Background: an optimization exercise with open tools, aiming at small area. Do not read the settings as production practice.
RTL that was checked went through simulation tests only; none was proved equivalent to the original.
Some runs may be left out. An edit can pass the tests and still lose a function that they never use.
Only the layout flow was run in run 12; the RTL was not checked for function there. The clock port is modelled as an ideal driver; clocking choices that lean on that would not hold on a real chip.

$ cat flow/config.mk
export PLATFORM = sky130hd
export DESIGN_NAME = ECC_array
export DESIGN_NICKNAME = ECC_array
export VERILOG_FILES = /design/flow/design.v
export SDC_FILE = /design/flow/constraint.sdc
export NUM_CORES = 4
export LEC_CHECK = 0
export CAP_MARGIN = 20
export CORE_MARGIN = 2
export CORE_UTILIZATION = 40
export SLEW_MARGIN = 20
$ cat flow/constraint.sdc
create_clock -name core_clock -period 3.2 [get_ports {clk}]
set_input_delay 0.6400 -clock core_clock [delete_from_list [all_inputs] [get_ports {clk}]]
set_output_delay 0.6400 -clock core_clock [all_outputs]
set_load 0.01 [all_outputs]
$ cat flow/design.v
module ECC_MODULE(
input clk,
input [7:0] din,
input en,           
input acc_d,        
input acc_a,        
input clr_x,        
input sel_x,        
input sel_a,        
output [7:0] dout
);
reg [7:0] d, q, a2, a1, a0, x;
wire [7:0] f = {8{en}} & (d ^ q);
wire [7:0] g2, g1, g0;
assign g2[7] = f[6] ^ f[5] ^ f[4];
assign g2[6] = f[7] ^ f[5] ^ f[4] ^ f[3];
assign g2[5] = f[6] ^ f[4] ^ f[3] ^ f[2];
assign g2[4] = f[7] ^ f[5] ^ f[3] ^ f[2] ^ f[1];
assign g2[3] = f[5] ^ f[2] ^ f[1] ^ f[0];
assign g2[2] = f[6] ^ f[5] ^ f[1] ^ f[0];
assign g2[1] = f[7] ^ f[6] ^ f[0];
assign g2[0] = f[7] ^ f[6] ^ f[5];
assign g1[7] = f[6] ^ f[4] ^ f[3] ^ f[2];
assign g1[6] = f[7] ^ f[5] ^ f[3] ^ f[2] ^ f[1];
assign g1[5] = f[6] ^ f[4] ^ f[2] ^ f[1] ^ f[0];
assign g1[4] = f[7] ^ f[5] ^ f[3] ^ f[1] ^ f[0];
assign g1[3] = f[3] ^ f[0];
assign g1[2] = f[6] ^ f[4] ^ f[3];
assign g1[1] = f[6] ^ f[5] ^ f[4];
assign g1[0] = f[7] ^ f[5] ^ f[4] ^ f[3];
assign g0[7] = f[7] ^ f[6] ^ f[5] ^ f[1];
assign g0[6] = f[6] ^ f[5] ^ f[4] ^ f[0];
assign g0[5] = f[5] ^ f[4] ^ f[3];
assign g0[4] = f[4] ^ f[3] ^ f[2];
assign g0[3] = f[6] ^ f[5] ^ f[3] ^ f[2];
assign g0[2] = f[7] ^ f[6] ^ f[4] ^ f[2];
assign g0[1] = f[7] ^ f[3];
assign g0[0] = f[7] ^ f[6] ^ f[2];
always @(posedge clk) begin
    d  <= din;
    q  <= a2;
    a2 <= g2 ^ a1;
    a1 <= g1 ^ a0;
    a0 <= g0;
    x  <= {8{~clr_x}} & (x ^ ({8{acc_d}} & d) ^ ({8{acc_a}} & a2));
end
assign dout = ({8{en}} & d) | ({8{sel_x}} & x) | ({8{sel_a}} & a2);
endmodule
module ECC_array(
input clk,
input rst_n,
input [127:0] axis_ins_tdata,
input axis_ins_tvalid,
output axis_ins_tready,
output [127:0] axis_ous_tdata,
output axis_ous_valid,
input axis_ous_ready 
    );
assign axis_ins_tready = 1'b1;
reg v, t1, t2, t3, t4;
always @(posedge clk or negedge rst_n) begin
    if (!rst_n) begin
        v  <= 1'b0;
        t1 <= 1'b0;
        t2 <= 1'b0;
        t3 <= 1'b0;
        t4 <= 1'b0;
    end else begin
        v  <= axis_ins_tvalid;
        t1 <= v & ~axis_ins_tvalid;
        t2 <= t1;
        t3 <= t2;
        t4 <= t3;
    end
end
wire acc_d = axis_ins_tvalid & v;
wire clr_x = axis_ins_tvalid & ~v;
wire acc_a = ~v;
wire sel_a = t1 | t2 | t3;
assign axis_ous_valid = v | t1 | t2 | t3 | t4;
genvar l;
generate
for (l = 0; l < 16; l = l + 1) begin : lane
    ECC_MODULE u (
        .clk(clk),
        .din(axis_ins_tdata[8*l+7:8*l]),
        .en(v),
        .acc_d(acc_d),
        .acc_a(acc_a),
        .clr_x(clr_x),
        .sel_x(t4),
        .sel_a(sel_a),
        .dout(axis_ous_tdata[127-8*l:120-8*l])
    );
end
endgenerate
endmodule
$ cat flow/run.sh
#!/bin/bash
# synth_recipe.tcl (not shown) runs the flow's synth.tcl, then flattens the netlist and writes it again
# the make line also repeats each setting of config.mk as NAME=value (left out here)
make -C /OpenROAD-flow-scripts/flow DESIGN_CONFIG=/design/flow/config.mk WORK_HOME=/design/flow/orfs CLKGATE_MAP_FILE= SYNTH_SCRIPT=/design/flow/synth_recipe.tcl finish
==> summary.txt, run 1 <==
sequential cell count = 773
PostCTS Resize Cnt = 191
Slowest-stage cell, CP = a222oi_1
Max Used Layer = met5
largest family of logic cells by synthesized area = XOR/XNOR gates
Total GRT Usage = 16.9%
routed wl met2 = 31300 um
GPL Wtd Cong = 0.790
n_taps = 1050
final setup margin = 0.0884 ns
most frequent cells in the layout = dfxtp_1, xnor2_1, nand2_1
commonest non-fill, non-tap cell in the layout = dfxtp_1
mux contribution to synthesized area = 0%
status = no timing/DRC/antenna violations
IO Count = 262
Tmin final = 3.11 ns
CP max stage delay = 0.49 ns
Synth Area in Simple Gates = 9.97%
initial antenna violation count = 2
RR Startpoint = v
root buffer cell = clkbuf_16
Worst-path clk slew = 0.06 ns
met1 Use GR = 23.4%
Synth Warn # = 2
vias in the first global route = 21061
hold slack = 0.247 ns
worst setup path start = t1
CTS Sinks = 773
bufs w/o clock = 305
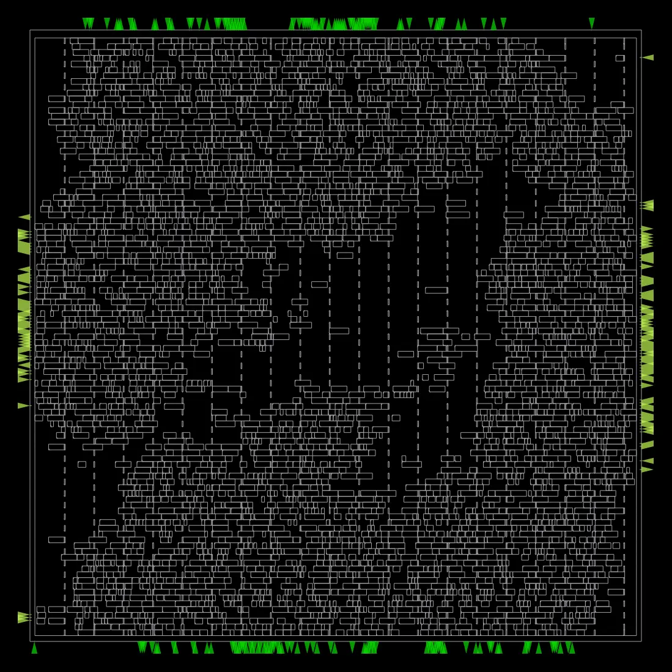
*Cell placement, run 1*
Final Util: 48.7%
post-route insts no fill: 4540
Core Area: 79000 um^2

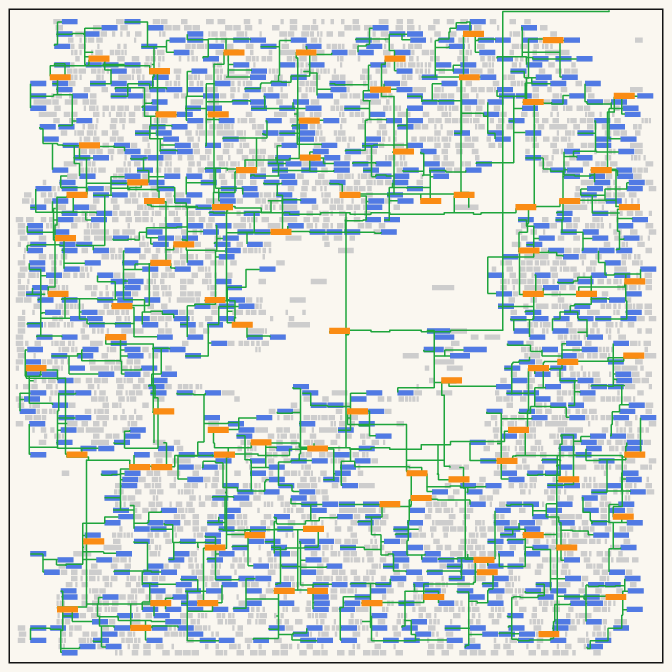
*Clock wires, drivers and flops, run 1*
cells driving clock nets: shown in orange, count 85. flip-flops: shown in blue, count 773. clock wires: shown in green, length 9990 um.
Position of the flops: all over the die.
Clock Skews: 0.0192 ns
Clk Latency, worst-skew pair: 0.62 ns

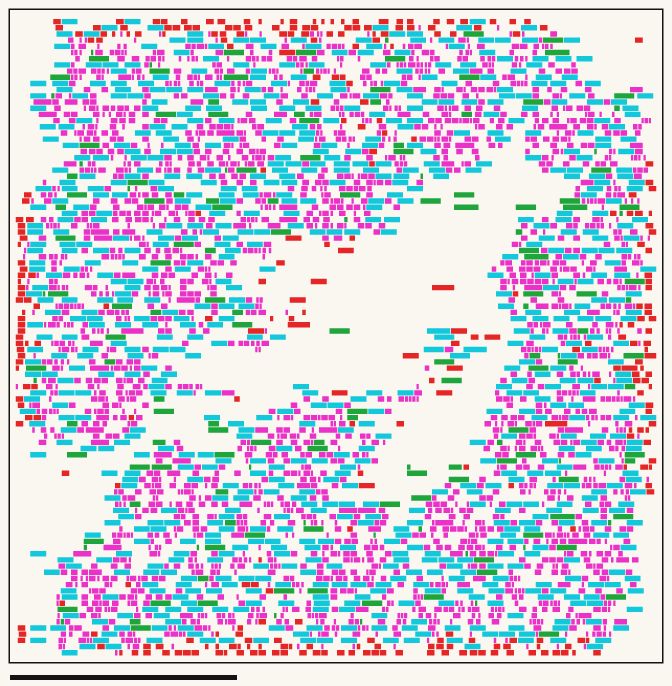
*Cells coloured by class, run 1*
Scale bar: 100 um.
flip-flops: shown in cyan, cells 773. all other logic: shown in magenta, cells 2253. clock drivers and dummy loads: shown in green, cells 158. other buffers and delay cells: shown in red, cells 305.
number of cell rows: 103
sequential portion of the cell area: 40.3%

==> run 1 -> run 2 <==
==> flow/design.v (replaced) <==
module ECC_MODULE(
input clk,
input [7:0] din,
input en,           
input sel_a,        
input sel_x,        
input acc,          
output [7:0] dout
);
reg [7:0] d, q, a2, a1, a0, x;
wire [7:0] f = {8{en}} & (d ^ q);
wire [7:0] g2, g1, g0;
wire s0 = f[4] ^ f[6];
wire s1 = f[3] ^ f[5];
wire s2 = f[7] ^ s1;
wire s3 = f[2] ^ s0;
wire s4 = f[6] ^ f[7];
wire s5 = f[0] ^ f[1];
wire s6 = f[5] ^ s0;
wire s7 = f[5] ^ s5;
wire s8 = f[1] ^ s2;
wire s9 = f[3] ^ s3;
wire s10 = f[4] ^ s2;
wire s11 = f[5] ^ s4;
wire s12 = f[2] ^ s8;
assign g2[7] = s6;
assign g2[6] = s10;
assign g2[5] = s9;
assign g2[4] = s12;
assign g2[3] = f[2] ^ s7;
assign g2[2] = f[6] ^ s7;
assign g2[1] = f[0] ^ s4;
assign g2[0] = s11;
assign g1[7] = s9;
assign g1[6] = s12;
assign g1[5] = s3 ^ s5;
assign g1[4] = s2 ^ s5;
assign g1[3] = f[0] ^ f[3];
assign g1[2] = f[3] ^ s0;
assign g1[1] = s6;
assign g1[0] = s10;
assign g0[7] = f[1] ^ s11;
assign g0[6] = f[0] ^ s6;
assign g0[5] = f[4] ^ s1;
assign g0[4] = f[2] ^ f[3] ^ f[4];
assign g0[3] = f[2] ^ f[6] ^ s1;
assign g0[2] = f[7] ^ s3;
assign g0[1] = f[3] ^ f[7];
assign g0[0] = f[2] ^ s4;
always @(posedge clk) begin
    d  <= din;
    q  <= a2;
    a2 <= g2 ^ a1;
    a1 <= g1 ^ a0;
    a0 <= g0;
    x  <= x ^ ({8{acc}} & dout);
end
assign dout = ({8{en}} & d) | ({8{sel_x}} & x) | ({8{sel_a}} & a2);
endmodule
module ECC_array(
input clk,
input rst_n,
input [127:0] axis_ins_tdata,
input axis_ins_tvalid,
output axis_ins_tready,
output [127:0] axis_ous_tdata,
output axis_ous_valid,
input axis_ous_ready 
    );
assign axis_ins_tready = 1'b1;
reg v, t1, t2, t3, t4, rs;
always @(posedge clk or negedge rst_n) begin
    if (!rst_n) begin
        v  <= 1'b0;
        t1 <= 1'b0;
        t2 <= 1'b0;
        t3 <= 1'b0;
        t4 <= 1'b0;
    end else begin
        v  <= axis_ins_tvalid;
        t1 <= v & ~axis_ins_tvalid;
        t2 <= t1;
        t3 <= t2;
        t4 <= t3;
    end
end
always @(posedge clk or negedge rst_n) begin
    if (!rst_n)
        rs <= 1'b1;
    else
        rs <= 1'b0;
end
wire acc = ~(v & ~axis_ins_tvalid);
wire sel_a = t1 | t2 | t3;
wire sel_x = t4 | rs;
assign axis_ous_valid = v | t1 | t2 | t3 | t4;
genvar l;
generate
for (l = 0; l < 16; l = l + 1) begin : lane
    ECC_MODULE u (
        .clk(clk),
        .din(axis_ins_tdata[8*l+7:8*l]),
        .en(v),
        .sel_a(sel_a),
        .sel_x(sel_x),
        .acc(acc),
        .dout(axis_ous_tdata[127-8*l:120-8*l])
    );
end
endgenerate
endmodule
==> run 2 against run 1 <==
Against the previous run: count of clock-buffer cells in the layout decreased by 21; synthesized cell count decreased by 8.3%; clock skew is essentially flat; global-route usage up 0.086 points; fmax fell by 2.5%; critical path type unchanged; critical endpoint is now axis_ous_tdata[110].
==> summary.txt, run 2 <==
Starting DRT DRC Count = 813
hold slack = 0.286 ns
Main synth FF type = dfxtp_1
met1 Use GR = 22.2%
initial antenna violation count = 3
Max Used Layer = met4
bufs w/o clock = 334
Tmin final = 3.19 ns
status = no timing/DRC/antenna violations
CP max stage delay = 0.50 ns
IO Count = 262
Synth Warn # = 2
final setup margin = 0.00890 ns
inverters = 1
sequential cell count = 774
Worst-path clk slew = 0.06 ns
vias in the first global route = 20505
async set-reset flop share out of synthesis = 0.775%
Slowest-stage cell, CP = or3_4
Mapped Area = 30800 um^2
gr busiest metal = met2
DRC Markers = 0
PostCTS Resize Cnt = 212
CP startpoint kind = flop
number of cell rows = 101
worst setup path start = t1
largest family of logic cells by synthesized area = XOR/XNOR gates
Synth Area in Simple Gates = 11.2%
CTS Sinks = 774
Total GRT Usage = 17.0%
mux contribution to synthesized area = 0.357%
Top class by area = sequential cells
commonest non-fill, non-tap cell in the layout = dfxtp_1
n_taps = 1030
CP Max Fanout = 16
Worst-Margin Slew = 0.863 ns
post-route insts no fill = 4327
number of synthesized flops with an enable pin = 0
Area after DPL = 34700 um^2
GPL Wtd Cong = 0.798
root buffer cell = clkbuf_16
Clk Latency, worst-skew pair = 0.63 ns
RR Startpoint = v
routed wl met2 = 33000 um
Clock Skews = 0.0190 ns
crit end category = primary output
cells on worst reg2reg path = 7
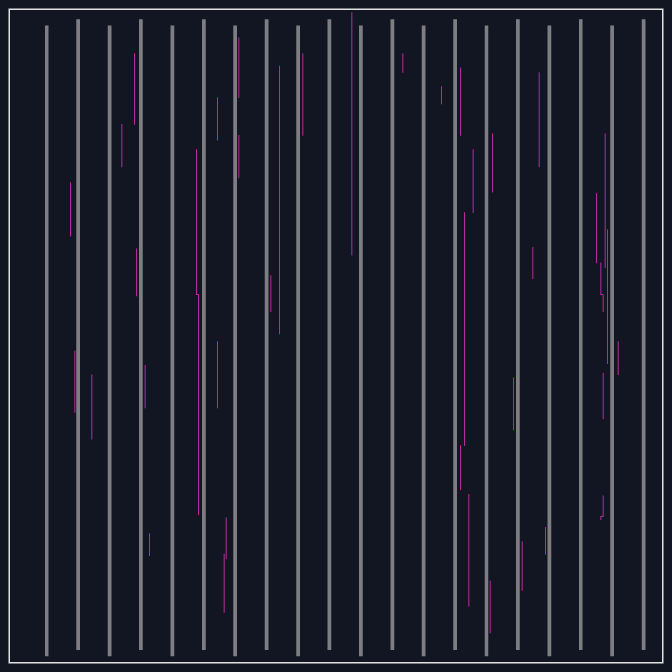
*Met4 routing, run 2*
Supply wires on this layer in grey.
The longest straight run is 116 um. The wires run mostly vertical.
final wirelength: 69000 um
via count: 20047

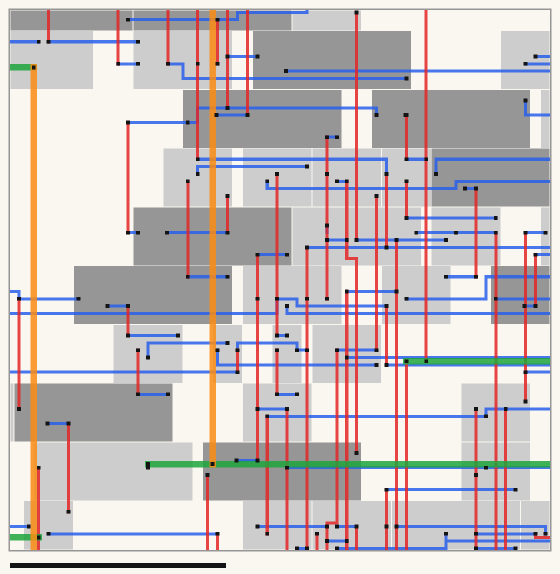
*A small window of the routed layout, run 2*
Scale bar: 10 um. Window x 199 to 224, y 199 to 224 um. Cells in grey, sequential cells in the stronger grey; small squares are vias.
met4: shown in orange. met2: shown in red. met1: shown in blue. met3: shown in green.
Netlist names of flops here include lane.u.a0 (2), lane.u.a1 (2), lane.u.a2 (2). 30 logic cells have their middle in the window. Sequential cells in the window: 8. Most frequent: xnor2_1 (11), dfxtp_1 (8).

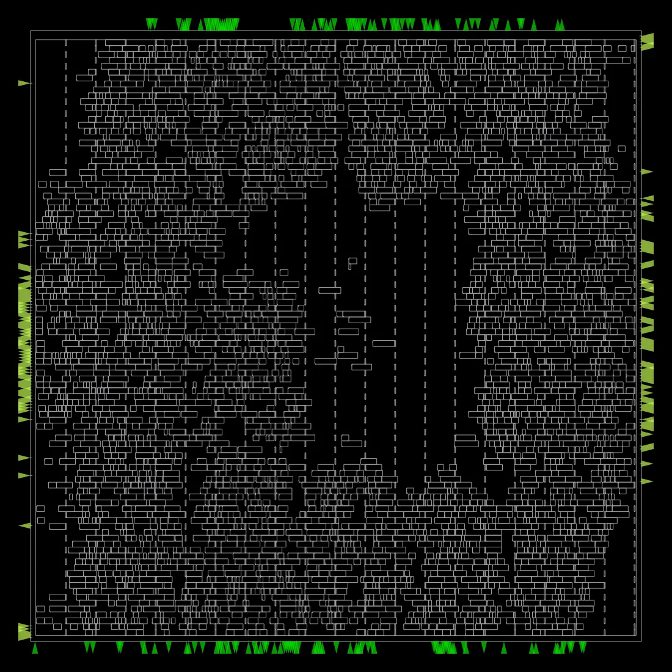
*Cell placement, run 2*
# fillers: 6887
Core Area: 76100 um^2
Final Util: 50.9%
sequential portion of the cell area: 40.1%

==> run 2 -> run 3 <==
==> flow/design.v (replaced) <==
module ECC_MODULE(
input clk,
input [7:0] din,
input en,           
input sel_d,        
input sel_a,        
input sel_x,        
input acc,          
output [7:0] dout
);
reg [7:0] d, f, a2, a1, a0, x;
wire [7:0] fe = {8{en}} & f;
wire [7:0] g2, g1, g0;
wire s0 = fe[3] ^ fe[7];
wire s1 = fe[4] ^ fe[6];
wire s2 = fe[5] ^ s1;
wire s3 = fe[1] ^ fe[5];
wire s4 = fe[6] ^ fe[7];
wire s5 = fe[2] ^ s4;
wire s6 = fe[0] ^ s3;
wire s7 = fe[3] ^ s1;
wire s8 = fe[5] ^ s4;
wire s9 = fe[2] ^ s6;
wire s10 = fe[2] ^ s7;
wire s11 = fe[6] ^ s10;
wire s12 = s7 ^ s8;
wire s13 = s0 ^ s10;
wire s14 = fe[6] ^ s6;
wire s15 = fe[0] ^ fe[3];
wire s16 = fe[1] ^ s8;
wire s17 = s6 ^ s16;
wire s18 = fe[7] ^ s12;
wire s19 = s2 ^ s9;
wire s20 = s0 ^ s6;
wire s21 = fe[0] ^ s2;
wire s22 = fe[2] ^ s0;
wire s23 = s3 ^ s22;
wire s24 = s8 ^ s22;
assign g2[7] = s2;
assign g2[6] = s12;
assign g2[5] = s10;
assign g2[4] = s23;
assign g2[3] = s9;
assign g2[2] = s14;
assign g2[1] = s17;
assign g2[0] = s8;
assign g1[7] = s10;
assign g1[6] = s23;
assign g1[5] = s19;
assign g1[4] = s20;
assign g1[3] = s15;
assign g1[2] = s7;
assign g1[1] = s2;
assign g1[0] = s12;
assign g0[7] = s16;
assign g0[6] = s21;
assign g0[5] = s18;
assign g0[4] = s11;
assign g0[3] = s24;
assign g0[2] = s13;
assign g0[1] = s0;
assign g0[0] = s5;
always @(posedge clk) begin
    d  <= din;
    f  <= din ^ a2;
    a2 <= g2 ^ a1;
    a1 <= g1 ^ a0;
    a0 <= g0;
    x  <= x ^ ({8{acc}} & dout);
end
assign dout = ({8{sel_d}} & d) | ({8{sel_a}} & a2) | ({8{sel_x}} & x);
endmodule
module ECC_array(
input clk,
input rst_n,
input [127:0] axis_ins_tdata,
input axis_ins_tvalid,
output axis_ins_tready,
output [127:0] axis_ous_tdata,
output axis_ous_valid,
input axis_ous_ready 
    );
assign axis_ins_tready = 1'b1;
reg v, t1, t2, t3, sa, sx, rs, sd, vo;
wire last = v & ~axis_ins_tvalid;
always @(posedge clk or negedge rst_n) begin
    if (!rst_n) begin
        v  <= 1'b0;
        t1 <= 1'b0;
        t2 <= 1'b0;
        t3 <= 1'b0;
        sa <= 1'b0;
        sd <= 1'b0;
        vo <= 1'b0;
    end else begin
        v  <= axis_ins_tvalid;
        t1 <= last;
        t2 <= t1;
        t3 <= t2;
        sa <= last | t1 | t2;
        sd <= ~(last | t1 | t2 | t3 | rs);
        vo <= axis_ins_tvalid | v | t1 | t2 | t3;
    end
end
always @(posedge clk or negedge rst_n) begin
    if (!rst_n) begin
        sx <= 1'b1;
        rs <= 1'b1;
    end else begin
        sx <= t3;
        rs <= 1'b0;
    end
end
wire acc = (v & axis_ins_tvalid) | sa | sx;
assign axis_ous_valid = vo;
genvar l;
generate
for (l = 0; l < 16; l = l + 1) begin : lane
    ECC_MODULE u (
        .clk(clk),
        .din(axis_ins_tdata[8*l+7:8*l]),
        .en(v),
        .sel_d(sd),
        .sel_a(sa),
        .sel_x(sx),
        .acc(acc),
        .dout(axis_ous_tdata[127-8*l:120-8*l])
    );
end
endgenerate
endmodule
--- a/flow/config.mk
+++ b/flow/config.mk
@@ -7,5 +7,10 @@
 export LEC_CHECK = 0
 export CAP_MARGIN = 20
 export CORE_MARGIN = 2
-export CORE_UTILIZATION = 40
+export CORE_UTILIZATION = 70
+export CTS_BUF_LIST = sky130_fd_sc_hd__clkbuf_16
+export CTS_CLUSTER_DIAMETER = 100
+export CTS_CLUSTER_SIZE = 30
+export GPL_TIMING_DRIVEN = 0
+export PLACE_DENSITY = 0.85
 export SLEW_MARGIN = 20
==> run 3 against run 2 <==
Against the previous run: via count decreased by 5.9%; first-iteration DRC count grew 54%; synthesized cell count decreased by 6.7%; largest cell class unchanged; worst setup slack gained 0.034 ns; still clean on timing, DRC and antenna; final cell count down 18%; count of clock-buffer cells in the layout shrank 82; wire length about the same; sequential cell count grew 3; non-clock buffer count up 68.
==> summary.txt, run 3 <==
Worst-Margin Slew = 1.18 ns
most frequent cells in the layout = dfxtp_1, nand2_1, xnor2_1
gr busiest metal = met2
CP Max Fanout = 10
Max Used Layer = met5
DRC Markers = 0
# fillers = 2708
crit end category = primary output
GPL Wtd Cong = 0.926
CTS Sinks = 777
largest family of logic cells by synthesized area = XOR/XNOR gates
sequential cell count = 777
status = no timing/DRC/antenna violations
number of synthesized flops with an enable pin = 0
Area after DPL = 32700 um^2
vias in the first global route = 19469
Top class by area = sequential cells
Slowest-stage cell, CP = dfstp_2
met1 Use GR = 42.0%
worst setup path start = sx
n_taps = 539
CP startpoint kind = flop
final setup margin = 0.0429 ns
Total GRT Usage = 31.6%
Main synth FF type = dfxtp_1
setup slack, reg-to-reg = 0.38 ns
root buffer cell = clkbuf_16
inverters = 3
mux contribution to synthesized area = 1.15%
Clock Skews = 0.0126 ns
post-route insts no fill = 3567
Tmin final = 3.16 ns
CP max stage delay = 0.58 ns
bufs w/o clock = 402
Synth Area in Simple Gates = 10.4%
Clk Latency, worst-skew pair = 0.62 ns
Worst-path clk slew = 0.11 ns
Cells after Synth = 2735
async set-reset flop share out of synthesis = 1.16%
Synth Warn # = 2
cells on worst reg2reg path = 5
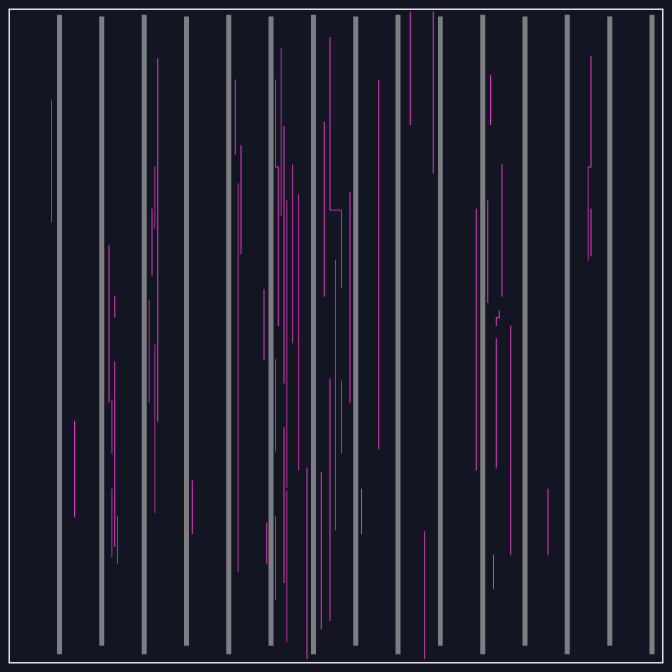
*Met4 routing, run 3*
Supply wires on this layer in grey.
The wires run mostly vertical. The layer holds 3.6% of the routed length.
final wirelength: 69000 um
via count: 18860

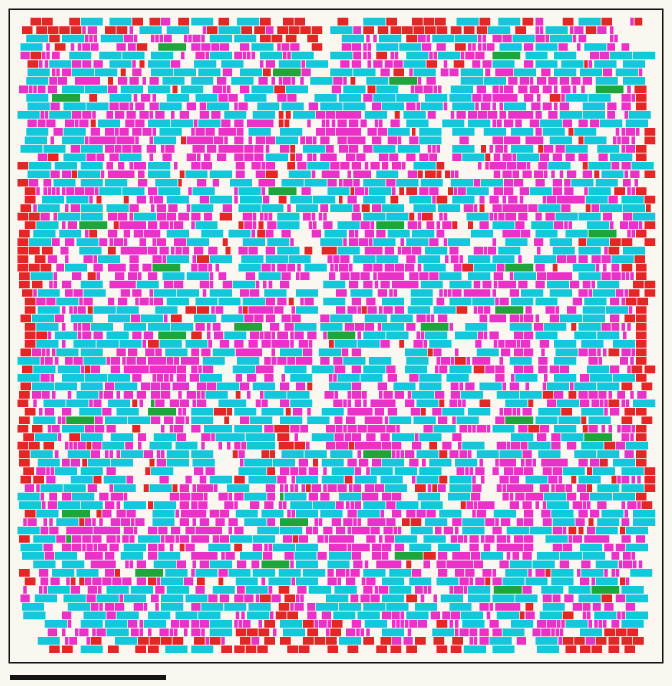
*Cells coloured by class, run 3*
Scale bar: 50 um.
all other logic: shown in magenta, cells 1814. clock drivers and dummy loads: shown in green, cells 32. other buffers and delay cells: shown in red, cells 402. flip-flops: shown in cyan, cells 777.
design area: 33600 um^2
Core Area: 41800 um^2
Final Util: 80.4%
sequential portion of the cell area: 46.5%
number of cell rows: 75

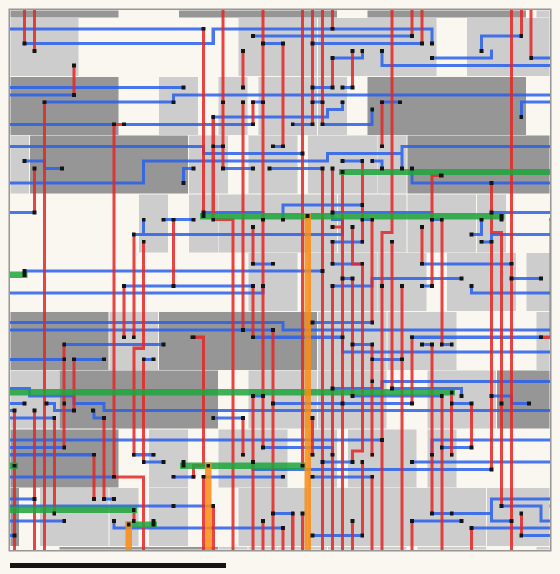
*A small window of the routed layout, run 3*
Scale bar: 10 um. Window x 144 to 169, y 144 to 169 um. Cells in grey, sequential cells in the stronger grey; small squares are vias.

==> run 3 -> run 4 <==
==> flow/config.mk (replaced) <==
export PLATFORM = sky130hd
export DESIGN_NAME = ECC_array
export DESIGN_NICKNAME = ECC_array
export VERILOG_FILES = /design/flow/design.v
export SDC_FILE = /design/flow/constraint.sdc
export NUM_CORES = 4
export LEC_CHECK = 0
export ABC_AREA = 0
export CAP_MARGIN = 20
export CORE_MARGIN = 2
export CORE_UTILIZATION = 70
export CTS_BUF_LIST = sky130_fd_sc_hd__clkbuf_16
export CTS_CLUSTER_DIAMETER = 120
export CTS_CLUSTER_SIZE = 34
export GPL_TIMING_DRIVEN = 0
export PLACE_DENSITY = 0.85
export SLEW_MARGIN = 20
==> run 4 against run 3 <==
Against the previous run: count of clock-buffer cells in the layout shrank 2; wire length fell by 0.53%; worst hold slack got worse by 0.0024 ns; synthesized area is the same; register-to-register slack about the same; sequential share of layout area increased by 0.057 points; utilization decreased by 0.099 points; still clean; sequential cell count unchanged.
==> summary.txt, run 4 <==
status = no timing/DRC/antenna violations
Mapped Area = 29400 um^2
Cells after Synth = 2735
Max Used Layer = met5
Area after DPL = 32700 um^2
inverters = 3
design area = 33500 um^2
initial antenna violation count = 4
async set-reset flop share out of synthesis = 1.16%
Slowest-stage cell, CP = dfstp_2
final setup margin = 0.0352 ns
Total GRT Usage = 31.3%
number of cell rows = 75
setup slack, reg-to-reg = 0.37 ns
Clk Latency, worst-skew pair = 0.61 ns
met1 Use GR = 41.7%
sequential cell count = 777
bufs w/o clock = 403
worst setup path start = sx
Worst-Margin Slew = 1.13 ns
vias in the first global route = 19360
mux contribution to synthesized area = 1.15%
Starting DRT DRC Count = 1330
GPL Wtd Cong = 0.926
CP Max Fanout = 10
Core Area = 41800 um^2
Synth Area in Simple Gates = 10.4%
RR Startpoint = v
DRC Markers = 0
CP max stage delay = 0.58 ns
Main synth FF type = dfxtp_1
Worst-path clk slew = 0.12 ns
cells on worst reg2reg path = 5
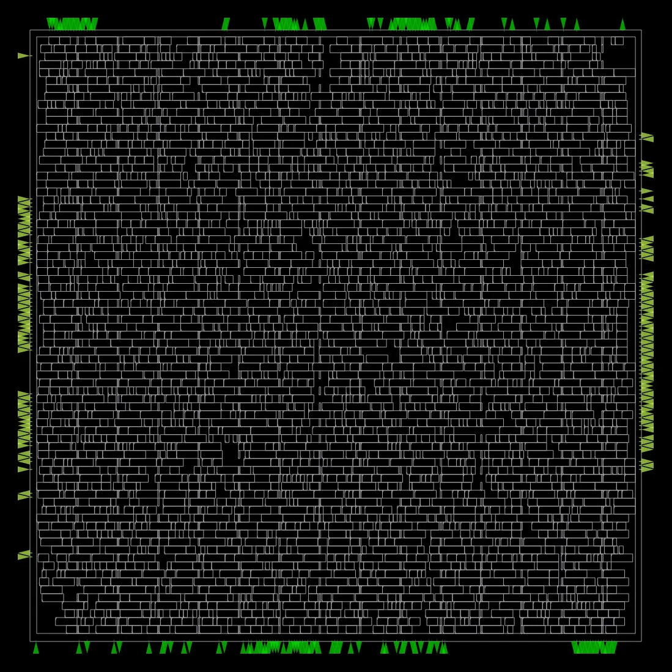
*Cell placement, run 4*
post-route insts no fill: 3566
sequential portion of the cell area: 46.5%
n_taps: 539

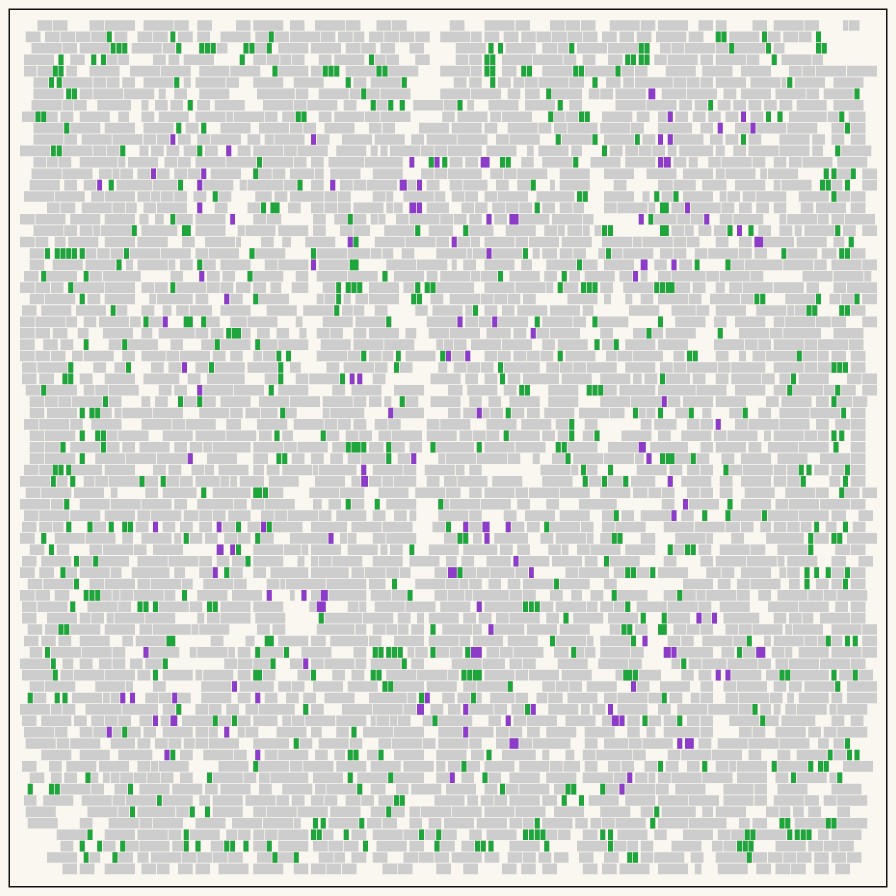
*Selected gate families, run 4*
NOR gates: shown in purple, cells 123. NAND gates: shown in green, cells 558, where all over the die.
commonest non-fill, non-tap cell in the layout: dfxtp_1
multi-input combinational area share: 39.0%

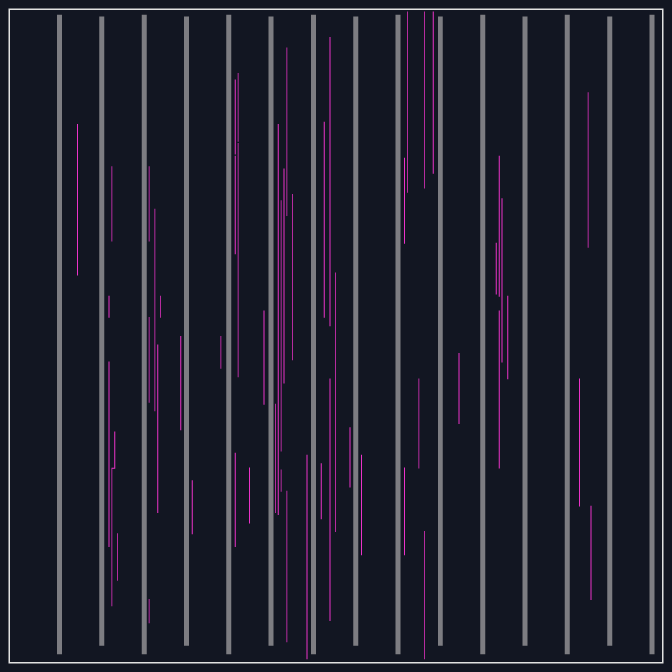
*Met4 routing, run 4*
Supply wires on this layer in grey.
The layer holds 3.2% of the routed length. The longest straight run is 125 um.
via count: 18894
final wirelength: 68600 um

==> run 4 -> run 5 <==
==> flow/flow/run.sh (new file) <==
#!/bin/bash
# Standard ORFS layout (standard.sh) with these changes:
#  - synthesis maps the logic with an area-oriented ABC script (flow/synth.tcl)
#  - ports are buffered with the smallest buffer, sky130_fd_sc_hd__buf_1
#  - CTS uses clkbuf_16 buffers, larger sink clusters and no dummy loads
#  - the floorplan step does not resize gates for timing before placement
#    (REMOVE_ABC_BUFFERS=1; the ABC script above inserts no buffers)
# Each tool's output goes to a log file in the work folder.
set -euo pipefail
W=$(pwd)
export OWN_ABC_SCRIPT=$W/flow/abc_area.script
export REMOVE_ABC_BUFFERS=1
export BUFFER_PORTS_ARGS="-buffer_cell sky130_fd_sc_hd__buf_1"
export CTS_ARGS="-sink_clustering_enable -repair_clock_nets -buf_list sky130_fd_sc_hd__clkbuf_16 -sink_clustering_size 34 -sink_clustering_max_diameter 120 -dont_use_dummy_load"
bash standard.sh SYNTH_SCRIPT=$W/flow/synth.tcl finish > $W/standard_make.log 2>&1
==> flow/flow/abc_area.script (new file) <==
strash
&get -n
&st
&dch
&nf -R 1000
&put
topo
==> flow/flow/synth.tcl (new file) <==
# The standard synthesis (synth_recipe.tcl), with an area-oriented ABC
# mapping script in place of ORFS's: only the combinational mapping changes.
proc synth {args} { yosys synth -nofsm -noshare {*}$args }
proc abc {args} {
  set i [lsearch -exact $args -script]
  if { $i >= 0 } {
    set args [lreplace $args [expr {$i + 1}] [expr {$i + 1}] $::env(OWN_ABC_SCRIPT)]
  }
  yosys abc {*}$args
}
source $::env(SCRIPTS_DIR)/synth.tcl
# left out here: clear keep_hierarchy, flatten, clean up, hide names made inside functions, write 1_2_yosys.v
==> flow/standard.sh (new file) <==
#!/bin/bash
# synth_recipe.tcl (not shown) runs the flow's synth.tcl, then flattens the netlist and writes it again
# the make line also repeats each setting of config.mk as NAME=value (left out here)
make -C /OpenROAD-flow-scripts/flow DESIGN_CONFIG=/design/flow/config.mk WORK_HOME=/design/flow/orfs CLKGATE_MAP_FILE= SYNTH_SCRIPT=/design/flow/synth_recipe.tcl "${@:-finish}"
==> flow/config.mk (replaced) <==
export PLATFORM = sky130hd
export DESIGN_NAME = ECC_array
export DESIGN_NICKNAME = ECC_array
export VERILOG_FILES = /design/flow/design.v
export SDC_FILE = /design/flow/constraint.sdc
export NUM_CORES = 4
export LEC_CHECK = 0
export CAP_MARGIN = 20
export CORE_MARGIN = 2
export CORE_UTILIZATION = 60
export GPL_TIMING_DRIVEN = 0
export SLEW_MARGIN = 20
removed: flow/run.sh
==> run 5 against run 4 <==
Against the previous run: synthesized cell count fell by 19%; fmax grew 2.4%; highest routed layer unchanged; worst setup slack improved by 0.075 ns; utilization is 13 points lower; count of clock-buffer cells in the layout decreased by 1.
==> summary.txt, run 5 <==
status = no timing/DRC/antenna violations
CTS Sinks = 777
cells on worst reg2reg path = 7
Top class by area = sequential cells
initial antenna violation count = 4
RR Startpoint = v
final setup margin = 0.110 ns
routed wl met2 = 24400 um
GPL Wtd Cong = 0.811
multi-input combinational area share = 35.2%
post-route insts no fill = 3113
# fillers = 3488
number of synthesized flops with an enable pin = 0
Slowest-stage cell, CP = dfstp_4
Synth Area in Simple Gates = 3.76%
hold slack = 0.166 ns
CP startpoint kind = flop
DRC Markers = 0
Tmin final = 3.09 ns
Synth Warn # = 2
CP max stage delay = 0.59 ns
most frequent cells in the layout = dfxtp_1, xor2_1, xnor2_1
bufs w/o clock = 290
setup slack, reg-to-reg = 0.25 ns
IO Count = 262
largest family of logic cells by synthesized area = XOR/XNOR gates
root buffer cell = clkbuf_16
PostCTS Resize Cnt = 0
Clock Skews = 0.0327 ns
Worst-Margin Slew = 0.673 ns
inverters = 128
Starting DRT DRC Count = 1054
worst setup path start = sx
CP Max Fanout = 35
met1 Use GR = 30.6%
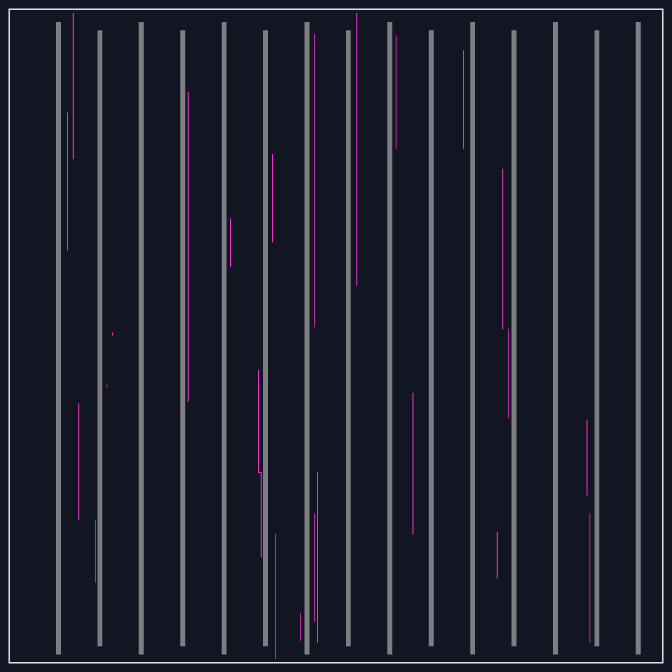
*Met4 routing, run 5*
Supply wires on this layer in grey.
The layer holds 1.9% of the routed length. 15 nets have wire on it. The wires run mostly vertical. The layer carries 964 um of wire.
final wirelength: 51900 um
via count: 15546

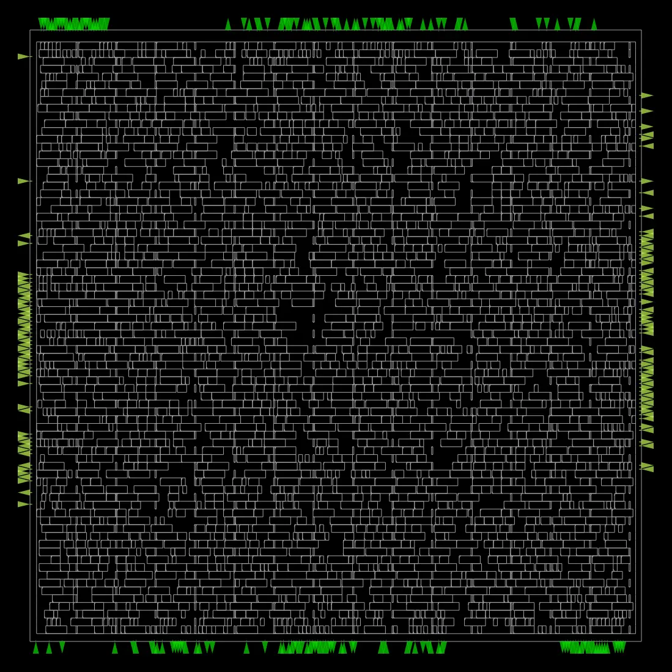
*Cell placement, run 5*
sequential portion of the cell area: 53.4%
number of cell rows: 76
Final Util: 67.6%
n_taps: 585

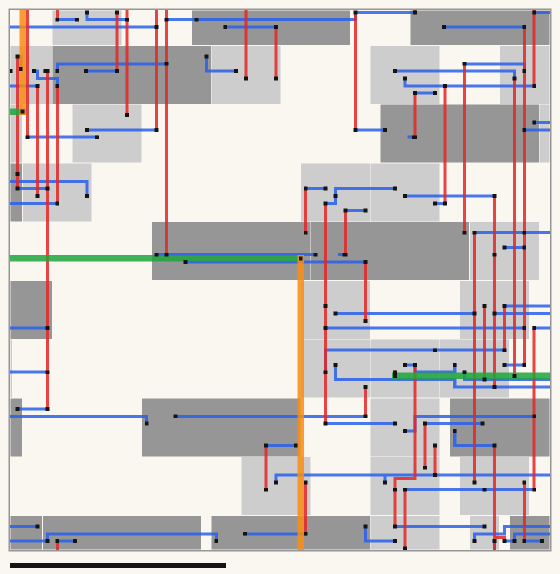
*A small window of the routed layout, run 5*
Scale bar: 10 um. Window x 148 to 173, y 148 to 173 um. Cells in grey, sequential cells in the stronger grey; small squares are vias.
met2: shown in red. met4: shown in orange. met1: shown in blue. met3: shown in green.
Sequential cells in the window: 10. Netlist names of flops here include lane.u.a0 (6), lane.u.a1 (3). 31 logic cells have their middle in the window. Most frequent: xor2_1 (15), dfxtp_1 (10), xnor2_1 (4).

==> run 5 -> run 6 <==
--- a/flow/config.mk
+++ b/flow/config.mk
@@ -7,6 +7,6 @@
 export LEC_CHECK = 0
 export CAP_MARGIN = 20
 export CORE_MARGIN = 2
-export CORE_UTILIZATION = 60
+export CORE_UTILIZATION = 70
 export GPL_TIMING_DRIVEN = 0
 export SLEW_MARGIN = 20
==> run 6 against run 5 <==
Against the previous run: utilization grew 10 points; worst setup slack lost 0.039 ns; count of clock-buffer cells in the layout is the same; via count grew 1.3%; wire length shrank 3.9%; fmax shrank 1.3%; sequential cell count is the same; clock skew shrank 0.0098 ns; non-clock buffer count shrank 9.
==> summary.txt, run 6 <==
status = no timing/DRC/antenna violations
Total GRT Usage = 24.9%
Tmin final = 3.13 ns
hold slack = 0.181 ns
mux contribution to synthesized area = 0%
met1 Use GR = 33.0%
worst setup path start = sa
# fillers = 2578
setup slack, reg-to-reg = 0.53 ns
vias in the first global route = 15828
CTS Sinks = 777
Core Area = 37400 um^2
Clk Latency, worst-skew pair = 0.58 ns
Slowest-stage cell, CP = dfrtp_4
async set-reset flop share out of synthesis = 1.16%
sequential cell count = 777
Main synth FF type = dfxtp_1
initial antenna violation count = 8
commonest non-fill, non-tap cell in the layout = dfxtp_1
Clock Skews = 0.0229 ns
design area = 29000 um^2
Mapped Area = 26400 um^2
CP max stage delay = 0.69 ns
crit end category = primary output
final setup margin = 0.0707 ns
cells on worst reg2reg path = 7
CP startpoint kind = flop
IO Count = 262
Area after DPL = 28300 um^2
DRC Markers = 0
bufs w/o clock = 281
Cells after Synth = 2211
root buffer cell = clkbuf_16
CP Max Fanout = 52
Top class by area = sequential cells
PostCTS Resize Cnt = 0
final wirelength = 49800 um
Starting DRT DRC Count = 1072
inverters = 128
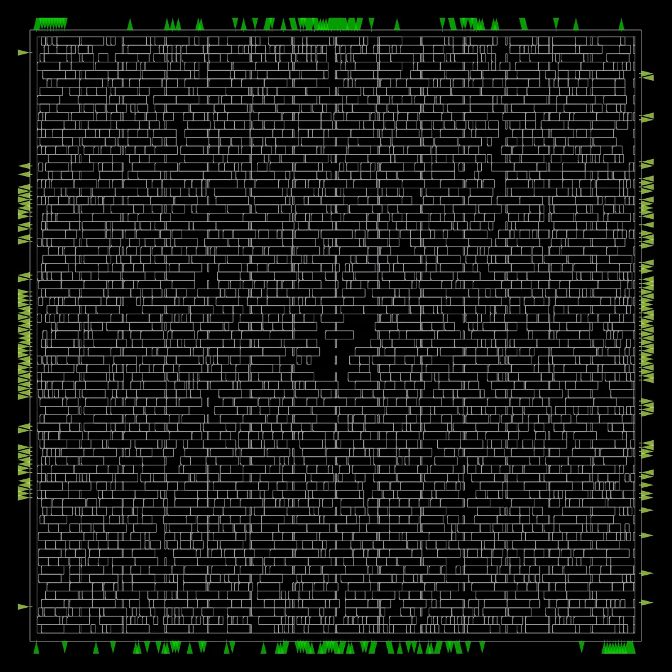
*Cell placement, run 6*
Final Util: 77.6%
sequential portion of the cell area: 53.8%
number of cell rows: 71
n_taps: 511
post-route insts no fill: 3032

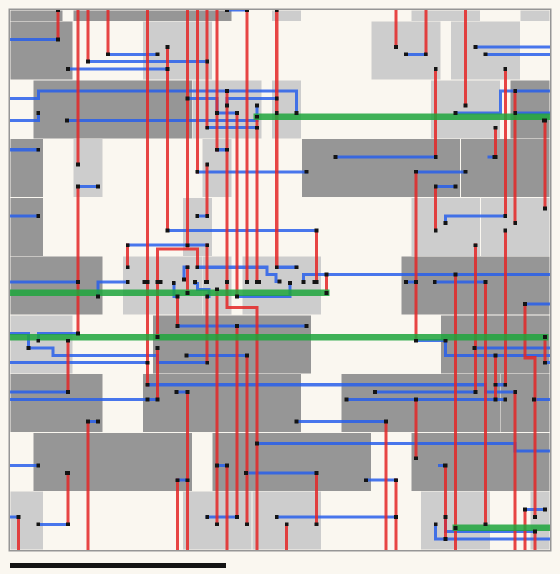
*A small window of the routed layout, run 6*
Scale bar: 10 um. Window x 136 to 161, y 136 to 161 um. Cells in grey, sequential cells in the stronger grey; small squares are vias.
met1: shown in blue. met2: shown in red. met3: shown in green.
Netlist names of flops here include lane.u.d (3), lane.u.f (3), lane.u.x (3). 32 logic cells have their middle in the window. Sequential cells in the window: 13. Most frequent: dfxtp_1 (13), xor2_1 (8), xnor2_1 (3).

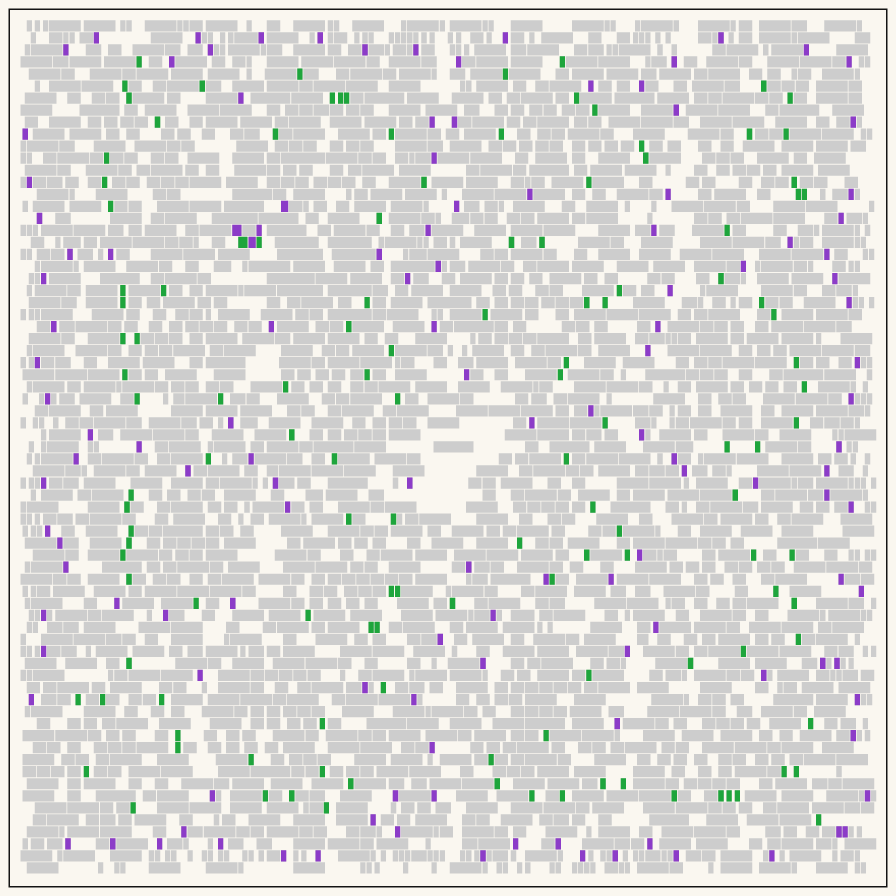
*Selected gate families, run 6*
multi-input combinational area share: 35.4%

==> run 6 -> run 7 <==
--- a/flow/config.mk
+++ b/flow/config.mk
@@ -9,4 +9,5 @@
 export CORE_MARGIN = 2
 export CORE_UTILIZATION = 70
 export GPL_TIMING_DRIVEN = 0
+export PLACE_DENSITY = 0.85
 export SLEW_MARGIN = 20
==> run 7 against run 6 <==
Against the previous run: via count is 0.56% higher; final cell count hardly changed; die area did not move; first-iteration DRC count rose by 7.4%; count of clock-buffer cells in the layout is the same; critical path type unchanged; wire length is 0.88% higher; non-clock buffer count shrank 4; global-route usage rose by 0.32 points; sequential share of layout area grew 0.074 points; utilization fell by 0.11 points.
==> summary.txt, run 7 <==
CTS Sinks = 777
routed len/inst = 16.6 um
design area = 29000 um^2
Starting DRT DRC Count = 1151
crit end category = primary output
DRC Markers = 0
final setup margin = 0.167 ns
Tmin final = 3.03 ns
sequential cell count = 777
Avg Cell Area, Syn = 11.9 um^2
Area after DPL = 28300 um^2
worst setup path start = sa
Synth Area in Simple Gates = 3.76%
async set-reset flop share out of synthesis = 1.16%
Slowest-stage cell, CP = dfrtp_4
inverters = 128
cells on worst reg2reg path = 7
Mapped Area = 26400 um^2
Clk Latency, worst-skew pair = 0.59 ns
CP top delay family = flip-flops
bufs w/o clock = 277
vias in the first global route = 16217
RR Startpoint = v
Synth Warn # = 2
number of synthesized flops with an enable pin = 0
Worst-Margin Slew = 0.828 ns
gr busiest metal = met2
status = no timing/DRC/antenna violations
PostCTS Resize Cnt = 0
Max Used Layer = met5
Cells after Synth = 2211
Total GRT Usage = 25.3%
CP max stage delay = 0.66 ns
GPL Wtd Cong = 0.867
CP startpoint kind = flop
setup slack, reg-to-reg = 0.49 ns
IO Count = 262
Clock Skews = 0.0182 ns
# fillers = 2379
root buffer cell = clkbuf_16
CP Max Fanout = 52
hold slack = 0.179 ns
met1 Use GR = 32.7%
initial antenna violation count = 8
n_taps = 511
routed wl met2 = 24800 um
via count = 15841
number of cell rows = 71
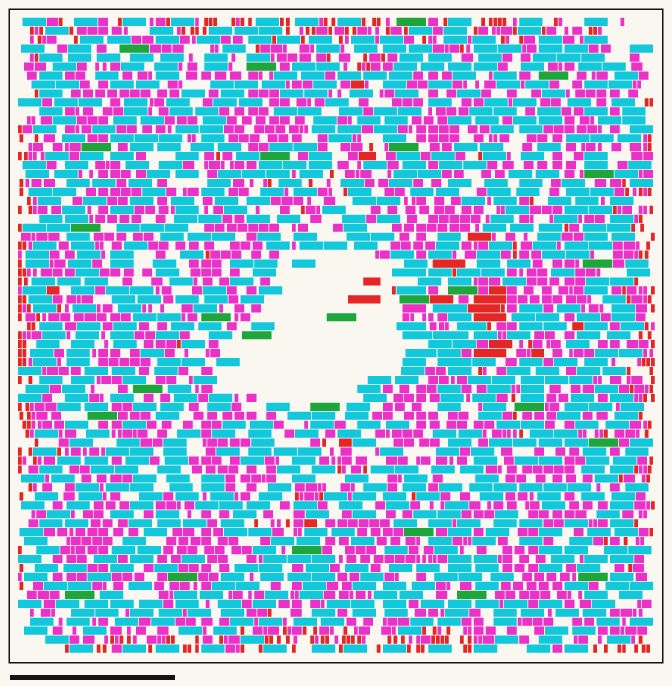
*Cells coloured by class, run 7*
Scale bar: 50 um.
sequential portion of the cell area: 53.9%
Final Util: 77.5%
Core Area: 37400 um^2

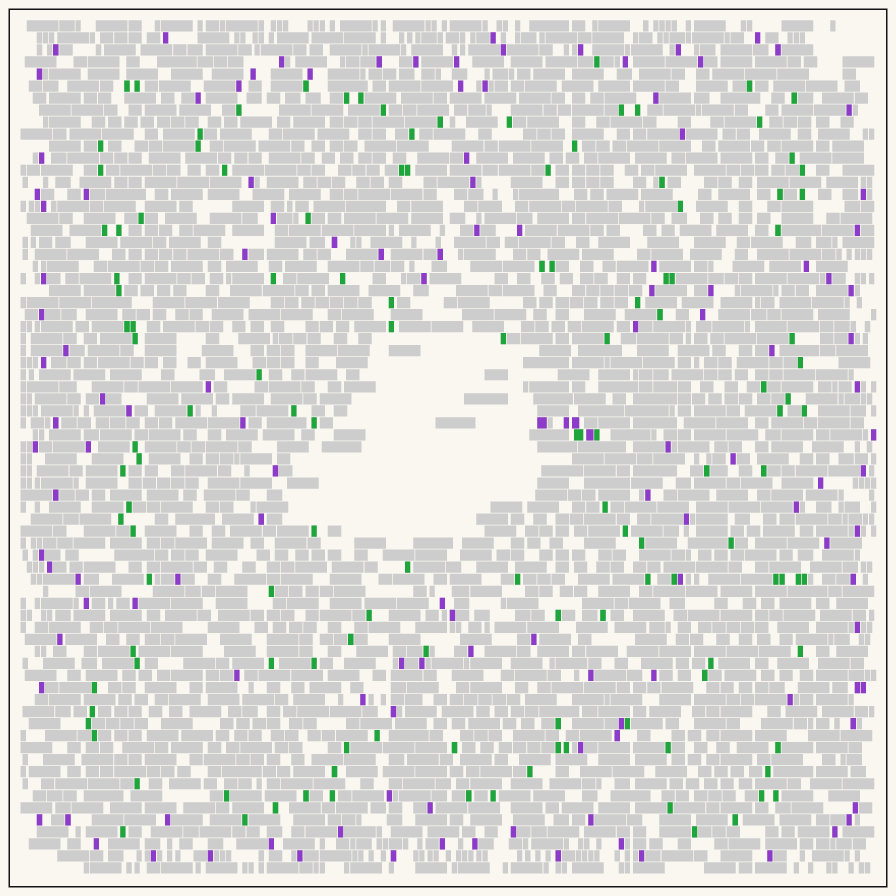
*Selected gate families, run 7*
post-route insts no fill: 3030
multi-input combinational area share: 35.5%

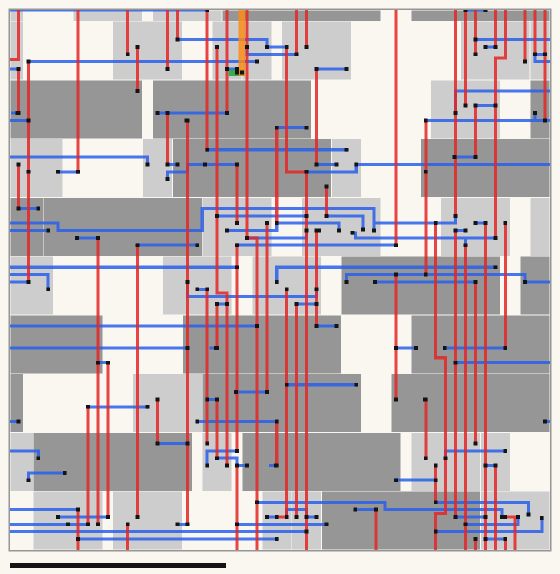
*A small window of the routed layout, run 7*
Scale bar: 10 um. Window x 136 to 161, y 136 to 161 um. Cells in grey, sequential cells in the stronger grey; small squares are vias.

==> run 7 -> run 8 <==
--- a/flow/design.v
+++ b/flow/design.v
@@ -12,54 +12,53 @@
 wire [7:0] fe = {8{en}} & f;
 wire [7:0] g2, g1, g0;
 wire s0 = fe[3] ^ fe[7];
-wire s1 = fe[4] ^ fe[6];
-wire s2 = fe[5] ^ s1;
-wire s3 = fe[1] ^ fe[5];
-wire s4 = fe[6] ^ fe[7];
-wire s5 = fe[2] ^ s4;
-wire s6 = fe[0] ^ s3;
-wire s7 = fe[3] ^ s1;
-wire s8 = fe[5] ^ s4;
-wire s9 = fe[2] ^ s6;
-wire s10 = fe[2] ^ s7;
-wire s11 = fe[6] ^ s10;
-wire s12 = s7 ^ s8;
-wire s13 = s0 ^ s10;
-wire s14 = fe[6] ^ s6;
-wire s15 = fe[0] ^ fe[3];
-wire s16 = fe[1] ^ s8;
-wire s17 = s6 ^ s16;
-wire s18 = fe[7] ^ s12;
-wire s19 = s2 ^ s9;
-wire s20 = s0 ^ s6;
-wire s21 = fe[0] ^ s2;
-wire s22 = fe[2] ^ s0;
-wire s23 = s3 ^ s22;
-wire s24 = s8 ^ s22;
-assign g2[7] = s2;
-assign g2[6] = s12;
-assign g2[5] = s10;
-assign g2[4] = s23;
-assign g2[3] = s9;
-assign g2[2] = s14;
-assign g2[1] = s17;
-assign g2[0] = s8;
-assign g1[7] = s10;
-assign g1[6] = s23;
+wire s1 = fe[0] ^ fe[3];
+wire s2 = fe[4] ^ fe[6];
+wire s3 = fe[6] ^ fe[7];
+wire s4 = fe[5] ^ s3;
+wire s5 = fe[3] ^ s2;
+wire s6 = fe[2] ^ s5;
+wire s7 = fe[1] ^ s4;
+wire s8 = fe[5] ^ s2;
+wire s9 = fe[6] ^ s6;
+wire s10 = fe[2] ^ s3;
+wire s11 = s4 ^ s5;
+wire s12 = s7 ^ s10;
+wire s13 = s1 ^ s7;
+wire s14 = fe[0] ^ s8;
+wire s15 = s8 ^ s9;
+wire s16 = s0 ^ s12;
+wire s17 = s0 ^ s6;
+wire s18 = s0 ^ s13;
+wire s19 = s12 ^ s14;
+wire s20 = fe[7] ^ s11;
+wire s21 = fe[0] ^ s3;
+wire s22 = fe[6] ^ s13;
+wire s23 = fe[0] ^ s12;
+assign g2[7] = s8;
+assign g2[6] = s11;
+assign g2[5] = s6;
+assign g2[4] = s16;
+assign g2[3] = s23;
+assign g2[2] = s18;
+assign g2[1] = s21;
+assign g2[0] = s4;
+assign g1[7] = s6;
+assign g1[6] = s16;
 assign g1[5] = s19;
-assign g1[4] = s20;
-assign g1[3] = s15;
-assign g1[2] = s7;
-assign g1[1] = s2;
-assign g1[0] = s12;
-assign g0[7] = s16;
-assign g0[6] = s21;
-assign g0[5] = s18;
-assign g0[4] = s11;
-assign g0[3] = s24;
-assign g0[2] = s13;
+assign g1[4] = s22;
+assign g1[3] = s1;
+assign g1[2] = s5;
+assign g1[1] = s8;
+assign g1[0] = s11;
+assign g0[7] = s7;
+assign g0[6] = s14;
+assign g0[5] = s20;
+assign g0[4] = s9;
+assign g0[3] = s15;
+assign g0[2] = s17;
 assign g0[1] = s0;
-assign g0[0] = s5;
+assign g0[0] = s10;
 always @(posedge clk) begin
     d  <= din;
     f  <= din ^ a2;
--- a/flow/config.mk
+++ b/flow/config.mk
@@ -7,7 +7,6 @@
 export LEC_CHECK = 0
 export CAP_MARGIN = 20
 export CORE_MARGIN = 2
-export CORE_UTILIZATION = 70
+export CORE_UTILIZATION = 60
 export GPL_TIMING_DRIVEN = 0
-export PLACE_DENSITY = 0.85
 export SLEW_MARGIN = 20
==> run 8 against run 7 <==
Against the previous run: still clean; die area is 16% higher; non-clock buffer count is 13 higher; first-iteration DRC count is 15% higher; critical path type unchanged; largest cell class unchanged.
==> summary.txt, run 8 <==
# fillers = 3423
GPL Wtd Cong = 0.799
CP top delay family = flip-flops
Synth Warn # = 2
worst setup path start = sx
vias in the first global route = 15362
initial antenna violation count = 7
status = no timing/DRC/antenna violations
Mapped Area = 26300 um^2
Synth Area in Simple Gates = 3.77%
Top class by area = sequential cells
cells on worst reg2reg path = 8
RR Startpoint = v
root buffer cell = clkbuf_16
final setup margin = 0.127 ns
routed len/inst = 16.6 um
Total GRT Usage = 21.9%
Worst-Margin Slew = 0.595 ns
PostCTS Resize Cnt = 22
met1 Use GR = 30.0%
routed wl met2 = 24100 um
Max Used Layer = met5
number of cell rows = 76
bufs w/o clock = 290
Cells after Synth = 2211
Worst-path clk slew = 0.12 ns
most frequent cells in the layout = dfxtp_1, xor2_1, buf_1
DRC Markers = 0
Slowest-stage cell, CP = dfstp_4
Avg Cell Area, Syn = 11.9 um^2
CTS Sinks = 777
Clk Latency, worst-skew pair = 0.60 ns
Starting DRT DRC Count = 1318
hold slack = 0.167 ns
async set-reset flop share out of synthesis = 1.16%
mux contribution to synthesized area = 0%
sequential portion of the cell area = 53.0%
Main synth FF type = dfxtp_1
crit end category = primary output
CP Max Fanout = 59
Tmin final = 3.07 ns
IO Count = 262
commonest non-fill, non-tap cell in the layout = dfxtp_1
number of synthesized flops with an enable pin = 0
inverters = 144
Final Util = 68.2%
Core Area = 43200 um^2
largest family of logic cells by synthesized area = XOR/XNOR gates
setup slack, reg-to-reg = 0.22 ns
CP startpoint kind = flop
CP max stage delay = 0.94 ns
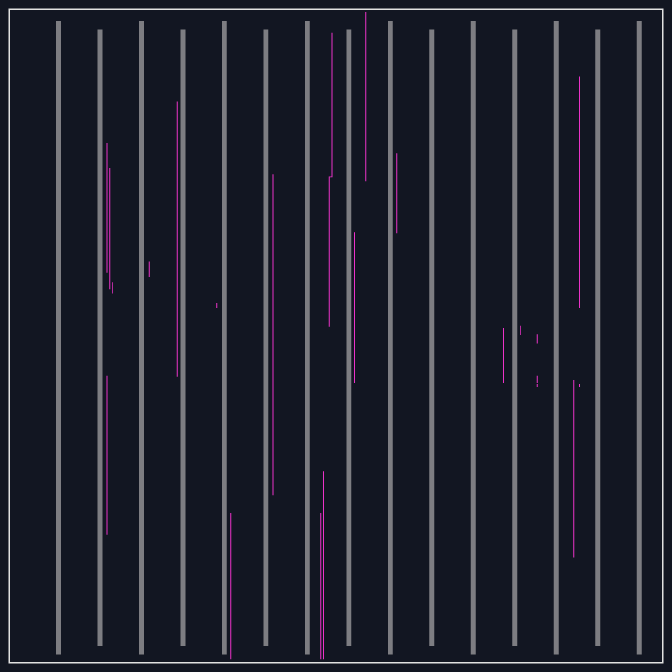
*Met4 routing, run 8*
Supply wires on this layer in grey.
The layer holds 1.7% of the routed length. The wires run mostly vertical.
final wirelength: 51600 um
via count: 15562

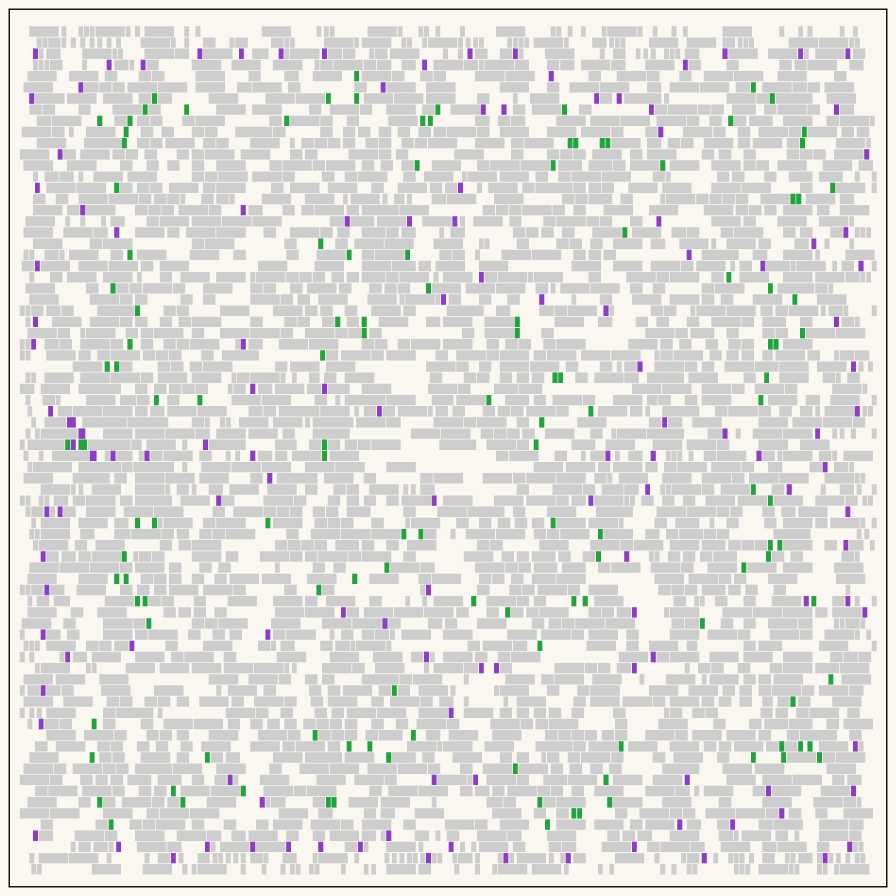
*Selected gate families, run 8*
post-route insts no fill: 3112
multi-input combinational area share: 35.5%

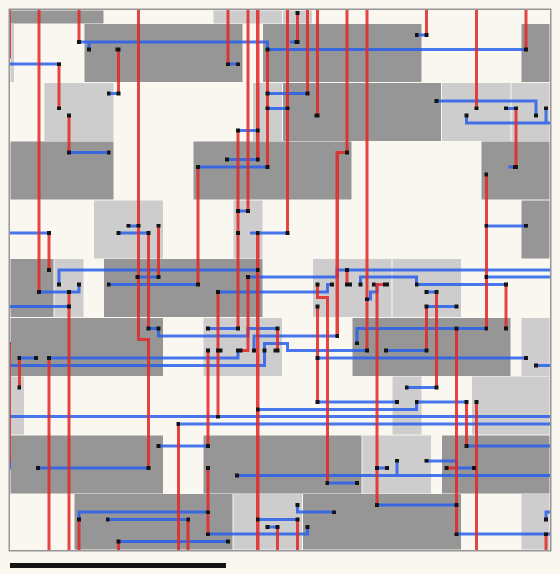
*A small window of the routed layout, run 8*
Scale bar: 10 um. Window x 147 to 172, y 147 to 172 um. Cells in grey, sequential cells in the stronger grey; small squares are vias.

==> run 8 -> run 9 <==
==> flow/design.v (replaced) <==
module ECC_MODULE(
input clk,
input [7:0] din,
input en,           
input sel_a,        
input sel_x,        
input acc,          
output [7:0] dout
);
reg [7:0] d, q, a2, a1, a0, x;
wire [7:0] f = {8{en}} & (d ^ q);
wire [7:0] g2, g1, g0;
wire s0 = f[5] ^ f[6];
wire s1 = f[3] ^ f[4];
wire s2 = f[2] ^ f[6];
wire s3 = f[1] ^ s0;
wire s4 = f[7] ^ s2;
wire s5 = f[0] ^ s3;
wire s6 = f[4] ^ s0;
wire s7 = f[5] ^ s1;
wire s8 = s2 ^ s5;
wire s9 = f[2] ^ s1;
wire s10 = f[4] ^ s4;
wire s11 = f[6] ^ s9;
wire s12 = f[2] ^ s11;
wire s13 = f[0] ^ s6;
wire s14 = f[7] ^ s7;
wire s15 = s13 ^ s14;
wire s16 = f[7] ^ s3;
wire s17 = f[1] ^ s16;
wire s18 = f[3] ^ f[7];
wire s19 = s10 ^ s14;
wire s20 = s3 ^ s15;
wire s21 = f[3] ^ s15;
wire s22 = f[0] ^ f[3];
wire s23 = s6 ^ s8;
wire s24 = s4 ^ s5;
wire s25 = s22 ^ s24;
assign g2[7] = s6;
assign g2[6] = s14;
assign g2[5] = s11;
assign g2[4] = s25;
assign g2[3] = s8;
assign g2[2] = s5;
assign g2[1] = s21;
assign g2[0] = s17;
assign g1[7] = s11;
assign g1[6] = s25;
assign g1[5] = s23;
assign g1[4] = s20;
assign g1[3] = s22;
assign g1[2] = s12;
assign g1[1] = s6;
assign g1[0] = s14;
assign g0[7] = s16;
assign g0[6] = s13;
assign g0[5] = s7;
assign g0[4] = s9;
assign g0[3] = s19;
assign g0[2] = s10;
assign g0[1] = s18;
assign g0[0] = s4;
always @(posedge clk) begin
    d  <= din;
    q  <= a2;
    a2 <= g2 ^ a1;
    a1 <= g1 ^ a0;
    a0 <= g0;
    x  <= x ^ ({8{acc}} & dout);
end
assign dout = ({8{en}} & d) | ({8{sel_x}} & x) | ({8{sel_a}} & a2);
endmodule
module ECC_array(
input clk,
input rst_n,
input [127:0] axis_ins_tdata,
input axis_ins_tvalid,
output axis_ins_tready,
output [127:0] axis_ous_tdata,
output axis_ous_valid,
input axis_ous_ready 
    );
assign axis_ins_tready = 1'b1;
reg v, t1, t2, t3, t4, sa, vo, rs;
wire last = v & ~axis_ins_tvalid;
always @(posedge clk or negedge rst_n) begin
    if (!rst_n) begin
        v  <= 1'b0;
        t1 <= 1'b0;
        t2 <= 1'b0;
        t3 <= 1'b0;
        t4 <= 1'b0;
        sa <= 1'b0;
        vo <= 1'b0;
    end else begin
        v  <= axis_ins_tvalid;
        t1 <= last;
        t2 <= t1;
        t3 <= t2;
        t4 <= t3;
        sa <= last | t1 | t2;
        vo <= axis_ins_tvalid | v | t1 | t2 | t3;
    end
end
always @(posedge clk or negedge rst_n) begin
    if (!rst_n)
        rs <= 1'b1;
    else
        rs <= 1'b0;
end
wire acc = ~last;
wire sel_x = t4 | rs;
assign axis_ous_valid = vo;
genvar l;
generate
for (l = 0; l < 16; l = l + 1) begin : lane
    ECC_MODULE u (
        .clk(clk),
        .din(axis_ins_tdata[8*l+7:8*l]),
        .en(v),
        .sel_a(sa),
        .sel_x(sel_x),
        .acc(acc),
        .dout(axis_ous_tdata[127-8*l:120-8*l])
    );
end
endgenerate
endmodule
==> flow/flow/run.sh (replaced) <==
#!/bin/bash
# Standard ORFS layout (standard.sh) with three changes:
#  - synthesis maps the logic with an area-oriented ABC script (flow/synth.tcl)
#  - ports are buffered with the smallest buffer, sky130_fd_sc_hd__buf_1
#  - CTS uses clkbuf_16 buffers, larger sink clusters and no dummy loads
# Each tool's output goes to a log file in the work folder.
set -euo pipefail
W=$(pwd)
export OWN_ABC_SCRIPT=$W/flow/abc_area.script
export BUFFER_PORTS_ARGS="-buffer_cell sky130_fd_sc_hd__buf_1"
export CTS_ARGS="-sink_clustering_enable -repair_clock_nets -buf_list sky130_fd_sc_hd__clkbuf_16 -sink_clustering_size 35 -sink_clustering_max_diameter 70 -dont_use_dummy_load"
bash standard.sh SYNTH_SCRIPT=$W/flow/synth.tcl finish > $W/standard_make.log 2>&1
--- a/flow/config.mk
+++ b/flow/config.mk
@@ -8,5 +8,4 @@
 export CAP_MARGIN = 20
 export CORE_MARGIN = 2
 export CORE_UTILIZATION = 60
-export GPL_TIMING_DRIVEN = 0
 export SLEW_MARGIN = 20
==> run 9 against run 8 <==
Against the previous run: final cell count is 5.4% higher; sequential cell count is 1 lower; critical path type unchanged; fmax is 2.1% higher; clock skew is 0.014 ns higher; register-to-register slack better by 0.21 ns; cell area is 3.8% higher; non-clock buffer count is 6 higher; synthesized cell count is 6.5% higher; still clean.
==> summary.txt, run 9 <==
status = no timing/DRC/antenna violations
IO Count = 262
M3 GR Usage = 3.30%
CP startpoint kind = flop
Worst-Margin Slew = 0.660 ns
Cells after Synth = 2354
bufs w/o clock = 296
Worst-path clk slew = 0.12 ns
Clk Latency, worst-skew pair = 0.59 ns
PostCTS Resize Cnt = 0
setup slack, reg-to-reg = 0.43 ns
hold slack = 0.146 ns
Total GRT Usage = 21.9%
routed wl met2 = 23900 um
Mapped Area = 26600 um^2
inverters = 1
largest family of logic cells by synthesized area = XOR/XNOR gates
crit end category = primary output
number of synthesized flops with an enable pin = 0
Starting DRT DRC Count = 687
Post-Route M1 WL = 23500 um
Tmin final = 3.01 ns
Area after DPL = 29600 um^2
mux contribution to synthesized area = 0%
Avg Cell Area, Syn = 11.3 um^2
vias in the first global route = 16454
dpl ws = 0.459 ns
root buffer cell = clkbuf_16
async set-reset flop share out of synthesis = 1.03%
DRC Markers = 0
RR Startpoint = v
Top class by area = sequential cells
gr busiest metal = met2
Max Used Layer = met5
CP top delay family = simple AND/OR/NAND/NOR gates
CTS Sinks = 776
CP max stage delay = 0.54 ns
Clock Skews = 0.0400 ns
multi-input combinational area share = 39.1%
most frequent cells in the layout = dfxtp_1, nand2_1, xor2_1
Main synth FF type = dfxtp_1
worst setup path start = rs
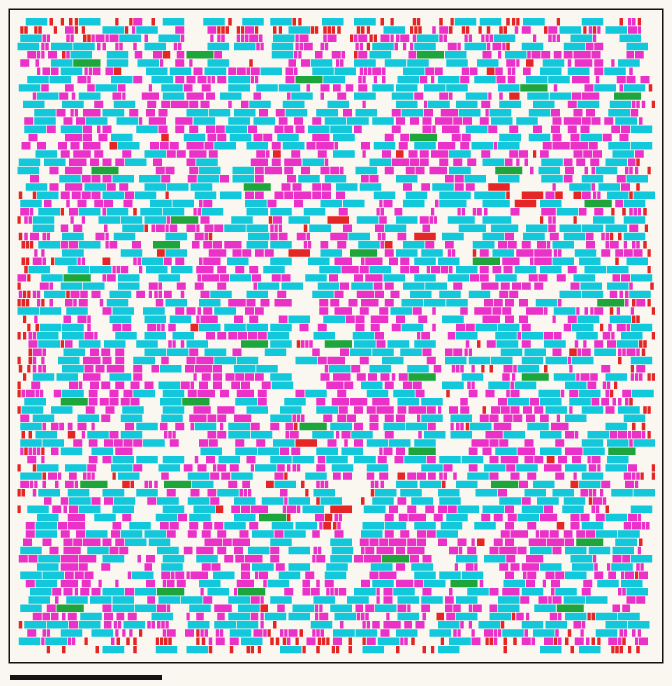
*Cells coloured by class, run 9*
Scale bar: 50 um.
Core Area: 44000 um^2
sequential portion of the cell area: 51.0%
Final Util: 69.4%
design area: 30600 um^2
number of cell rows: 77

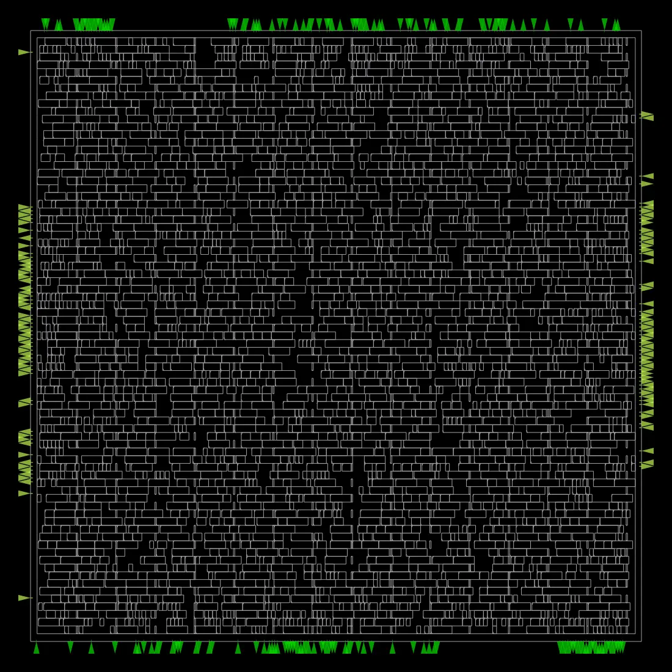
*Cell placement, run 9*
post-route insts no fill: 3279
sequential cell count: 776
# fillers: 3492

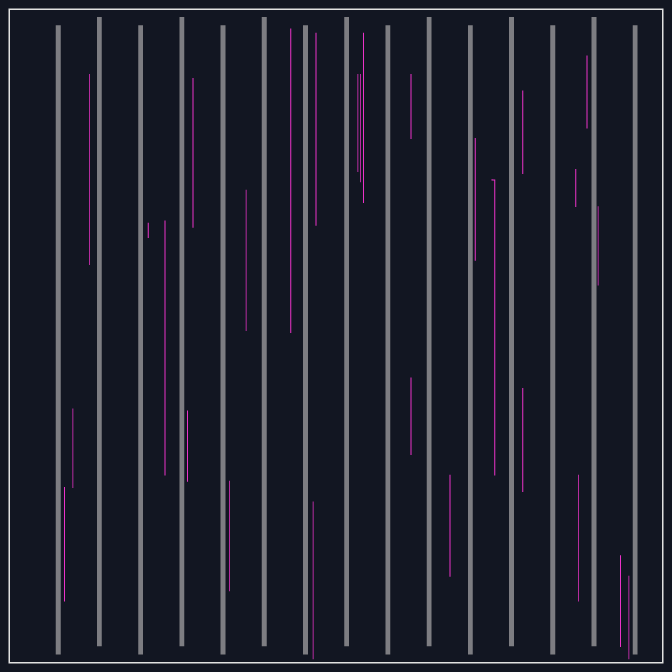
*Met4 routing, run 9*
Supply wires on this layer in grey.
via count: 15851
final wirelength: 50500 um

==> run 9 -> run 10 <==
==> flow/flow/run.sh (replaced) <==
#!/bin/bash
# Standard ORFS layout (standard.sh) with these changes:
#  - synthesis maps the logic with an area-oriented ABC script (flow/synth.tcl)
#  - ports are buffered with the smallest buffer, sky130_fd_sc_hd__buf_1
#  - CTS uses clkbuf_16 buffers, larger sink clusters and no dummy loads
#  - the floorplan step does not resize gates for timing before placement
#    (REMOVE_ABC_BUFFERS=1; the ABC script above inserts no buffers)
# Each tool's output goes to a log file in the work folder.
set -euo pipefail
W=$(pwd)
export OWN_ABC_SCRIPT=$W/flow/abc_area.script
export REMOVE_ABC_BUFFERS=1
export BUFFER_PORTS_ARGS="-buffer_cell sky130_fd_sc_hd__buf_1"
export CTS_ARGS="-sink_clustering_enable -repair_clock_nets -buf_list sky130_fd_sc_hd__clkbuf_16 -sink_clustering_size 30 -sink_clustering_max_diameter 100 -dont_use_dummy_load"
bash standard.sh SYNTH_SCRIPT=$W/flow/synth.tcl finish > $W/standard_make.log 2>&1
==> run 10 against run 9 <==
Against the previous run: via count is 0.20% higher; sequential cell count unchanged; first-iteration DRC count grew 10%; synthesized cell count unchanged; register-to-register slack improved by 0.02 ns; non-clock buffer count grew 15; utilization fell by 2.2 points; die area unchanged; critical path type unchanged.
==> summary.txt, run 10 <==
CP startpoint kind = flop
Max Used Layer = met5
Top class by area = sequential cells
sequential cell count = 776
CP Max Fanout = 34
IO Count = 262
routed len/inst = 15.1 um
async set-reset flop share out of synthesis = 1.03%
commonest non-fill, non-tap cell in the layout = dfxtp_1
Main synth FF type = dfxtp_1
setup slack, reg-to-reg = 0.45 ns
Synth Warn # = 2
routed wl met2 = 23200 um
status = no timing/DRC/antenna violations
via count = 15883
Starting DRT DRC Count = 757
initial antenna violation count = 6
Post-Route M1 WL = 23600 um
Tmin final = 3.04 ns
Core Area = 44000 um^2
Clk Latency, worst-skew pair = 0.61 ns
crit end category = primary output
Clock Skews = 0.0140 ns
Cells after Synth = 2354
mux contribution to synthesized area = 0%
root buffer cell = clkbuf_16
dpl ws = 0.454 ns
final setup margin = 0.165 ns
Total GRT Usage = 21.5%
CP top delay family = simple AND/OR/NAND/NOR gates
most frequent cells in the layout = dfxtp_1, nand2_1, xor2_1
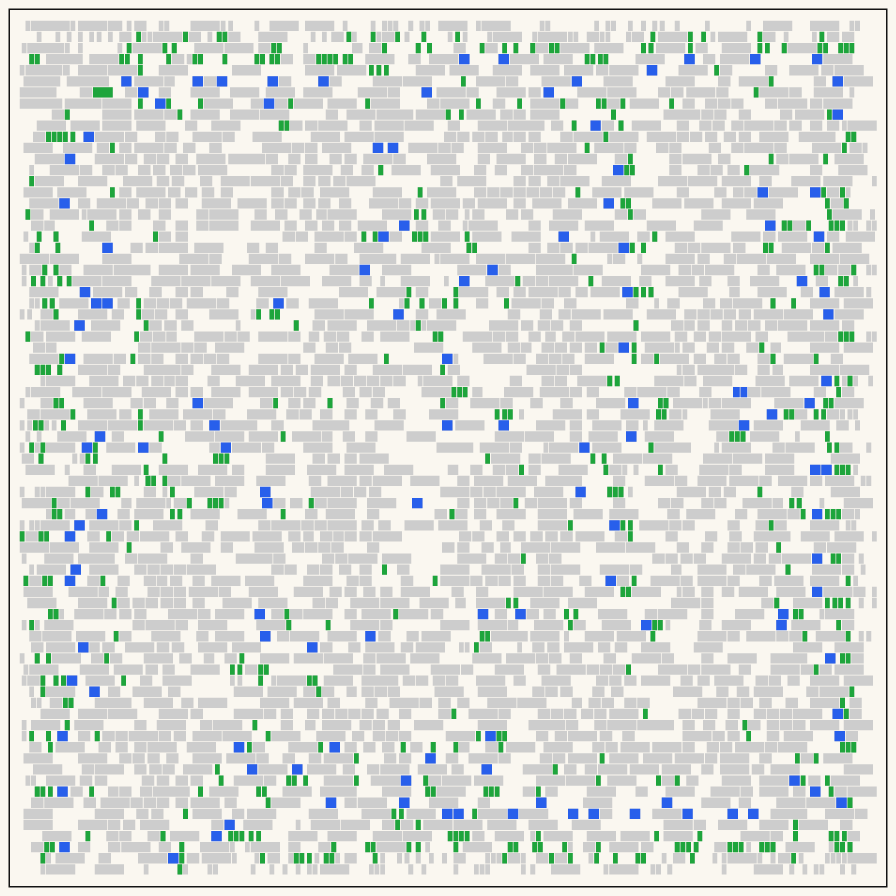
*Selected gate families, run 10*
NAND gates: shown in green, cells 514, where all over the die. inverting AOI/OAI gates: shown in blue, cells 130, where all over the die.
multi-input combinational area share: 37.3%
post-route insts no fill: 3289

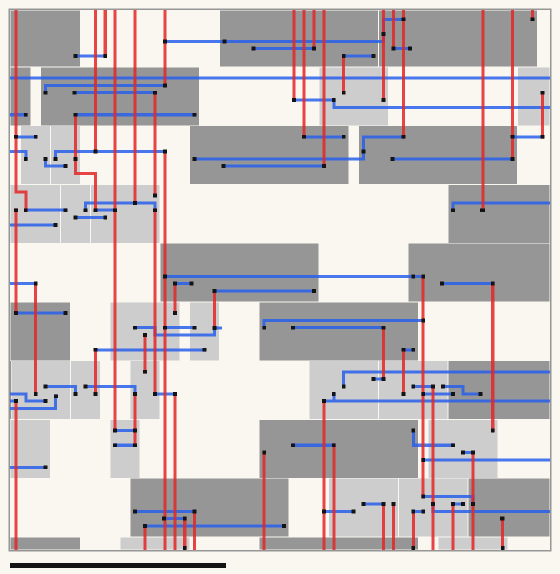
*A small window of the routed layout, run 10*
Scale bar: 10 um. Window x 149 to 174, y 149 to 174 um. Cells in grey, sequential cells in the stronger grey; small squares are vias.
met2: shown in red. met1: shown in blue.
Most frequent: dfxtp_1 (13), xor2_1 (7), nand2_1 (6). Sequential cells in the window: 13. Netlist names of flops here include lane.u.a0 (5), lane.u.a1 (4), lane.u.x (3). 31 logic cells have their middle in the window.

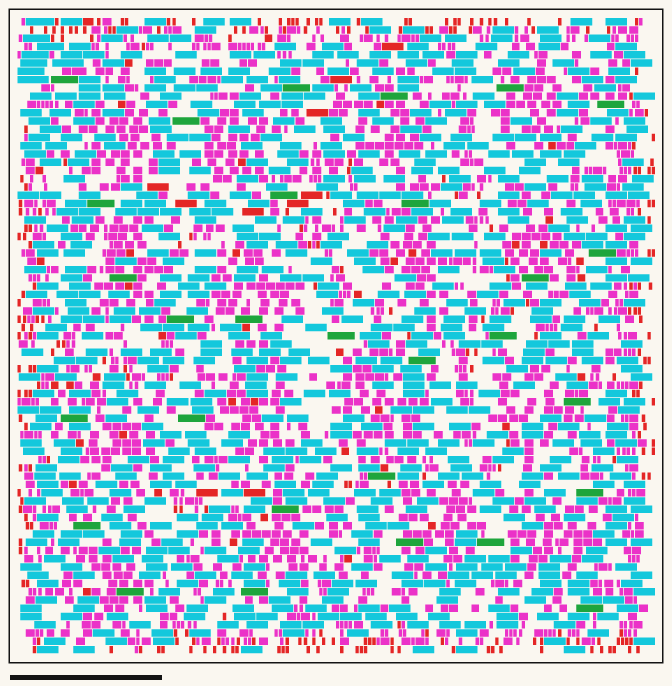
*Cells coloured by class, run 10*
Scale bar: 50 um.
sequential portion of the cell area: 52.6%
Final Util: 67.2%
design area: 29600 um^2

==> run 10 -> run 11 <==
--- a/flow/design.v
+++ b/flow/design.v
@@ -81,7 +81,7 @@
 input axis_ous_ready 
     );
 assign axis_ins_tready = 1'b1;
-reg v, t1, t2, t3, t4, sa, vo, rs;
+reg v, t1, t2, t3, sa, sx, vo;
 wire last = v & ~axis_ins_tvalid;
 always @(posedge clk or negedge rst_n) begin
     if (!rst_n) begin
@@ -89,7 +89,6 @@
         t1 <= 1'b0;
         t2 <= 1'b0;
         t3 <= 1'b0;
-        t4 <= 1'b0;
         sa <= 1'b0;
         vo <= 1'b0;
     end else begin
@@ -97,19 +96,17 @@
         t1 <= last;
         t2 <= t1;
         t3 <= t2;
-        t4 <= t3;
         sa <= last | t1 | t2;
         vo <= axis_ins_tvalid | v | t1 | t2 | t3;
     end
 end
 always @(posedge clk or negedge rst_n) begin
     if (!rst_n)
-        rs <= 1'b1;
+        sx <= 1'b1;
     else
-        rs <= 1'b0;
+        sx <= t3;
 end
 wire acc = ~last;
-wire sel_x = t4 | rs;
 assign axis_ous_valid = vo;
 genvar l;
 generate
@@ -119,7 +116,7 @@
         .din(axis_ins_tdata[8*l+7:8*l]),
         .en(v),
         .sel_a(sa),
-        .sel_x(sel_x),
+        .sel_x(sx),
         .acc(acc),
         .dout(axis_ous_tdata[127-8*l:120-8*l])
     );
--- a/flow/flow/run.sh
+++ b/flow/flow/run.sh
@@ -11,5 +11,5 @@
 export OWN_ABC_SCRIPT=$W/flow/abc_area.script
 export REMOVE_ABC_BUFFERS=1
 export BUFFER_PORTS_ARGS="-buffer_cell sky130_fd_sc_hd__buf_1"
-export CTS_ARGS="-sink_clustering_enable -repair_clock_nets -buf_list sky130_fd_sc_hd__clkbuf_16 -sink_clustering_size 30 -sink_clustering_max_diameter 100 -dont_use_dummy_load"
+export CTS_ARGS="-sink_clustering_enable -repair_clock_nets -buf_list sky130_fd_sc_hd__clkbuf_16 -sink_clustering_size 34 -sink_clustering_max_diameter 120 -dont_use_dummy_load"
 bash standard.sh SYNTH_SCRIPT=$W/flow/synth.tcl finish > $W/standard_make.log 2>&1
--- a/flow/config.mk
+++ b/flow/config.mk
@@ -8,4 +8,5 @@
 export CAP_MARGIN = 20
 export CORE_MARGIN = 2
 export CORE_UTILIZATION = 60
+export GPL_TIMING_DRIVEN = 0
 export SLEW_MARGIN = 20
==> run 11 against run 10 <==
Against the previous run: global-route usage up 0.17 points; non-clock buffer count down 35; worst hold slack about the same; still clean on timing, DRC and antenna; sequential cell count down 1; utilization down 0.083 points; count of clock-buffer cells in the layout down 3; cell area down 0.34%; final cell count down 1.5%; wire length up 2.4%.
==> summary.txt, run 11 <==
status = no timing/DRC/antenna violations
async set-reset flop share out of synthesis = 0.903%
Total GRT Usage = 21.7%
multi-input combinational area share = 37.9%
root buffer cell = clkbuf_16
met1 Use GR = 29.2%
bufs w/o clock = 276
# fillers = 3513
Starting DRT DRC Count = 659
design area = 29500 um^2
CTS Sinks = 775
gr busiest metal = met2
Top class by area = sequential cells
CP top delay family = buffers and inverters
Area after DPL = 28600 um^2
largest family of logic cells by synthesized area = XOR/XNOR gates
CP startpoint kind = flop
CP Max Fanout = 39
Synth Area in Simple Gates = 7.10%
Main synth FF type = dfxtp_1
Clk Latency, worst-skew pair = 0.60 ns
number of synthesized flops with an enable pin = 0
Cells after Synth = 2344
Avg Cell Area, Syn = 11.3 um^2
Core Area = 43900 um^2
CP max stage delay = 0.79 ns
Post-Route M1 WL = 23900 um
Tmin final = 3.05 ns
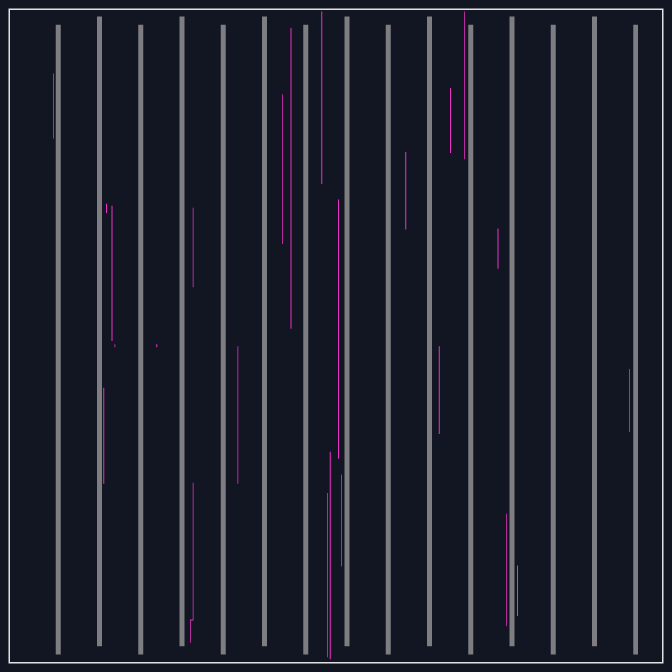
*Met4 routing, run 11*
Supply wires on this layer in grey.
The layer holds 1.7% of the routed length. 15 nets have wire on it.
via count: 15798
final wirelength: 51000 um

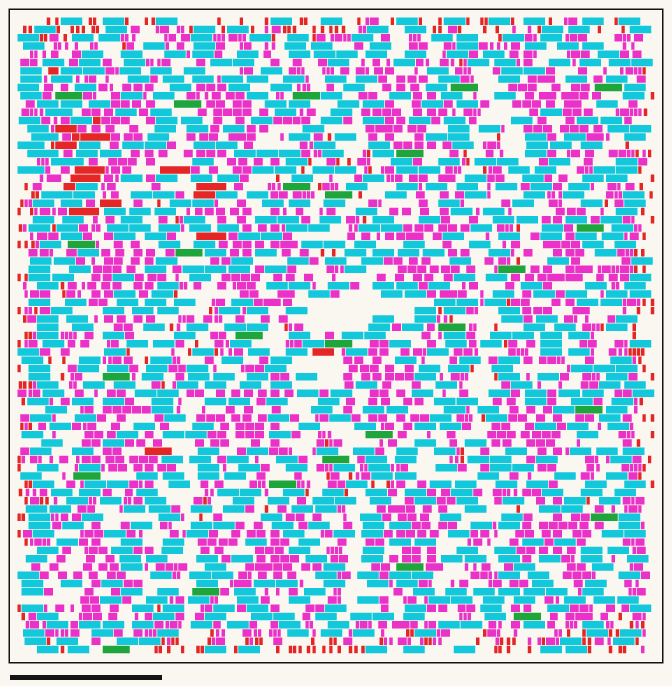
*Cells coloured by class, run 11*
Scale bar: 50 um.
sequential portion of the cell area: 52.7%
Final Util: 67.2%

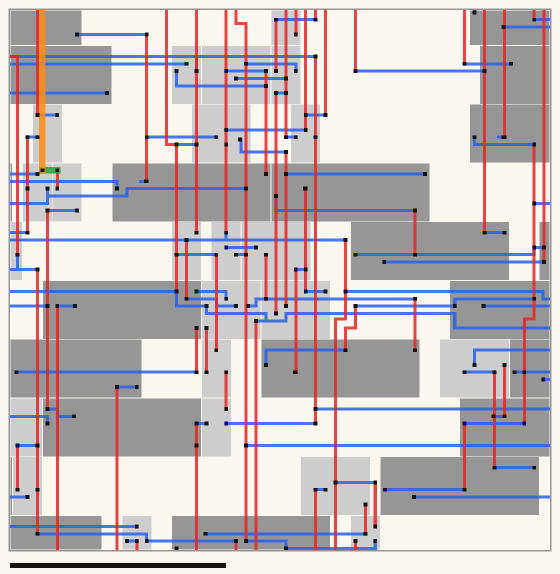
*A small window of the routed layout, run 11*
Scale bar: 10 um. Window x 148 to 173, y 148 to 173 um. Cells in grey, sequential cells in the stronger grey; small squares are vias.
met3: shown in green. met2: shown in red. met1: shown in blue. met4: shown in orange.
Most frequent: dfxtp_1 (15), nand2_1 (10), buf_1 (4). Netlist names of flops here include lane.u.x (5), lane.u.a1 (3), lane.u.a2 (2). 36 logic cells have their middle in the window. Sequential cells in the window: 15.

--- run 12: outline of the changes from run 11 ---
flow/design.v: 125 -> 591 lines; modules unchanged: 0
  ECC_MODULE: edited, 72 -> 384 lines
  ECC_array: edited, 53 -> 205 lines
==> module ECC_array as of run 12 <==
module ECC_array(
input clk,
input rst_n,
input [127:0] axis_ins_tdata,
input axis_ins_tvalid,
output axis_ins_tready,
output [127:0] axis_ous_tdata,
output axis_ous_valid,
input axis_ous_ready 
    );
wire [7:0] axis_ous_tdata0;
ECC_MODULE v_ECC_MODULE_0(
.clk(clk),
.rst_n(rst_n),
.axis_ins_tdata(axis_ins_tdata[7:0]),
.axis_ins_tvalid(axis_ins_tvalid),
.axis_ins_tready(axis_ins_tready),
.axis_ous_tdata(axis_ous_tdata0),
.axis_ous_valid(axis_ous_valid),
.axis_ous_ready() 
);
wire [7:0] axis_ous_tdata1;
ECC_MODULE v_ECC_MODULE_1(
.clk(clk),
.rst_n(rst_n),
.axis_ins_tdata(axis_ins_tdata[15:8]),
.axis_ins_tvalid(axis_ins_tvalid),
.axis_ins_tready(),
.axis_ous_tdata(axis_ous_tdata1),
.axis_ous_valid(),
.axis_ous_ready() 
);
wire [7:0] axis_ous_tdata2;
ECC_MODULE v_ECC_MODULE_2(
.clk(clk),
.rst_n(rst_n),
.axis_ins_tdata(axis_ins_tdata[23:16]),
.axis_ins_tvalid(axis_ins_tvalid),
.axis_ins_tready(),
.axis_ous_tdata(axis_ous_tdata2),
.axis_ous_valid(),
.axis_ous_ready() 
);
wire [7:0] axis_ous_tdata3;
ECC_MODULE v_ECC_MODULE_3(
.clk(clk),
.rst_n(rst_n),
.axis_ins_tdata(axis_ins_tdata[31:24]),
.axis_ins_tvalid(axis_ins_tvalid),
.axis_ins_tready(),
.axis_ous_tdata(axis_ous_tdata3),
.axis_ous_valid(),
.axis_ous_ready() 
);
wire [7:0] axis_ous_tdata4;
ECC_MODULE v_ECC_MODULE_4(
.clk(clk),
.rst_n(rst_n),
.axis_ins_tdata(axis_ins_tdata[39:32]),
.axis_ins_tvalid(axis_ins_tvalid),
.axis_ins_tready(),
.axis_ous_tdata(axis_ous_tdata4),
.axis_ous_valid(),
.axis_ous_ready() 
);
wire [7:0] axis_ous_tdata5;
ECC_MODULE v_ECC_MODULE_5(
.clk(clk),
.rst_n(rst_n),
.axis_ins_tdata(axis_ins_tdata[47:40]),
.axis_ins_tvalid(axis_ins_tvalid),
.axis_ins_tready(),
.axis_ous_tdata(axis_ous_tdata5),
.axis_ous_valid(),
.axis_ous_ready() 
);
wire [7:0] axis_ous_tdata6;
ECC_MODULE v_ECC_MODULE_6(
.clk(clk),
.rst_n(rst_n),
.axis_ins_tdata(axis_ins_tdata[55:48]),
.axis_ins_tvalid(axis_ins_tvalid),
.axis_ins_tready(),
.axis_ous_tdata(axis_ous_tdata6),
.axis_ous_valid(),
.axis_ous_ready() 
);
wire [7:0] axis_ous_tdata7;
ECC_MODULE v_ECC_MODULE_7(
.clk(clk),
.rst_n(rst_n),
.axis_ins_tdata(axis_ins_tdata[63:56]),
.axis_ins_tvalid(axis_ins_tvalid),
.axis_ins_tready(),
.axis_ous_tdata(axis_ous_tdata7),
.axis_ous_valid(),
.axis_ous_ready() 
);
wire [7:0] axis_ous_tdata8;
ECC_MODULE v_ECC_MODULE_8(
.clk(clk),
.rst_n(rst_n),
.axis_ins_tdata(axis_ins_tdata[71:64]),
.axis_ins_tvalid(axis_ins_tvalid),
.axis_ins_tready(),
.axis_ous_tdata(axis_ous_tdata8),
.axis_ous_valid(),
.axis_ous_ready() 
);
wire [7:0] axis_ous_tdata9;
ECC_MODULE v_ECC_MODULE_9(
.clk(clk),
.rst_n(rst_n),
.axis_ins_tdata(axis_ins_tdata[79:72]),
.axis_ins_tvalid(axis_ins_tvalid),
.axis_ins_tready(),
.axis_ous_tdata(axis_ous_tdata9),
.axis_ous_valid(),
.axis_ous_ready() 
);
wire [7:0] axis_ous_tdata10;
ECC_MODULE v_ECC_MODULE_10(
.clk(clk),
.rst_n(rst_n),
.axis_ins_tdata(axis_ins_tdata[87:80]),
.axis_ins_tvalid(axis_ins_tvalid),
.axis_ins_tready(),
.axis_ous_tdata(axis_ous_tdata10),
.axis_ous_valid(),
.axis_ous_ready() 
);
wire [7:0] axis_ous_tdata11;
ECC_MODULE v_ECC_MODULE_11(
.clk(clk),
.rst_n(rst_n),
.axis_ins_tdata(axis_ins_tdata[95:88]),
.axis_ins_tvalid(axis_ins_tvalid),
.axis_ins_tready(),
.axis_ous_tdata(axis_ous_tdata11),
.axis_ous_valid(),
.axis_ous_ready() 
);
wire [7:0] axis_ous_tdata12;
ECC_MODULE v_ECC_MODULE_12(
.clk(clk),
.rst_n(rst_n),
.axis_ins_tdata(axis_ins_tdata[103:96]),
.axis_ins_tvalid(axis_ins_tvalid),
.axis_ins_tready(),
.axis_ous_tdata(axis_ous_tdata12),
.axis_ous_valid(),
.axis_ous_ready() 
);
wire [7:0] axis_ous_tdata13;
ECC_MODULE v_ECC_MODULE_13(
.clk(clk),
.rst_n(rst_n),
.axis_ins_tdata(axis_ins_tdata[111:104]),
.axis_ins_tvalid(axis_ins_tvalid),
.axis_ins_tready(),
.axis_ous_tdata(axis_ous_tdata13),
.axis_ous_valid(),
.axis_ous_ready() 
);
wire [7:0] axis_ous_tdata14;
ECC_MODULE v_ECC_MODULE_14(
.clk(clk),
.rst_n(rst_n),
.axis_ins_tdata(axis_ins_tdata[119:112]),
.axis_ins_tvalid(axis_ins_tvalid),
.axis_ins_tready(),
.axis_ous_tdata(axis_ous_tdata14),
.axis_ous_valid(),
.axis_ous_ready() 
);
wire [7:0] axis_ous_tdata15;
ECC_MODULE v_ECC_MODULE_15(
.clk(clk),
.rst_n(rst_n),
.axis_ins_tdata(axis_ins_tdata[127:120]),
.axis_ins_tvalid(axis_ins_tvalid),
.axis_ins_tready(),
.axis_ous_tdata(axis_ous_tdata15),
.axis_ous_valid(),
.axis_ous_ready() 
);
assign axis_ous_tdata=
{axis_ous_tdata0,
axis_ous_tdata1,
axis_ous_tdata2,
axis_ous_tdata3,
axis_ous_tdata4,
axis_ous_tdata5,
axis_ous_tdata6,
axis_ous_tdata7,
axis_ous_tdata8,
axis_ous_tdata9,
axis_ous_tdata10,
axis_ous_tdata11,
axis_ous_tdata12,
axis_ous_tdata13,
axis_ous_tdata14,
axis_ous_tdata15
};
endmodule
==> flow/run.sh (new file) <==
#!/bin/bash
# synth_recipe.tcl (not shown) runs the flow's synth.tcl, then flattens the netlist and writes it again
# the make line also repeats each setting of config.mk as NAME=value (left out here)
make -C /OpenROAD-flow-scripts/flow DESIGN_CONFIG=/design/flow/config.mk WORK_HOME=/design/flow/orfs CLKGATE_MAP_FILE= SYNTH_SCRIPT=/design/flow/synth_recipe.tcl finish
--- a/flow/config.mk
+++ b/flow/config.mk
@@ -8,5 +8,4 @@
 export CAP_MARGIN = 20
 export CORE_MARGIN = 2
-export CORE_UTILIZATION = 60
-export GPL_TIMING_DRIVEN = 0
+export CORE_UTILIZATION = 40
 export SLEW_MARGIN = 20
removed: flow/flow/run.sh
removed: flow/flow/abc_area.script
removed: flow/flow/synth.tcl
removed: flow/standard.sh
==> run 12 against run 11 <==
Against the previous run: global-route usage decreased by 9.1 points; synthesized cell count increased to 3.1 times the previous value; first-iteration DRC count increased to 2.7 times the previous value; utilization decreased by 20 points; cell area increased to 4.2 times the previous value; final cell count increased to 3.6 times the previous value; critical endpoint is now axis_ous_tdata[93].
==> summary.txt, run 12 <==
# fillers = 22620
CTS Sinks = 3977
number of synthesized flops with an enable pin = 0
CP top delay family = buffers and inverters
largest family of logic cells by synthesized area = XOR/XNOR gates
async set-reset flop share out of synthesis = 0.0754%
final setup margin = 0.593 ns
Tmin final = 2.61 ns
met1 Use GR = 16.1%
final wirelength = 170000 um
gr busiest metal = met2
Main synth FF type = dfxtp_1
root buffer cell = clkbuf_16
Worst-Margin Slew = 0.800 ns
mux contribution to synthesized area = 0.171%
GPL Wtd Cong = 0.732
Total GRT Usage = 12.6%
status = no timing/DRC/antenna violations
routed wl met2 = 79700 um
Clk Latency, worst-skew pair = 0.92 ns
PostCTS Resize Cnt = 0
crit end category = primary output
vias in the first global route = 49802
CP Max Fanout = 1
setup slack, reg-to-reg = 1.17 ns
Mapped Area = 105000 um^2
Cells after Synth = 7363
routed len/inst = 14.7 um
Synth Area in Simple Gates = 5.90%
Clock Skews = 0.0510 ns
Synth Warn # = 1
CP max stage delay = 0.59 ns
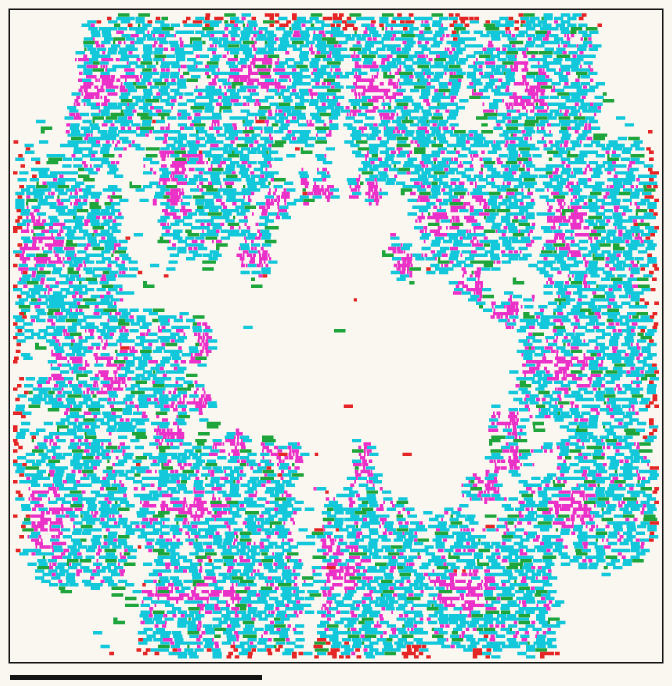
*Cells coloured by class, run 12*
Scale bar: 200 um.
all other logic: shown in magenta, cells 3131. clock drivers and dummy loads: shown in green, cells 696. flip-flops: shown in cyan, cells 3977. other buffers and delay cells: shown in red, cells 279.
Core Area: 262000 um^2
design area: 124000 um^2
sequential portion of the cell area: 64.0%
number of cell rows: 188

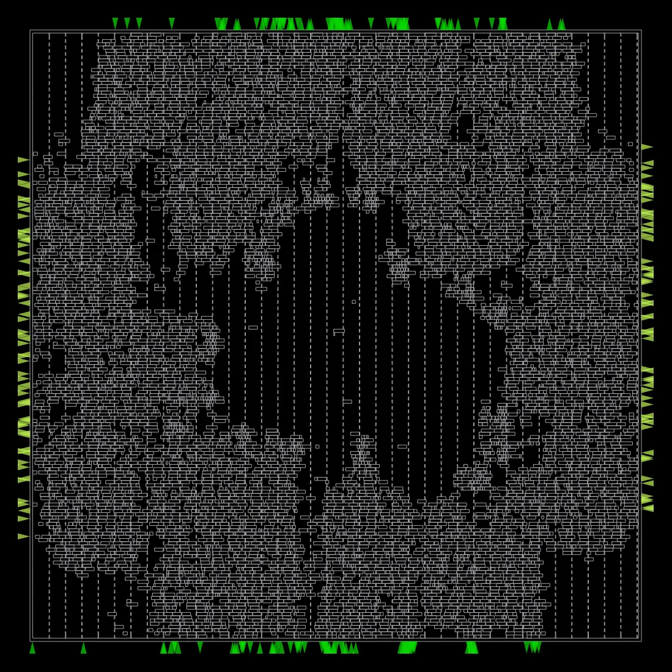
*Cell placement, run 12*
n_taps: 3515
sequential cell count: 3977
Final Util: 47.5%

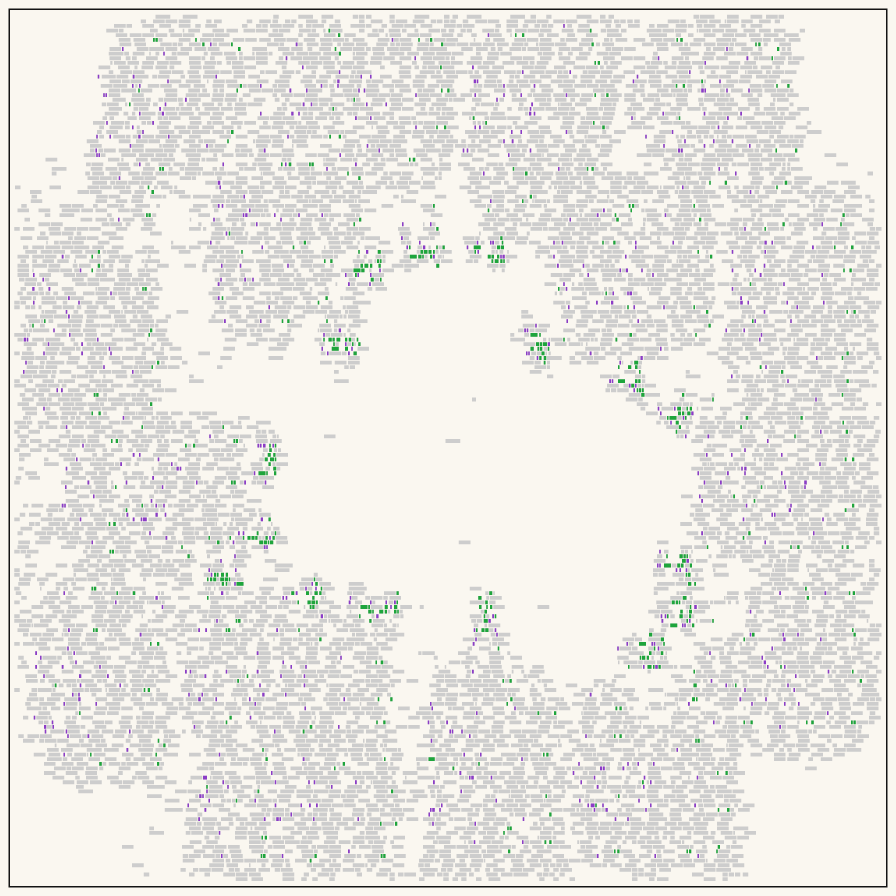
*Selected gate families, run 12*
post-route insts no fill: 11600
multi-input combinational area share: 19.4%


==> notes/layouts.md <==
Pictures saved along the way, in no particular order.

Cells coloured by class.
image #1
Scale bar: 50 um.
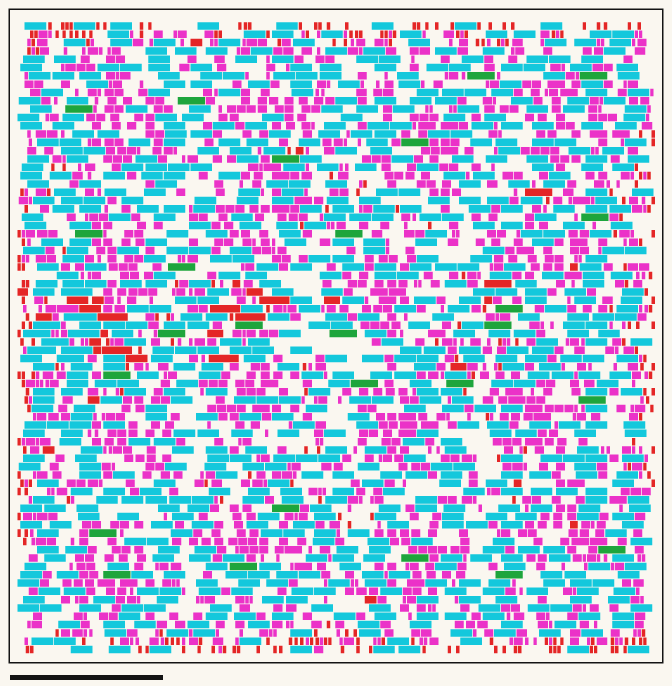
image #2
Scale bar: 50 um.
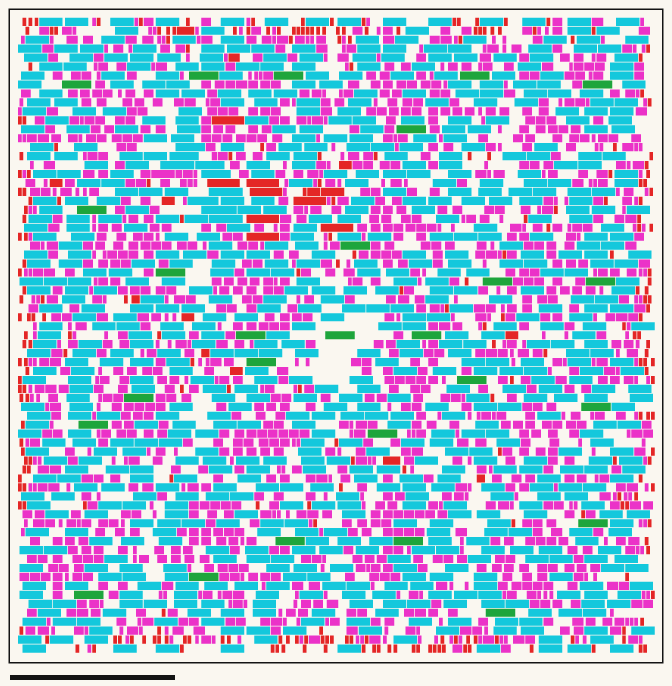
image #3
Scale bar: 50 um.
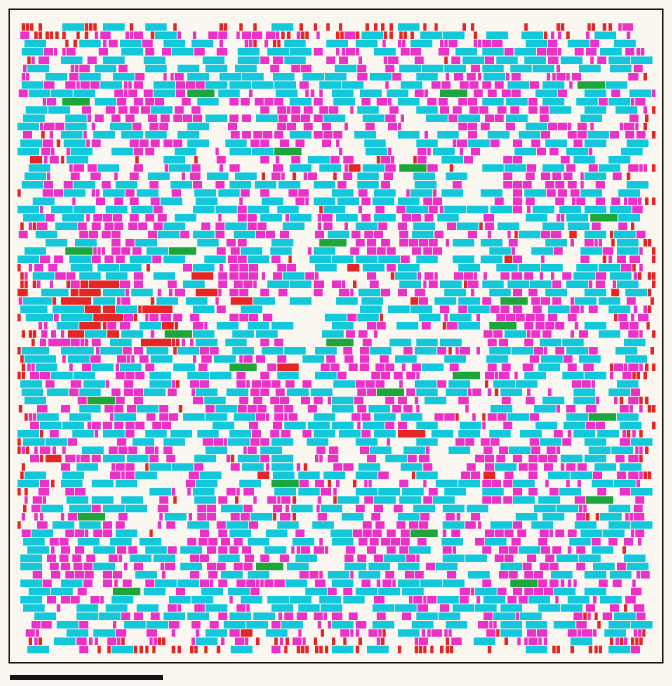
image #4
Scale bar: 100 um.
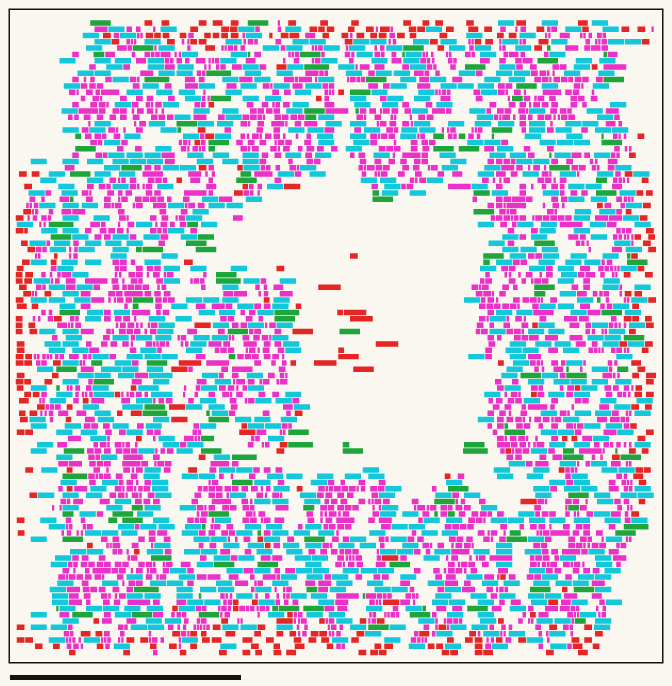
image #5
Scale bar: 50 um.
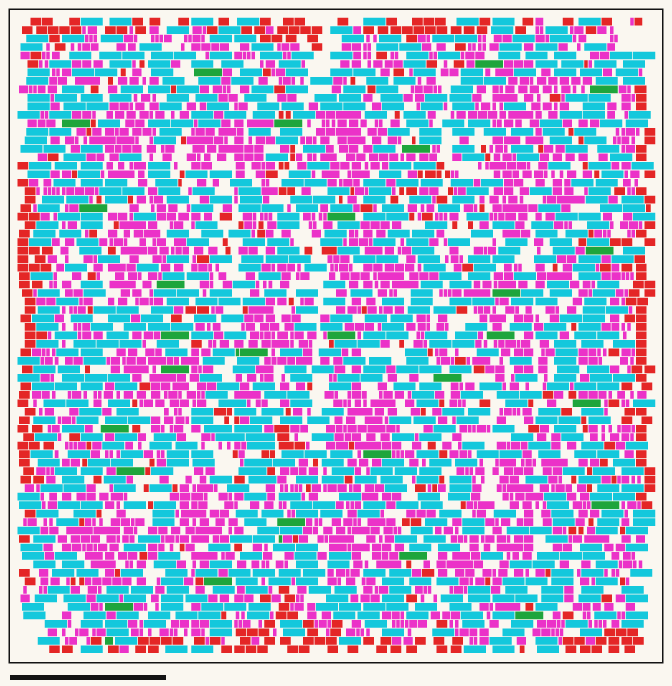
run 6 -> image #2
run 5 -> image #3
run 4 -> image #5
run 2 -> image #4
run 8 -> image #1

Key to image #2:
other buffers and delay cells: shown in red, cells 281. all other logic: shown in magenta, cells 1433. cells driving clock nets: shown in green, cells 26. flip-flops: shown in cyan, cells 777.


==> layout pictures side by side <==
Cell placement.
picture 1
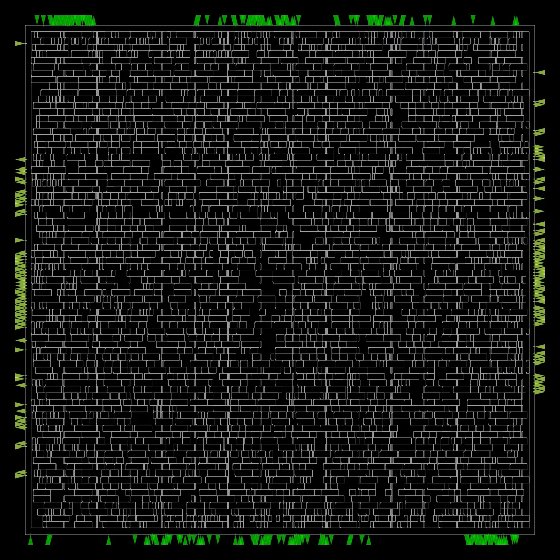
picture 2
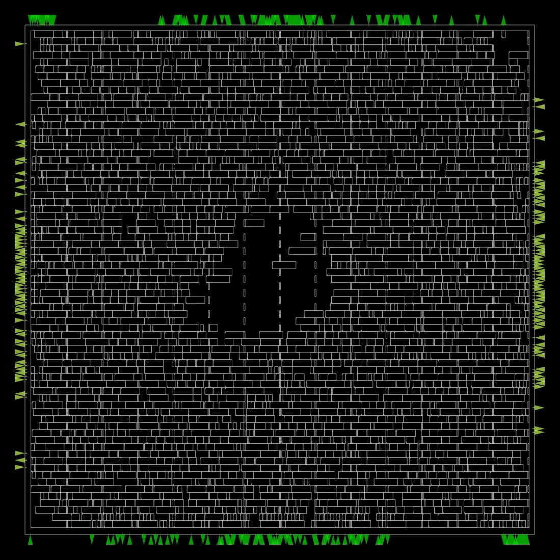
picture 3
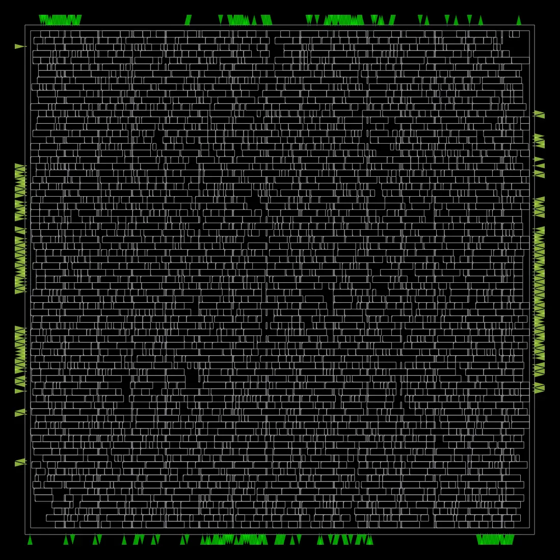
Picture 1 comes from run 10.
Picture 3 comes from run 3.
Picture 2 comes from run 7.
- lowest utilization: picture 1

==> re-timing with driven ports <==
The flow's constraints put no driver on any port. The routed layouts listed below were extracted and timed again, unchanged, in two steps. Step 1, drivers: a clkbuf_16 drives clk and a buf_2 each remaining input, both assumed. Step 2 moves the port delays by t, midway between the first and last clock arrival at a register: inputs arrive t later, outputs are due t later. That takes back most of the time a late clock gives input paths. Slacks: no drivers / after step 1 / after step 2; pairs: no drivers / after step 1.
| run | t, ns | setup slack, ns | worst hold slack (ns) | pins driven straight from the clock port |
|---|---|---|---|---|
| run 1 | 0.675 | 0.088 / 0.029 / 0.704 | 0.247 / 0.279 / 0.378 | 1 |
| run 2 | 0.681 | 0.009 / -0.054 / 0.627 | 0.286 / 0.258 / 0.359 | 1 |
| run 3 | 0.670 | 0.043 / -0.015 / 0.379 | 0.324 / 0.287 / 0.412 | 1 |
| run 4 | 0.667 | 0.035 / -0.023 / 0.369 | 0.321 / 0.285 / 0.420 | 1 |
| run 5 | 0.649 | 0.110 / 0.047 / 0.251 | 0.166 / 0.122 / 0.395 | 1 |
| run 6 | 0.623 | 0.071 / 0.016 / 0.533 | 0.181 / 0.151 / 0.395 | 1 |
| run 7 | 0.632 | 0.167 / 0.113 / 0.495 | 0.179 / 0.151 / 0.403 | 1 |
| run 8 | 0.645 | 0.127 / 0.068 / 0.223 | 0.167 / 0.131 / 0.396 | 1 |
| run 9 | 0.624 | 0.189 / 0.132 / 0.427 | 0.146 / 0.112 / 0.331 | 1 |
| run 10 | 0.655 | 0.165 / 0.108 / 0.446 | 0.114 / 0.082 / 0.346 | 1 |
| run 11 | 0.645 | 0.151 / 0.093 / 0.169 | 0.114 / 0.078 / 0.356 | 1 |
| run 12 | 0.974 | 0.593 / 0.512 / 1.172 | 0.164 / 0.104 / 0.299 | 1 |
After both steps every run listed still meets setup and hold.
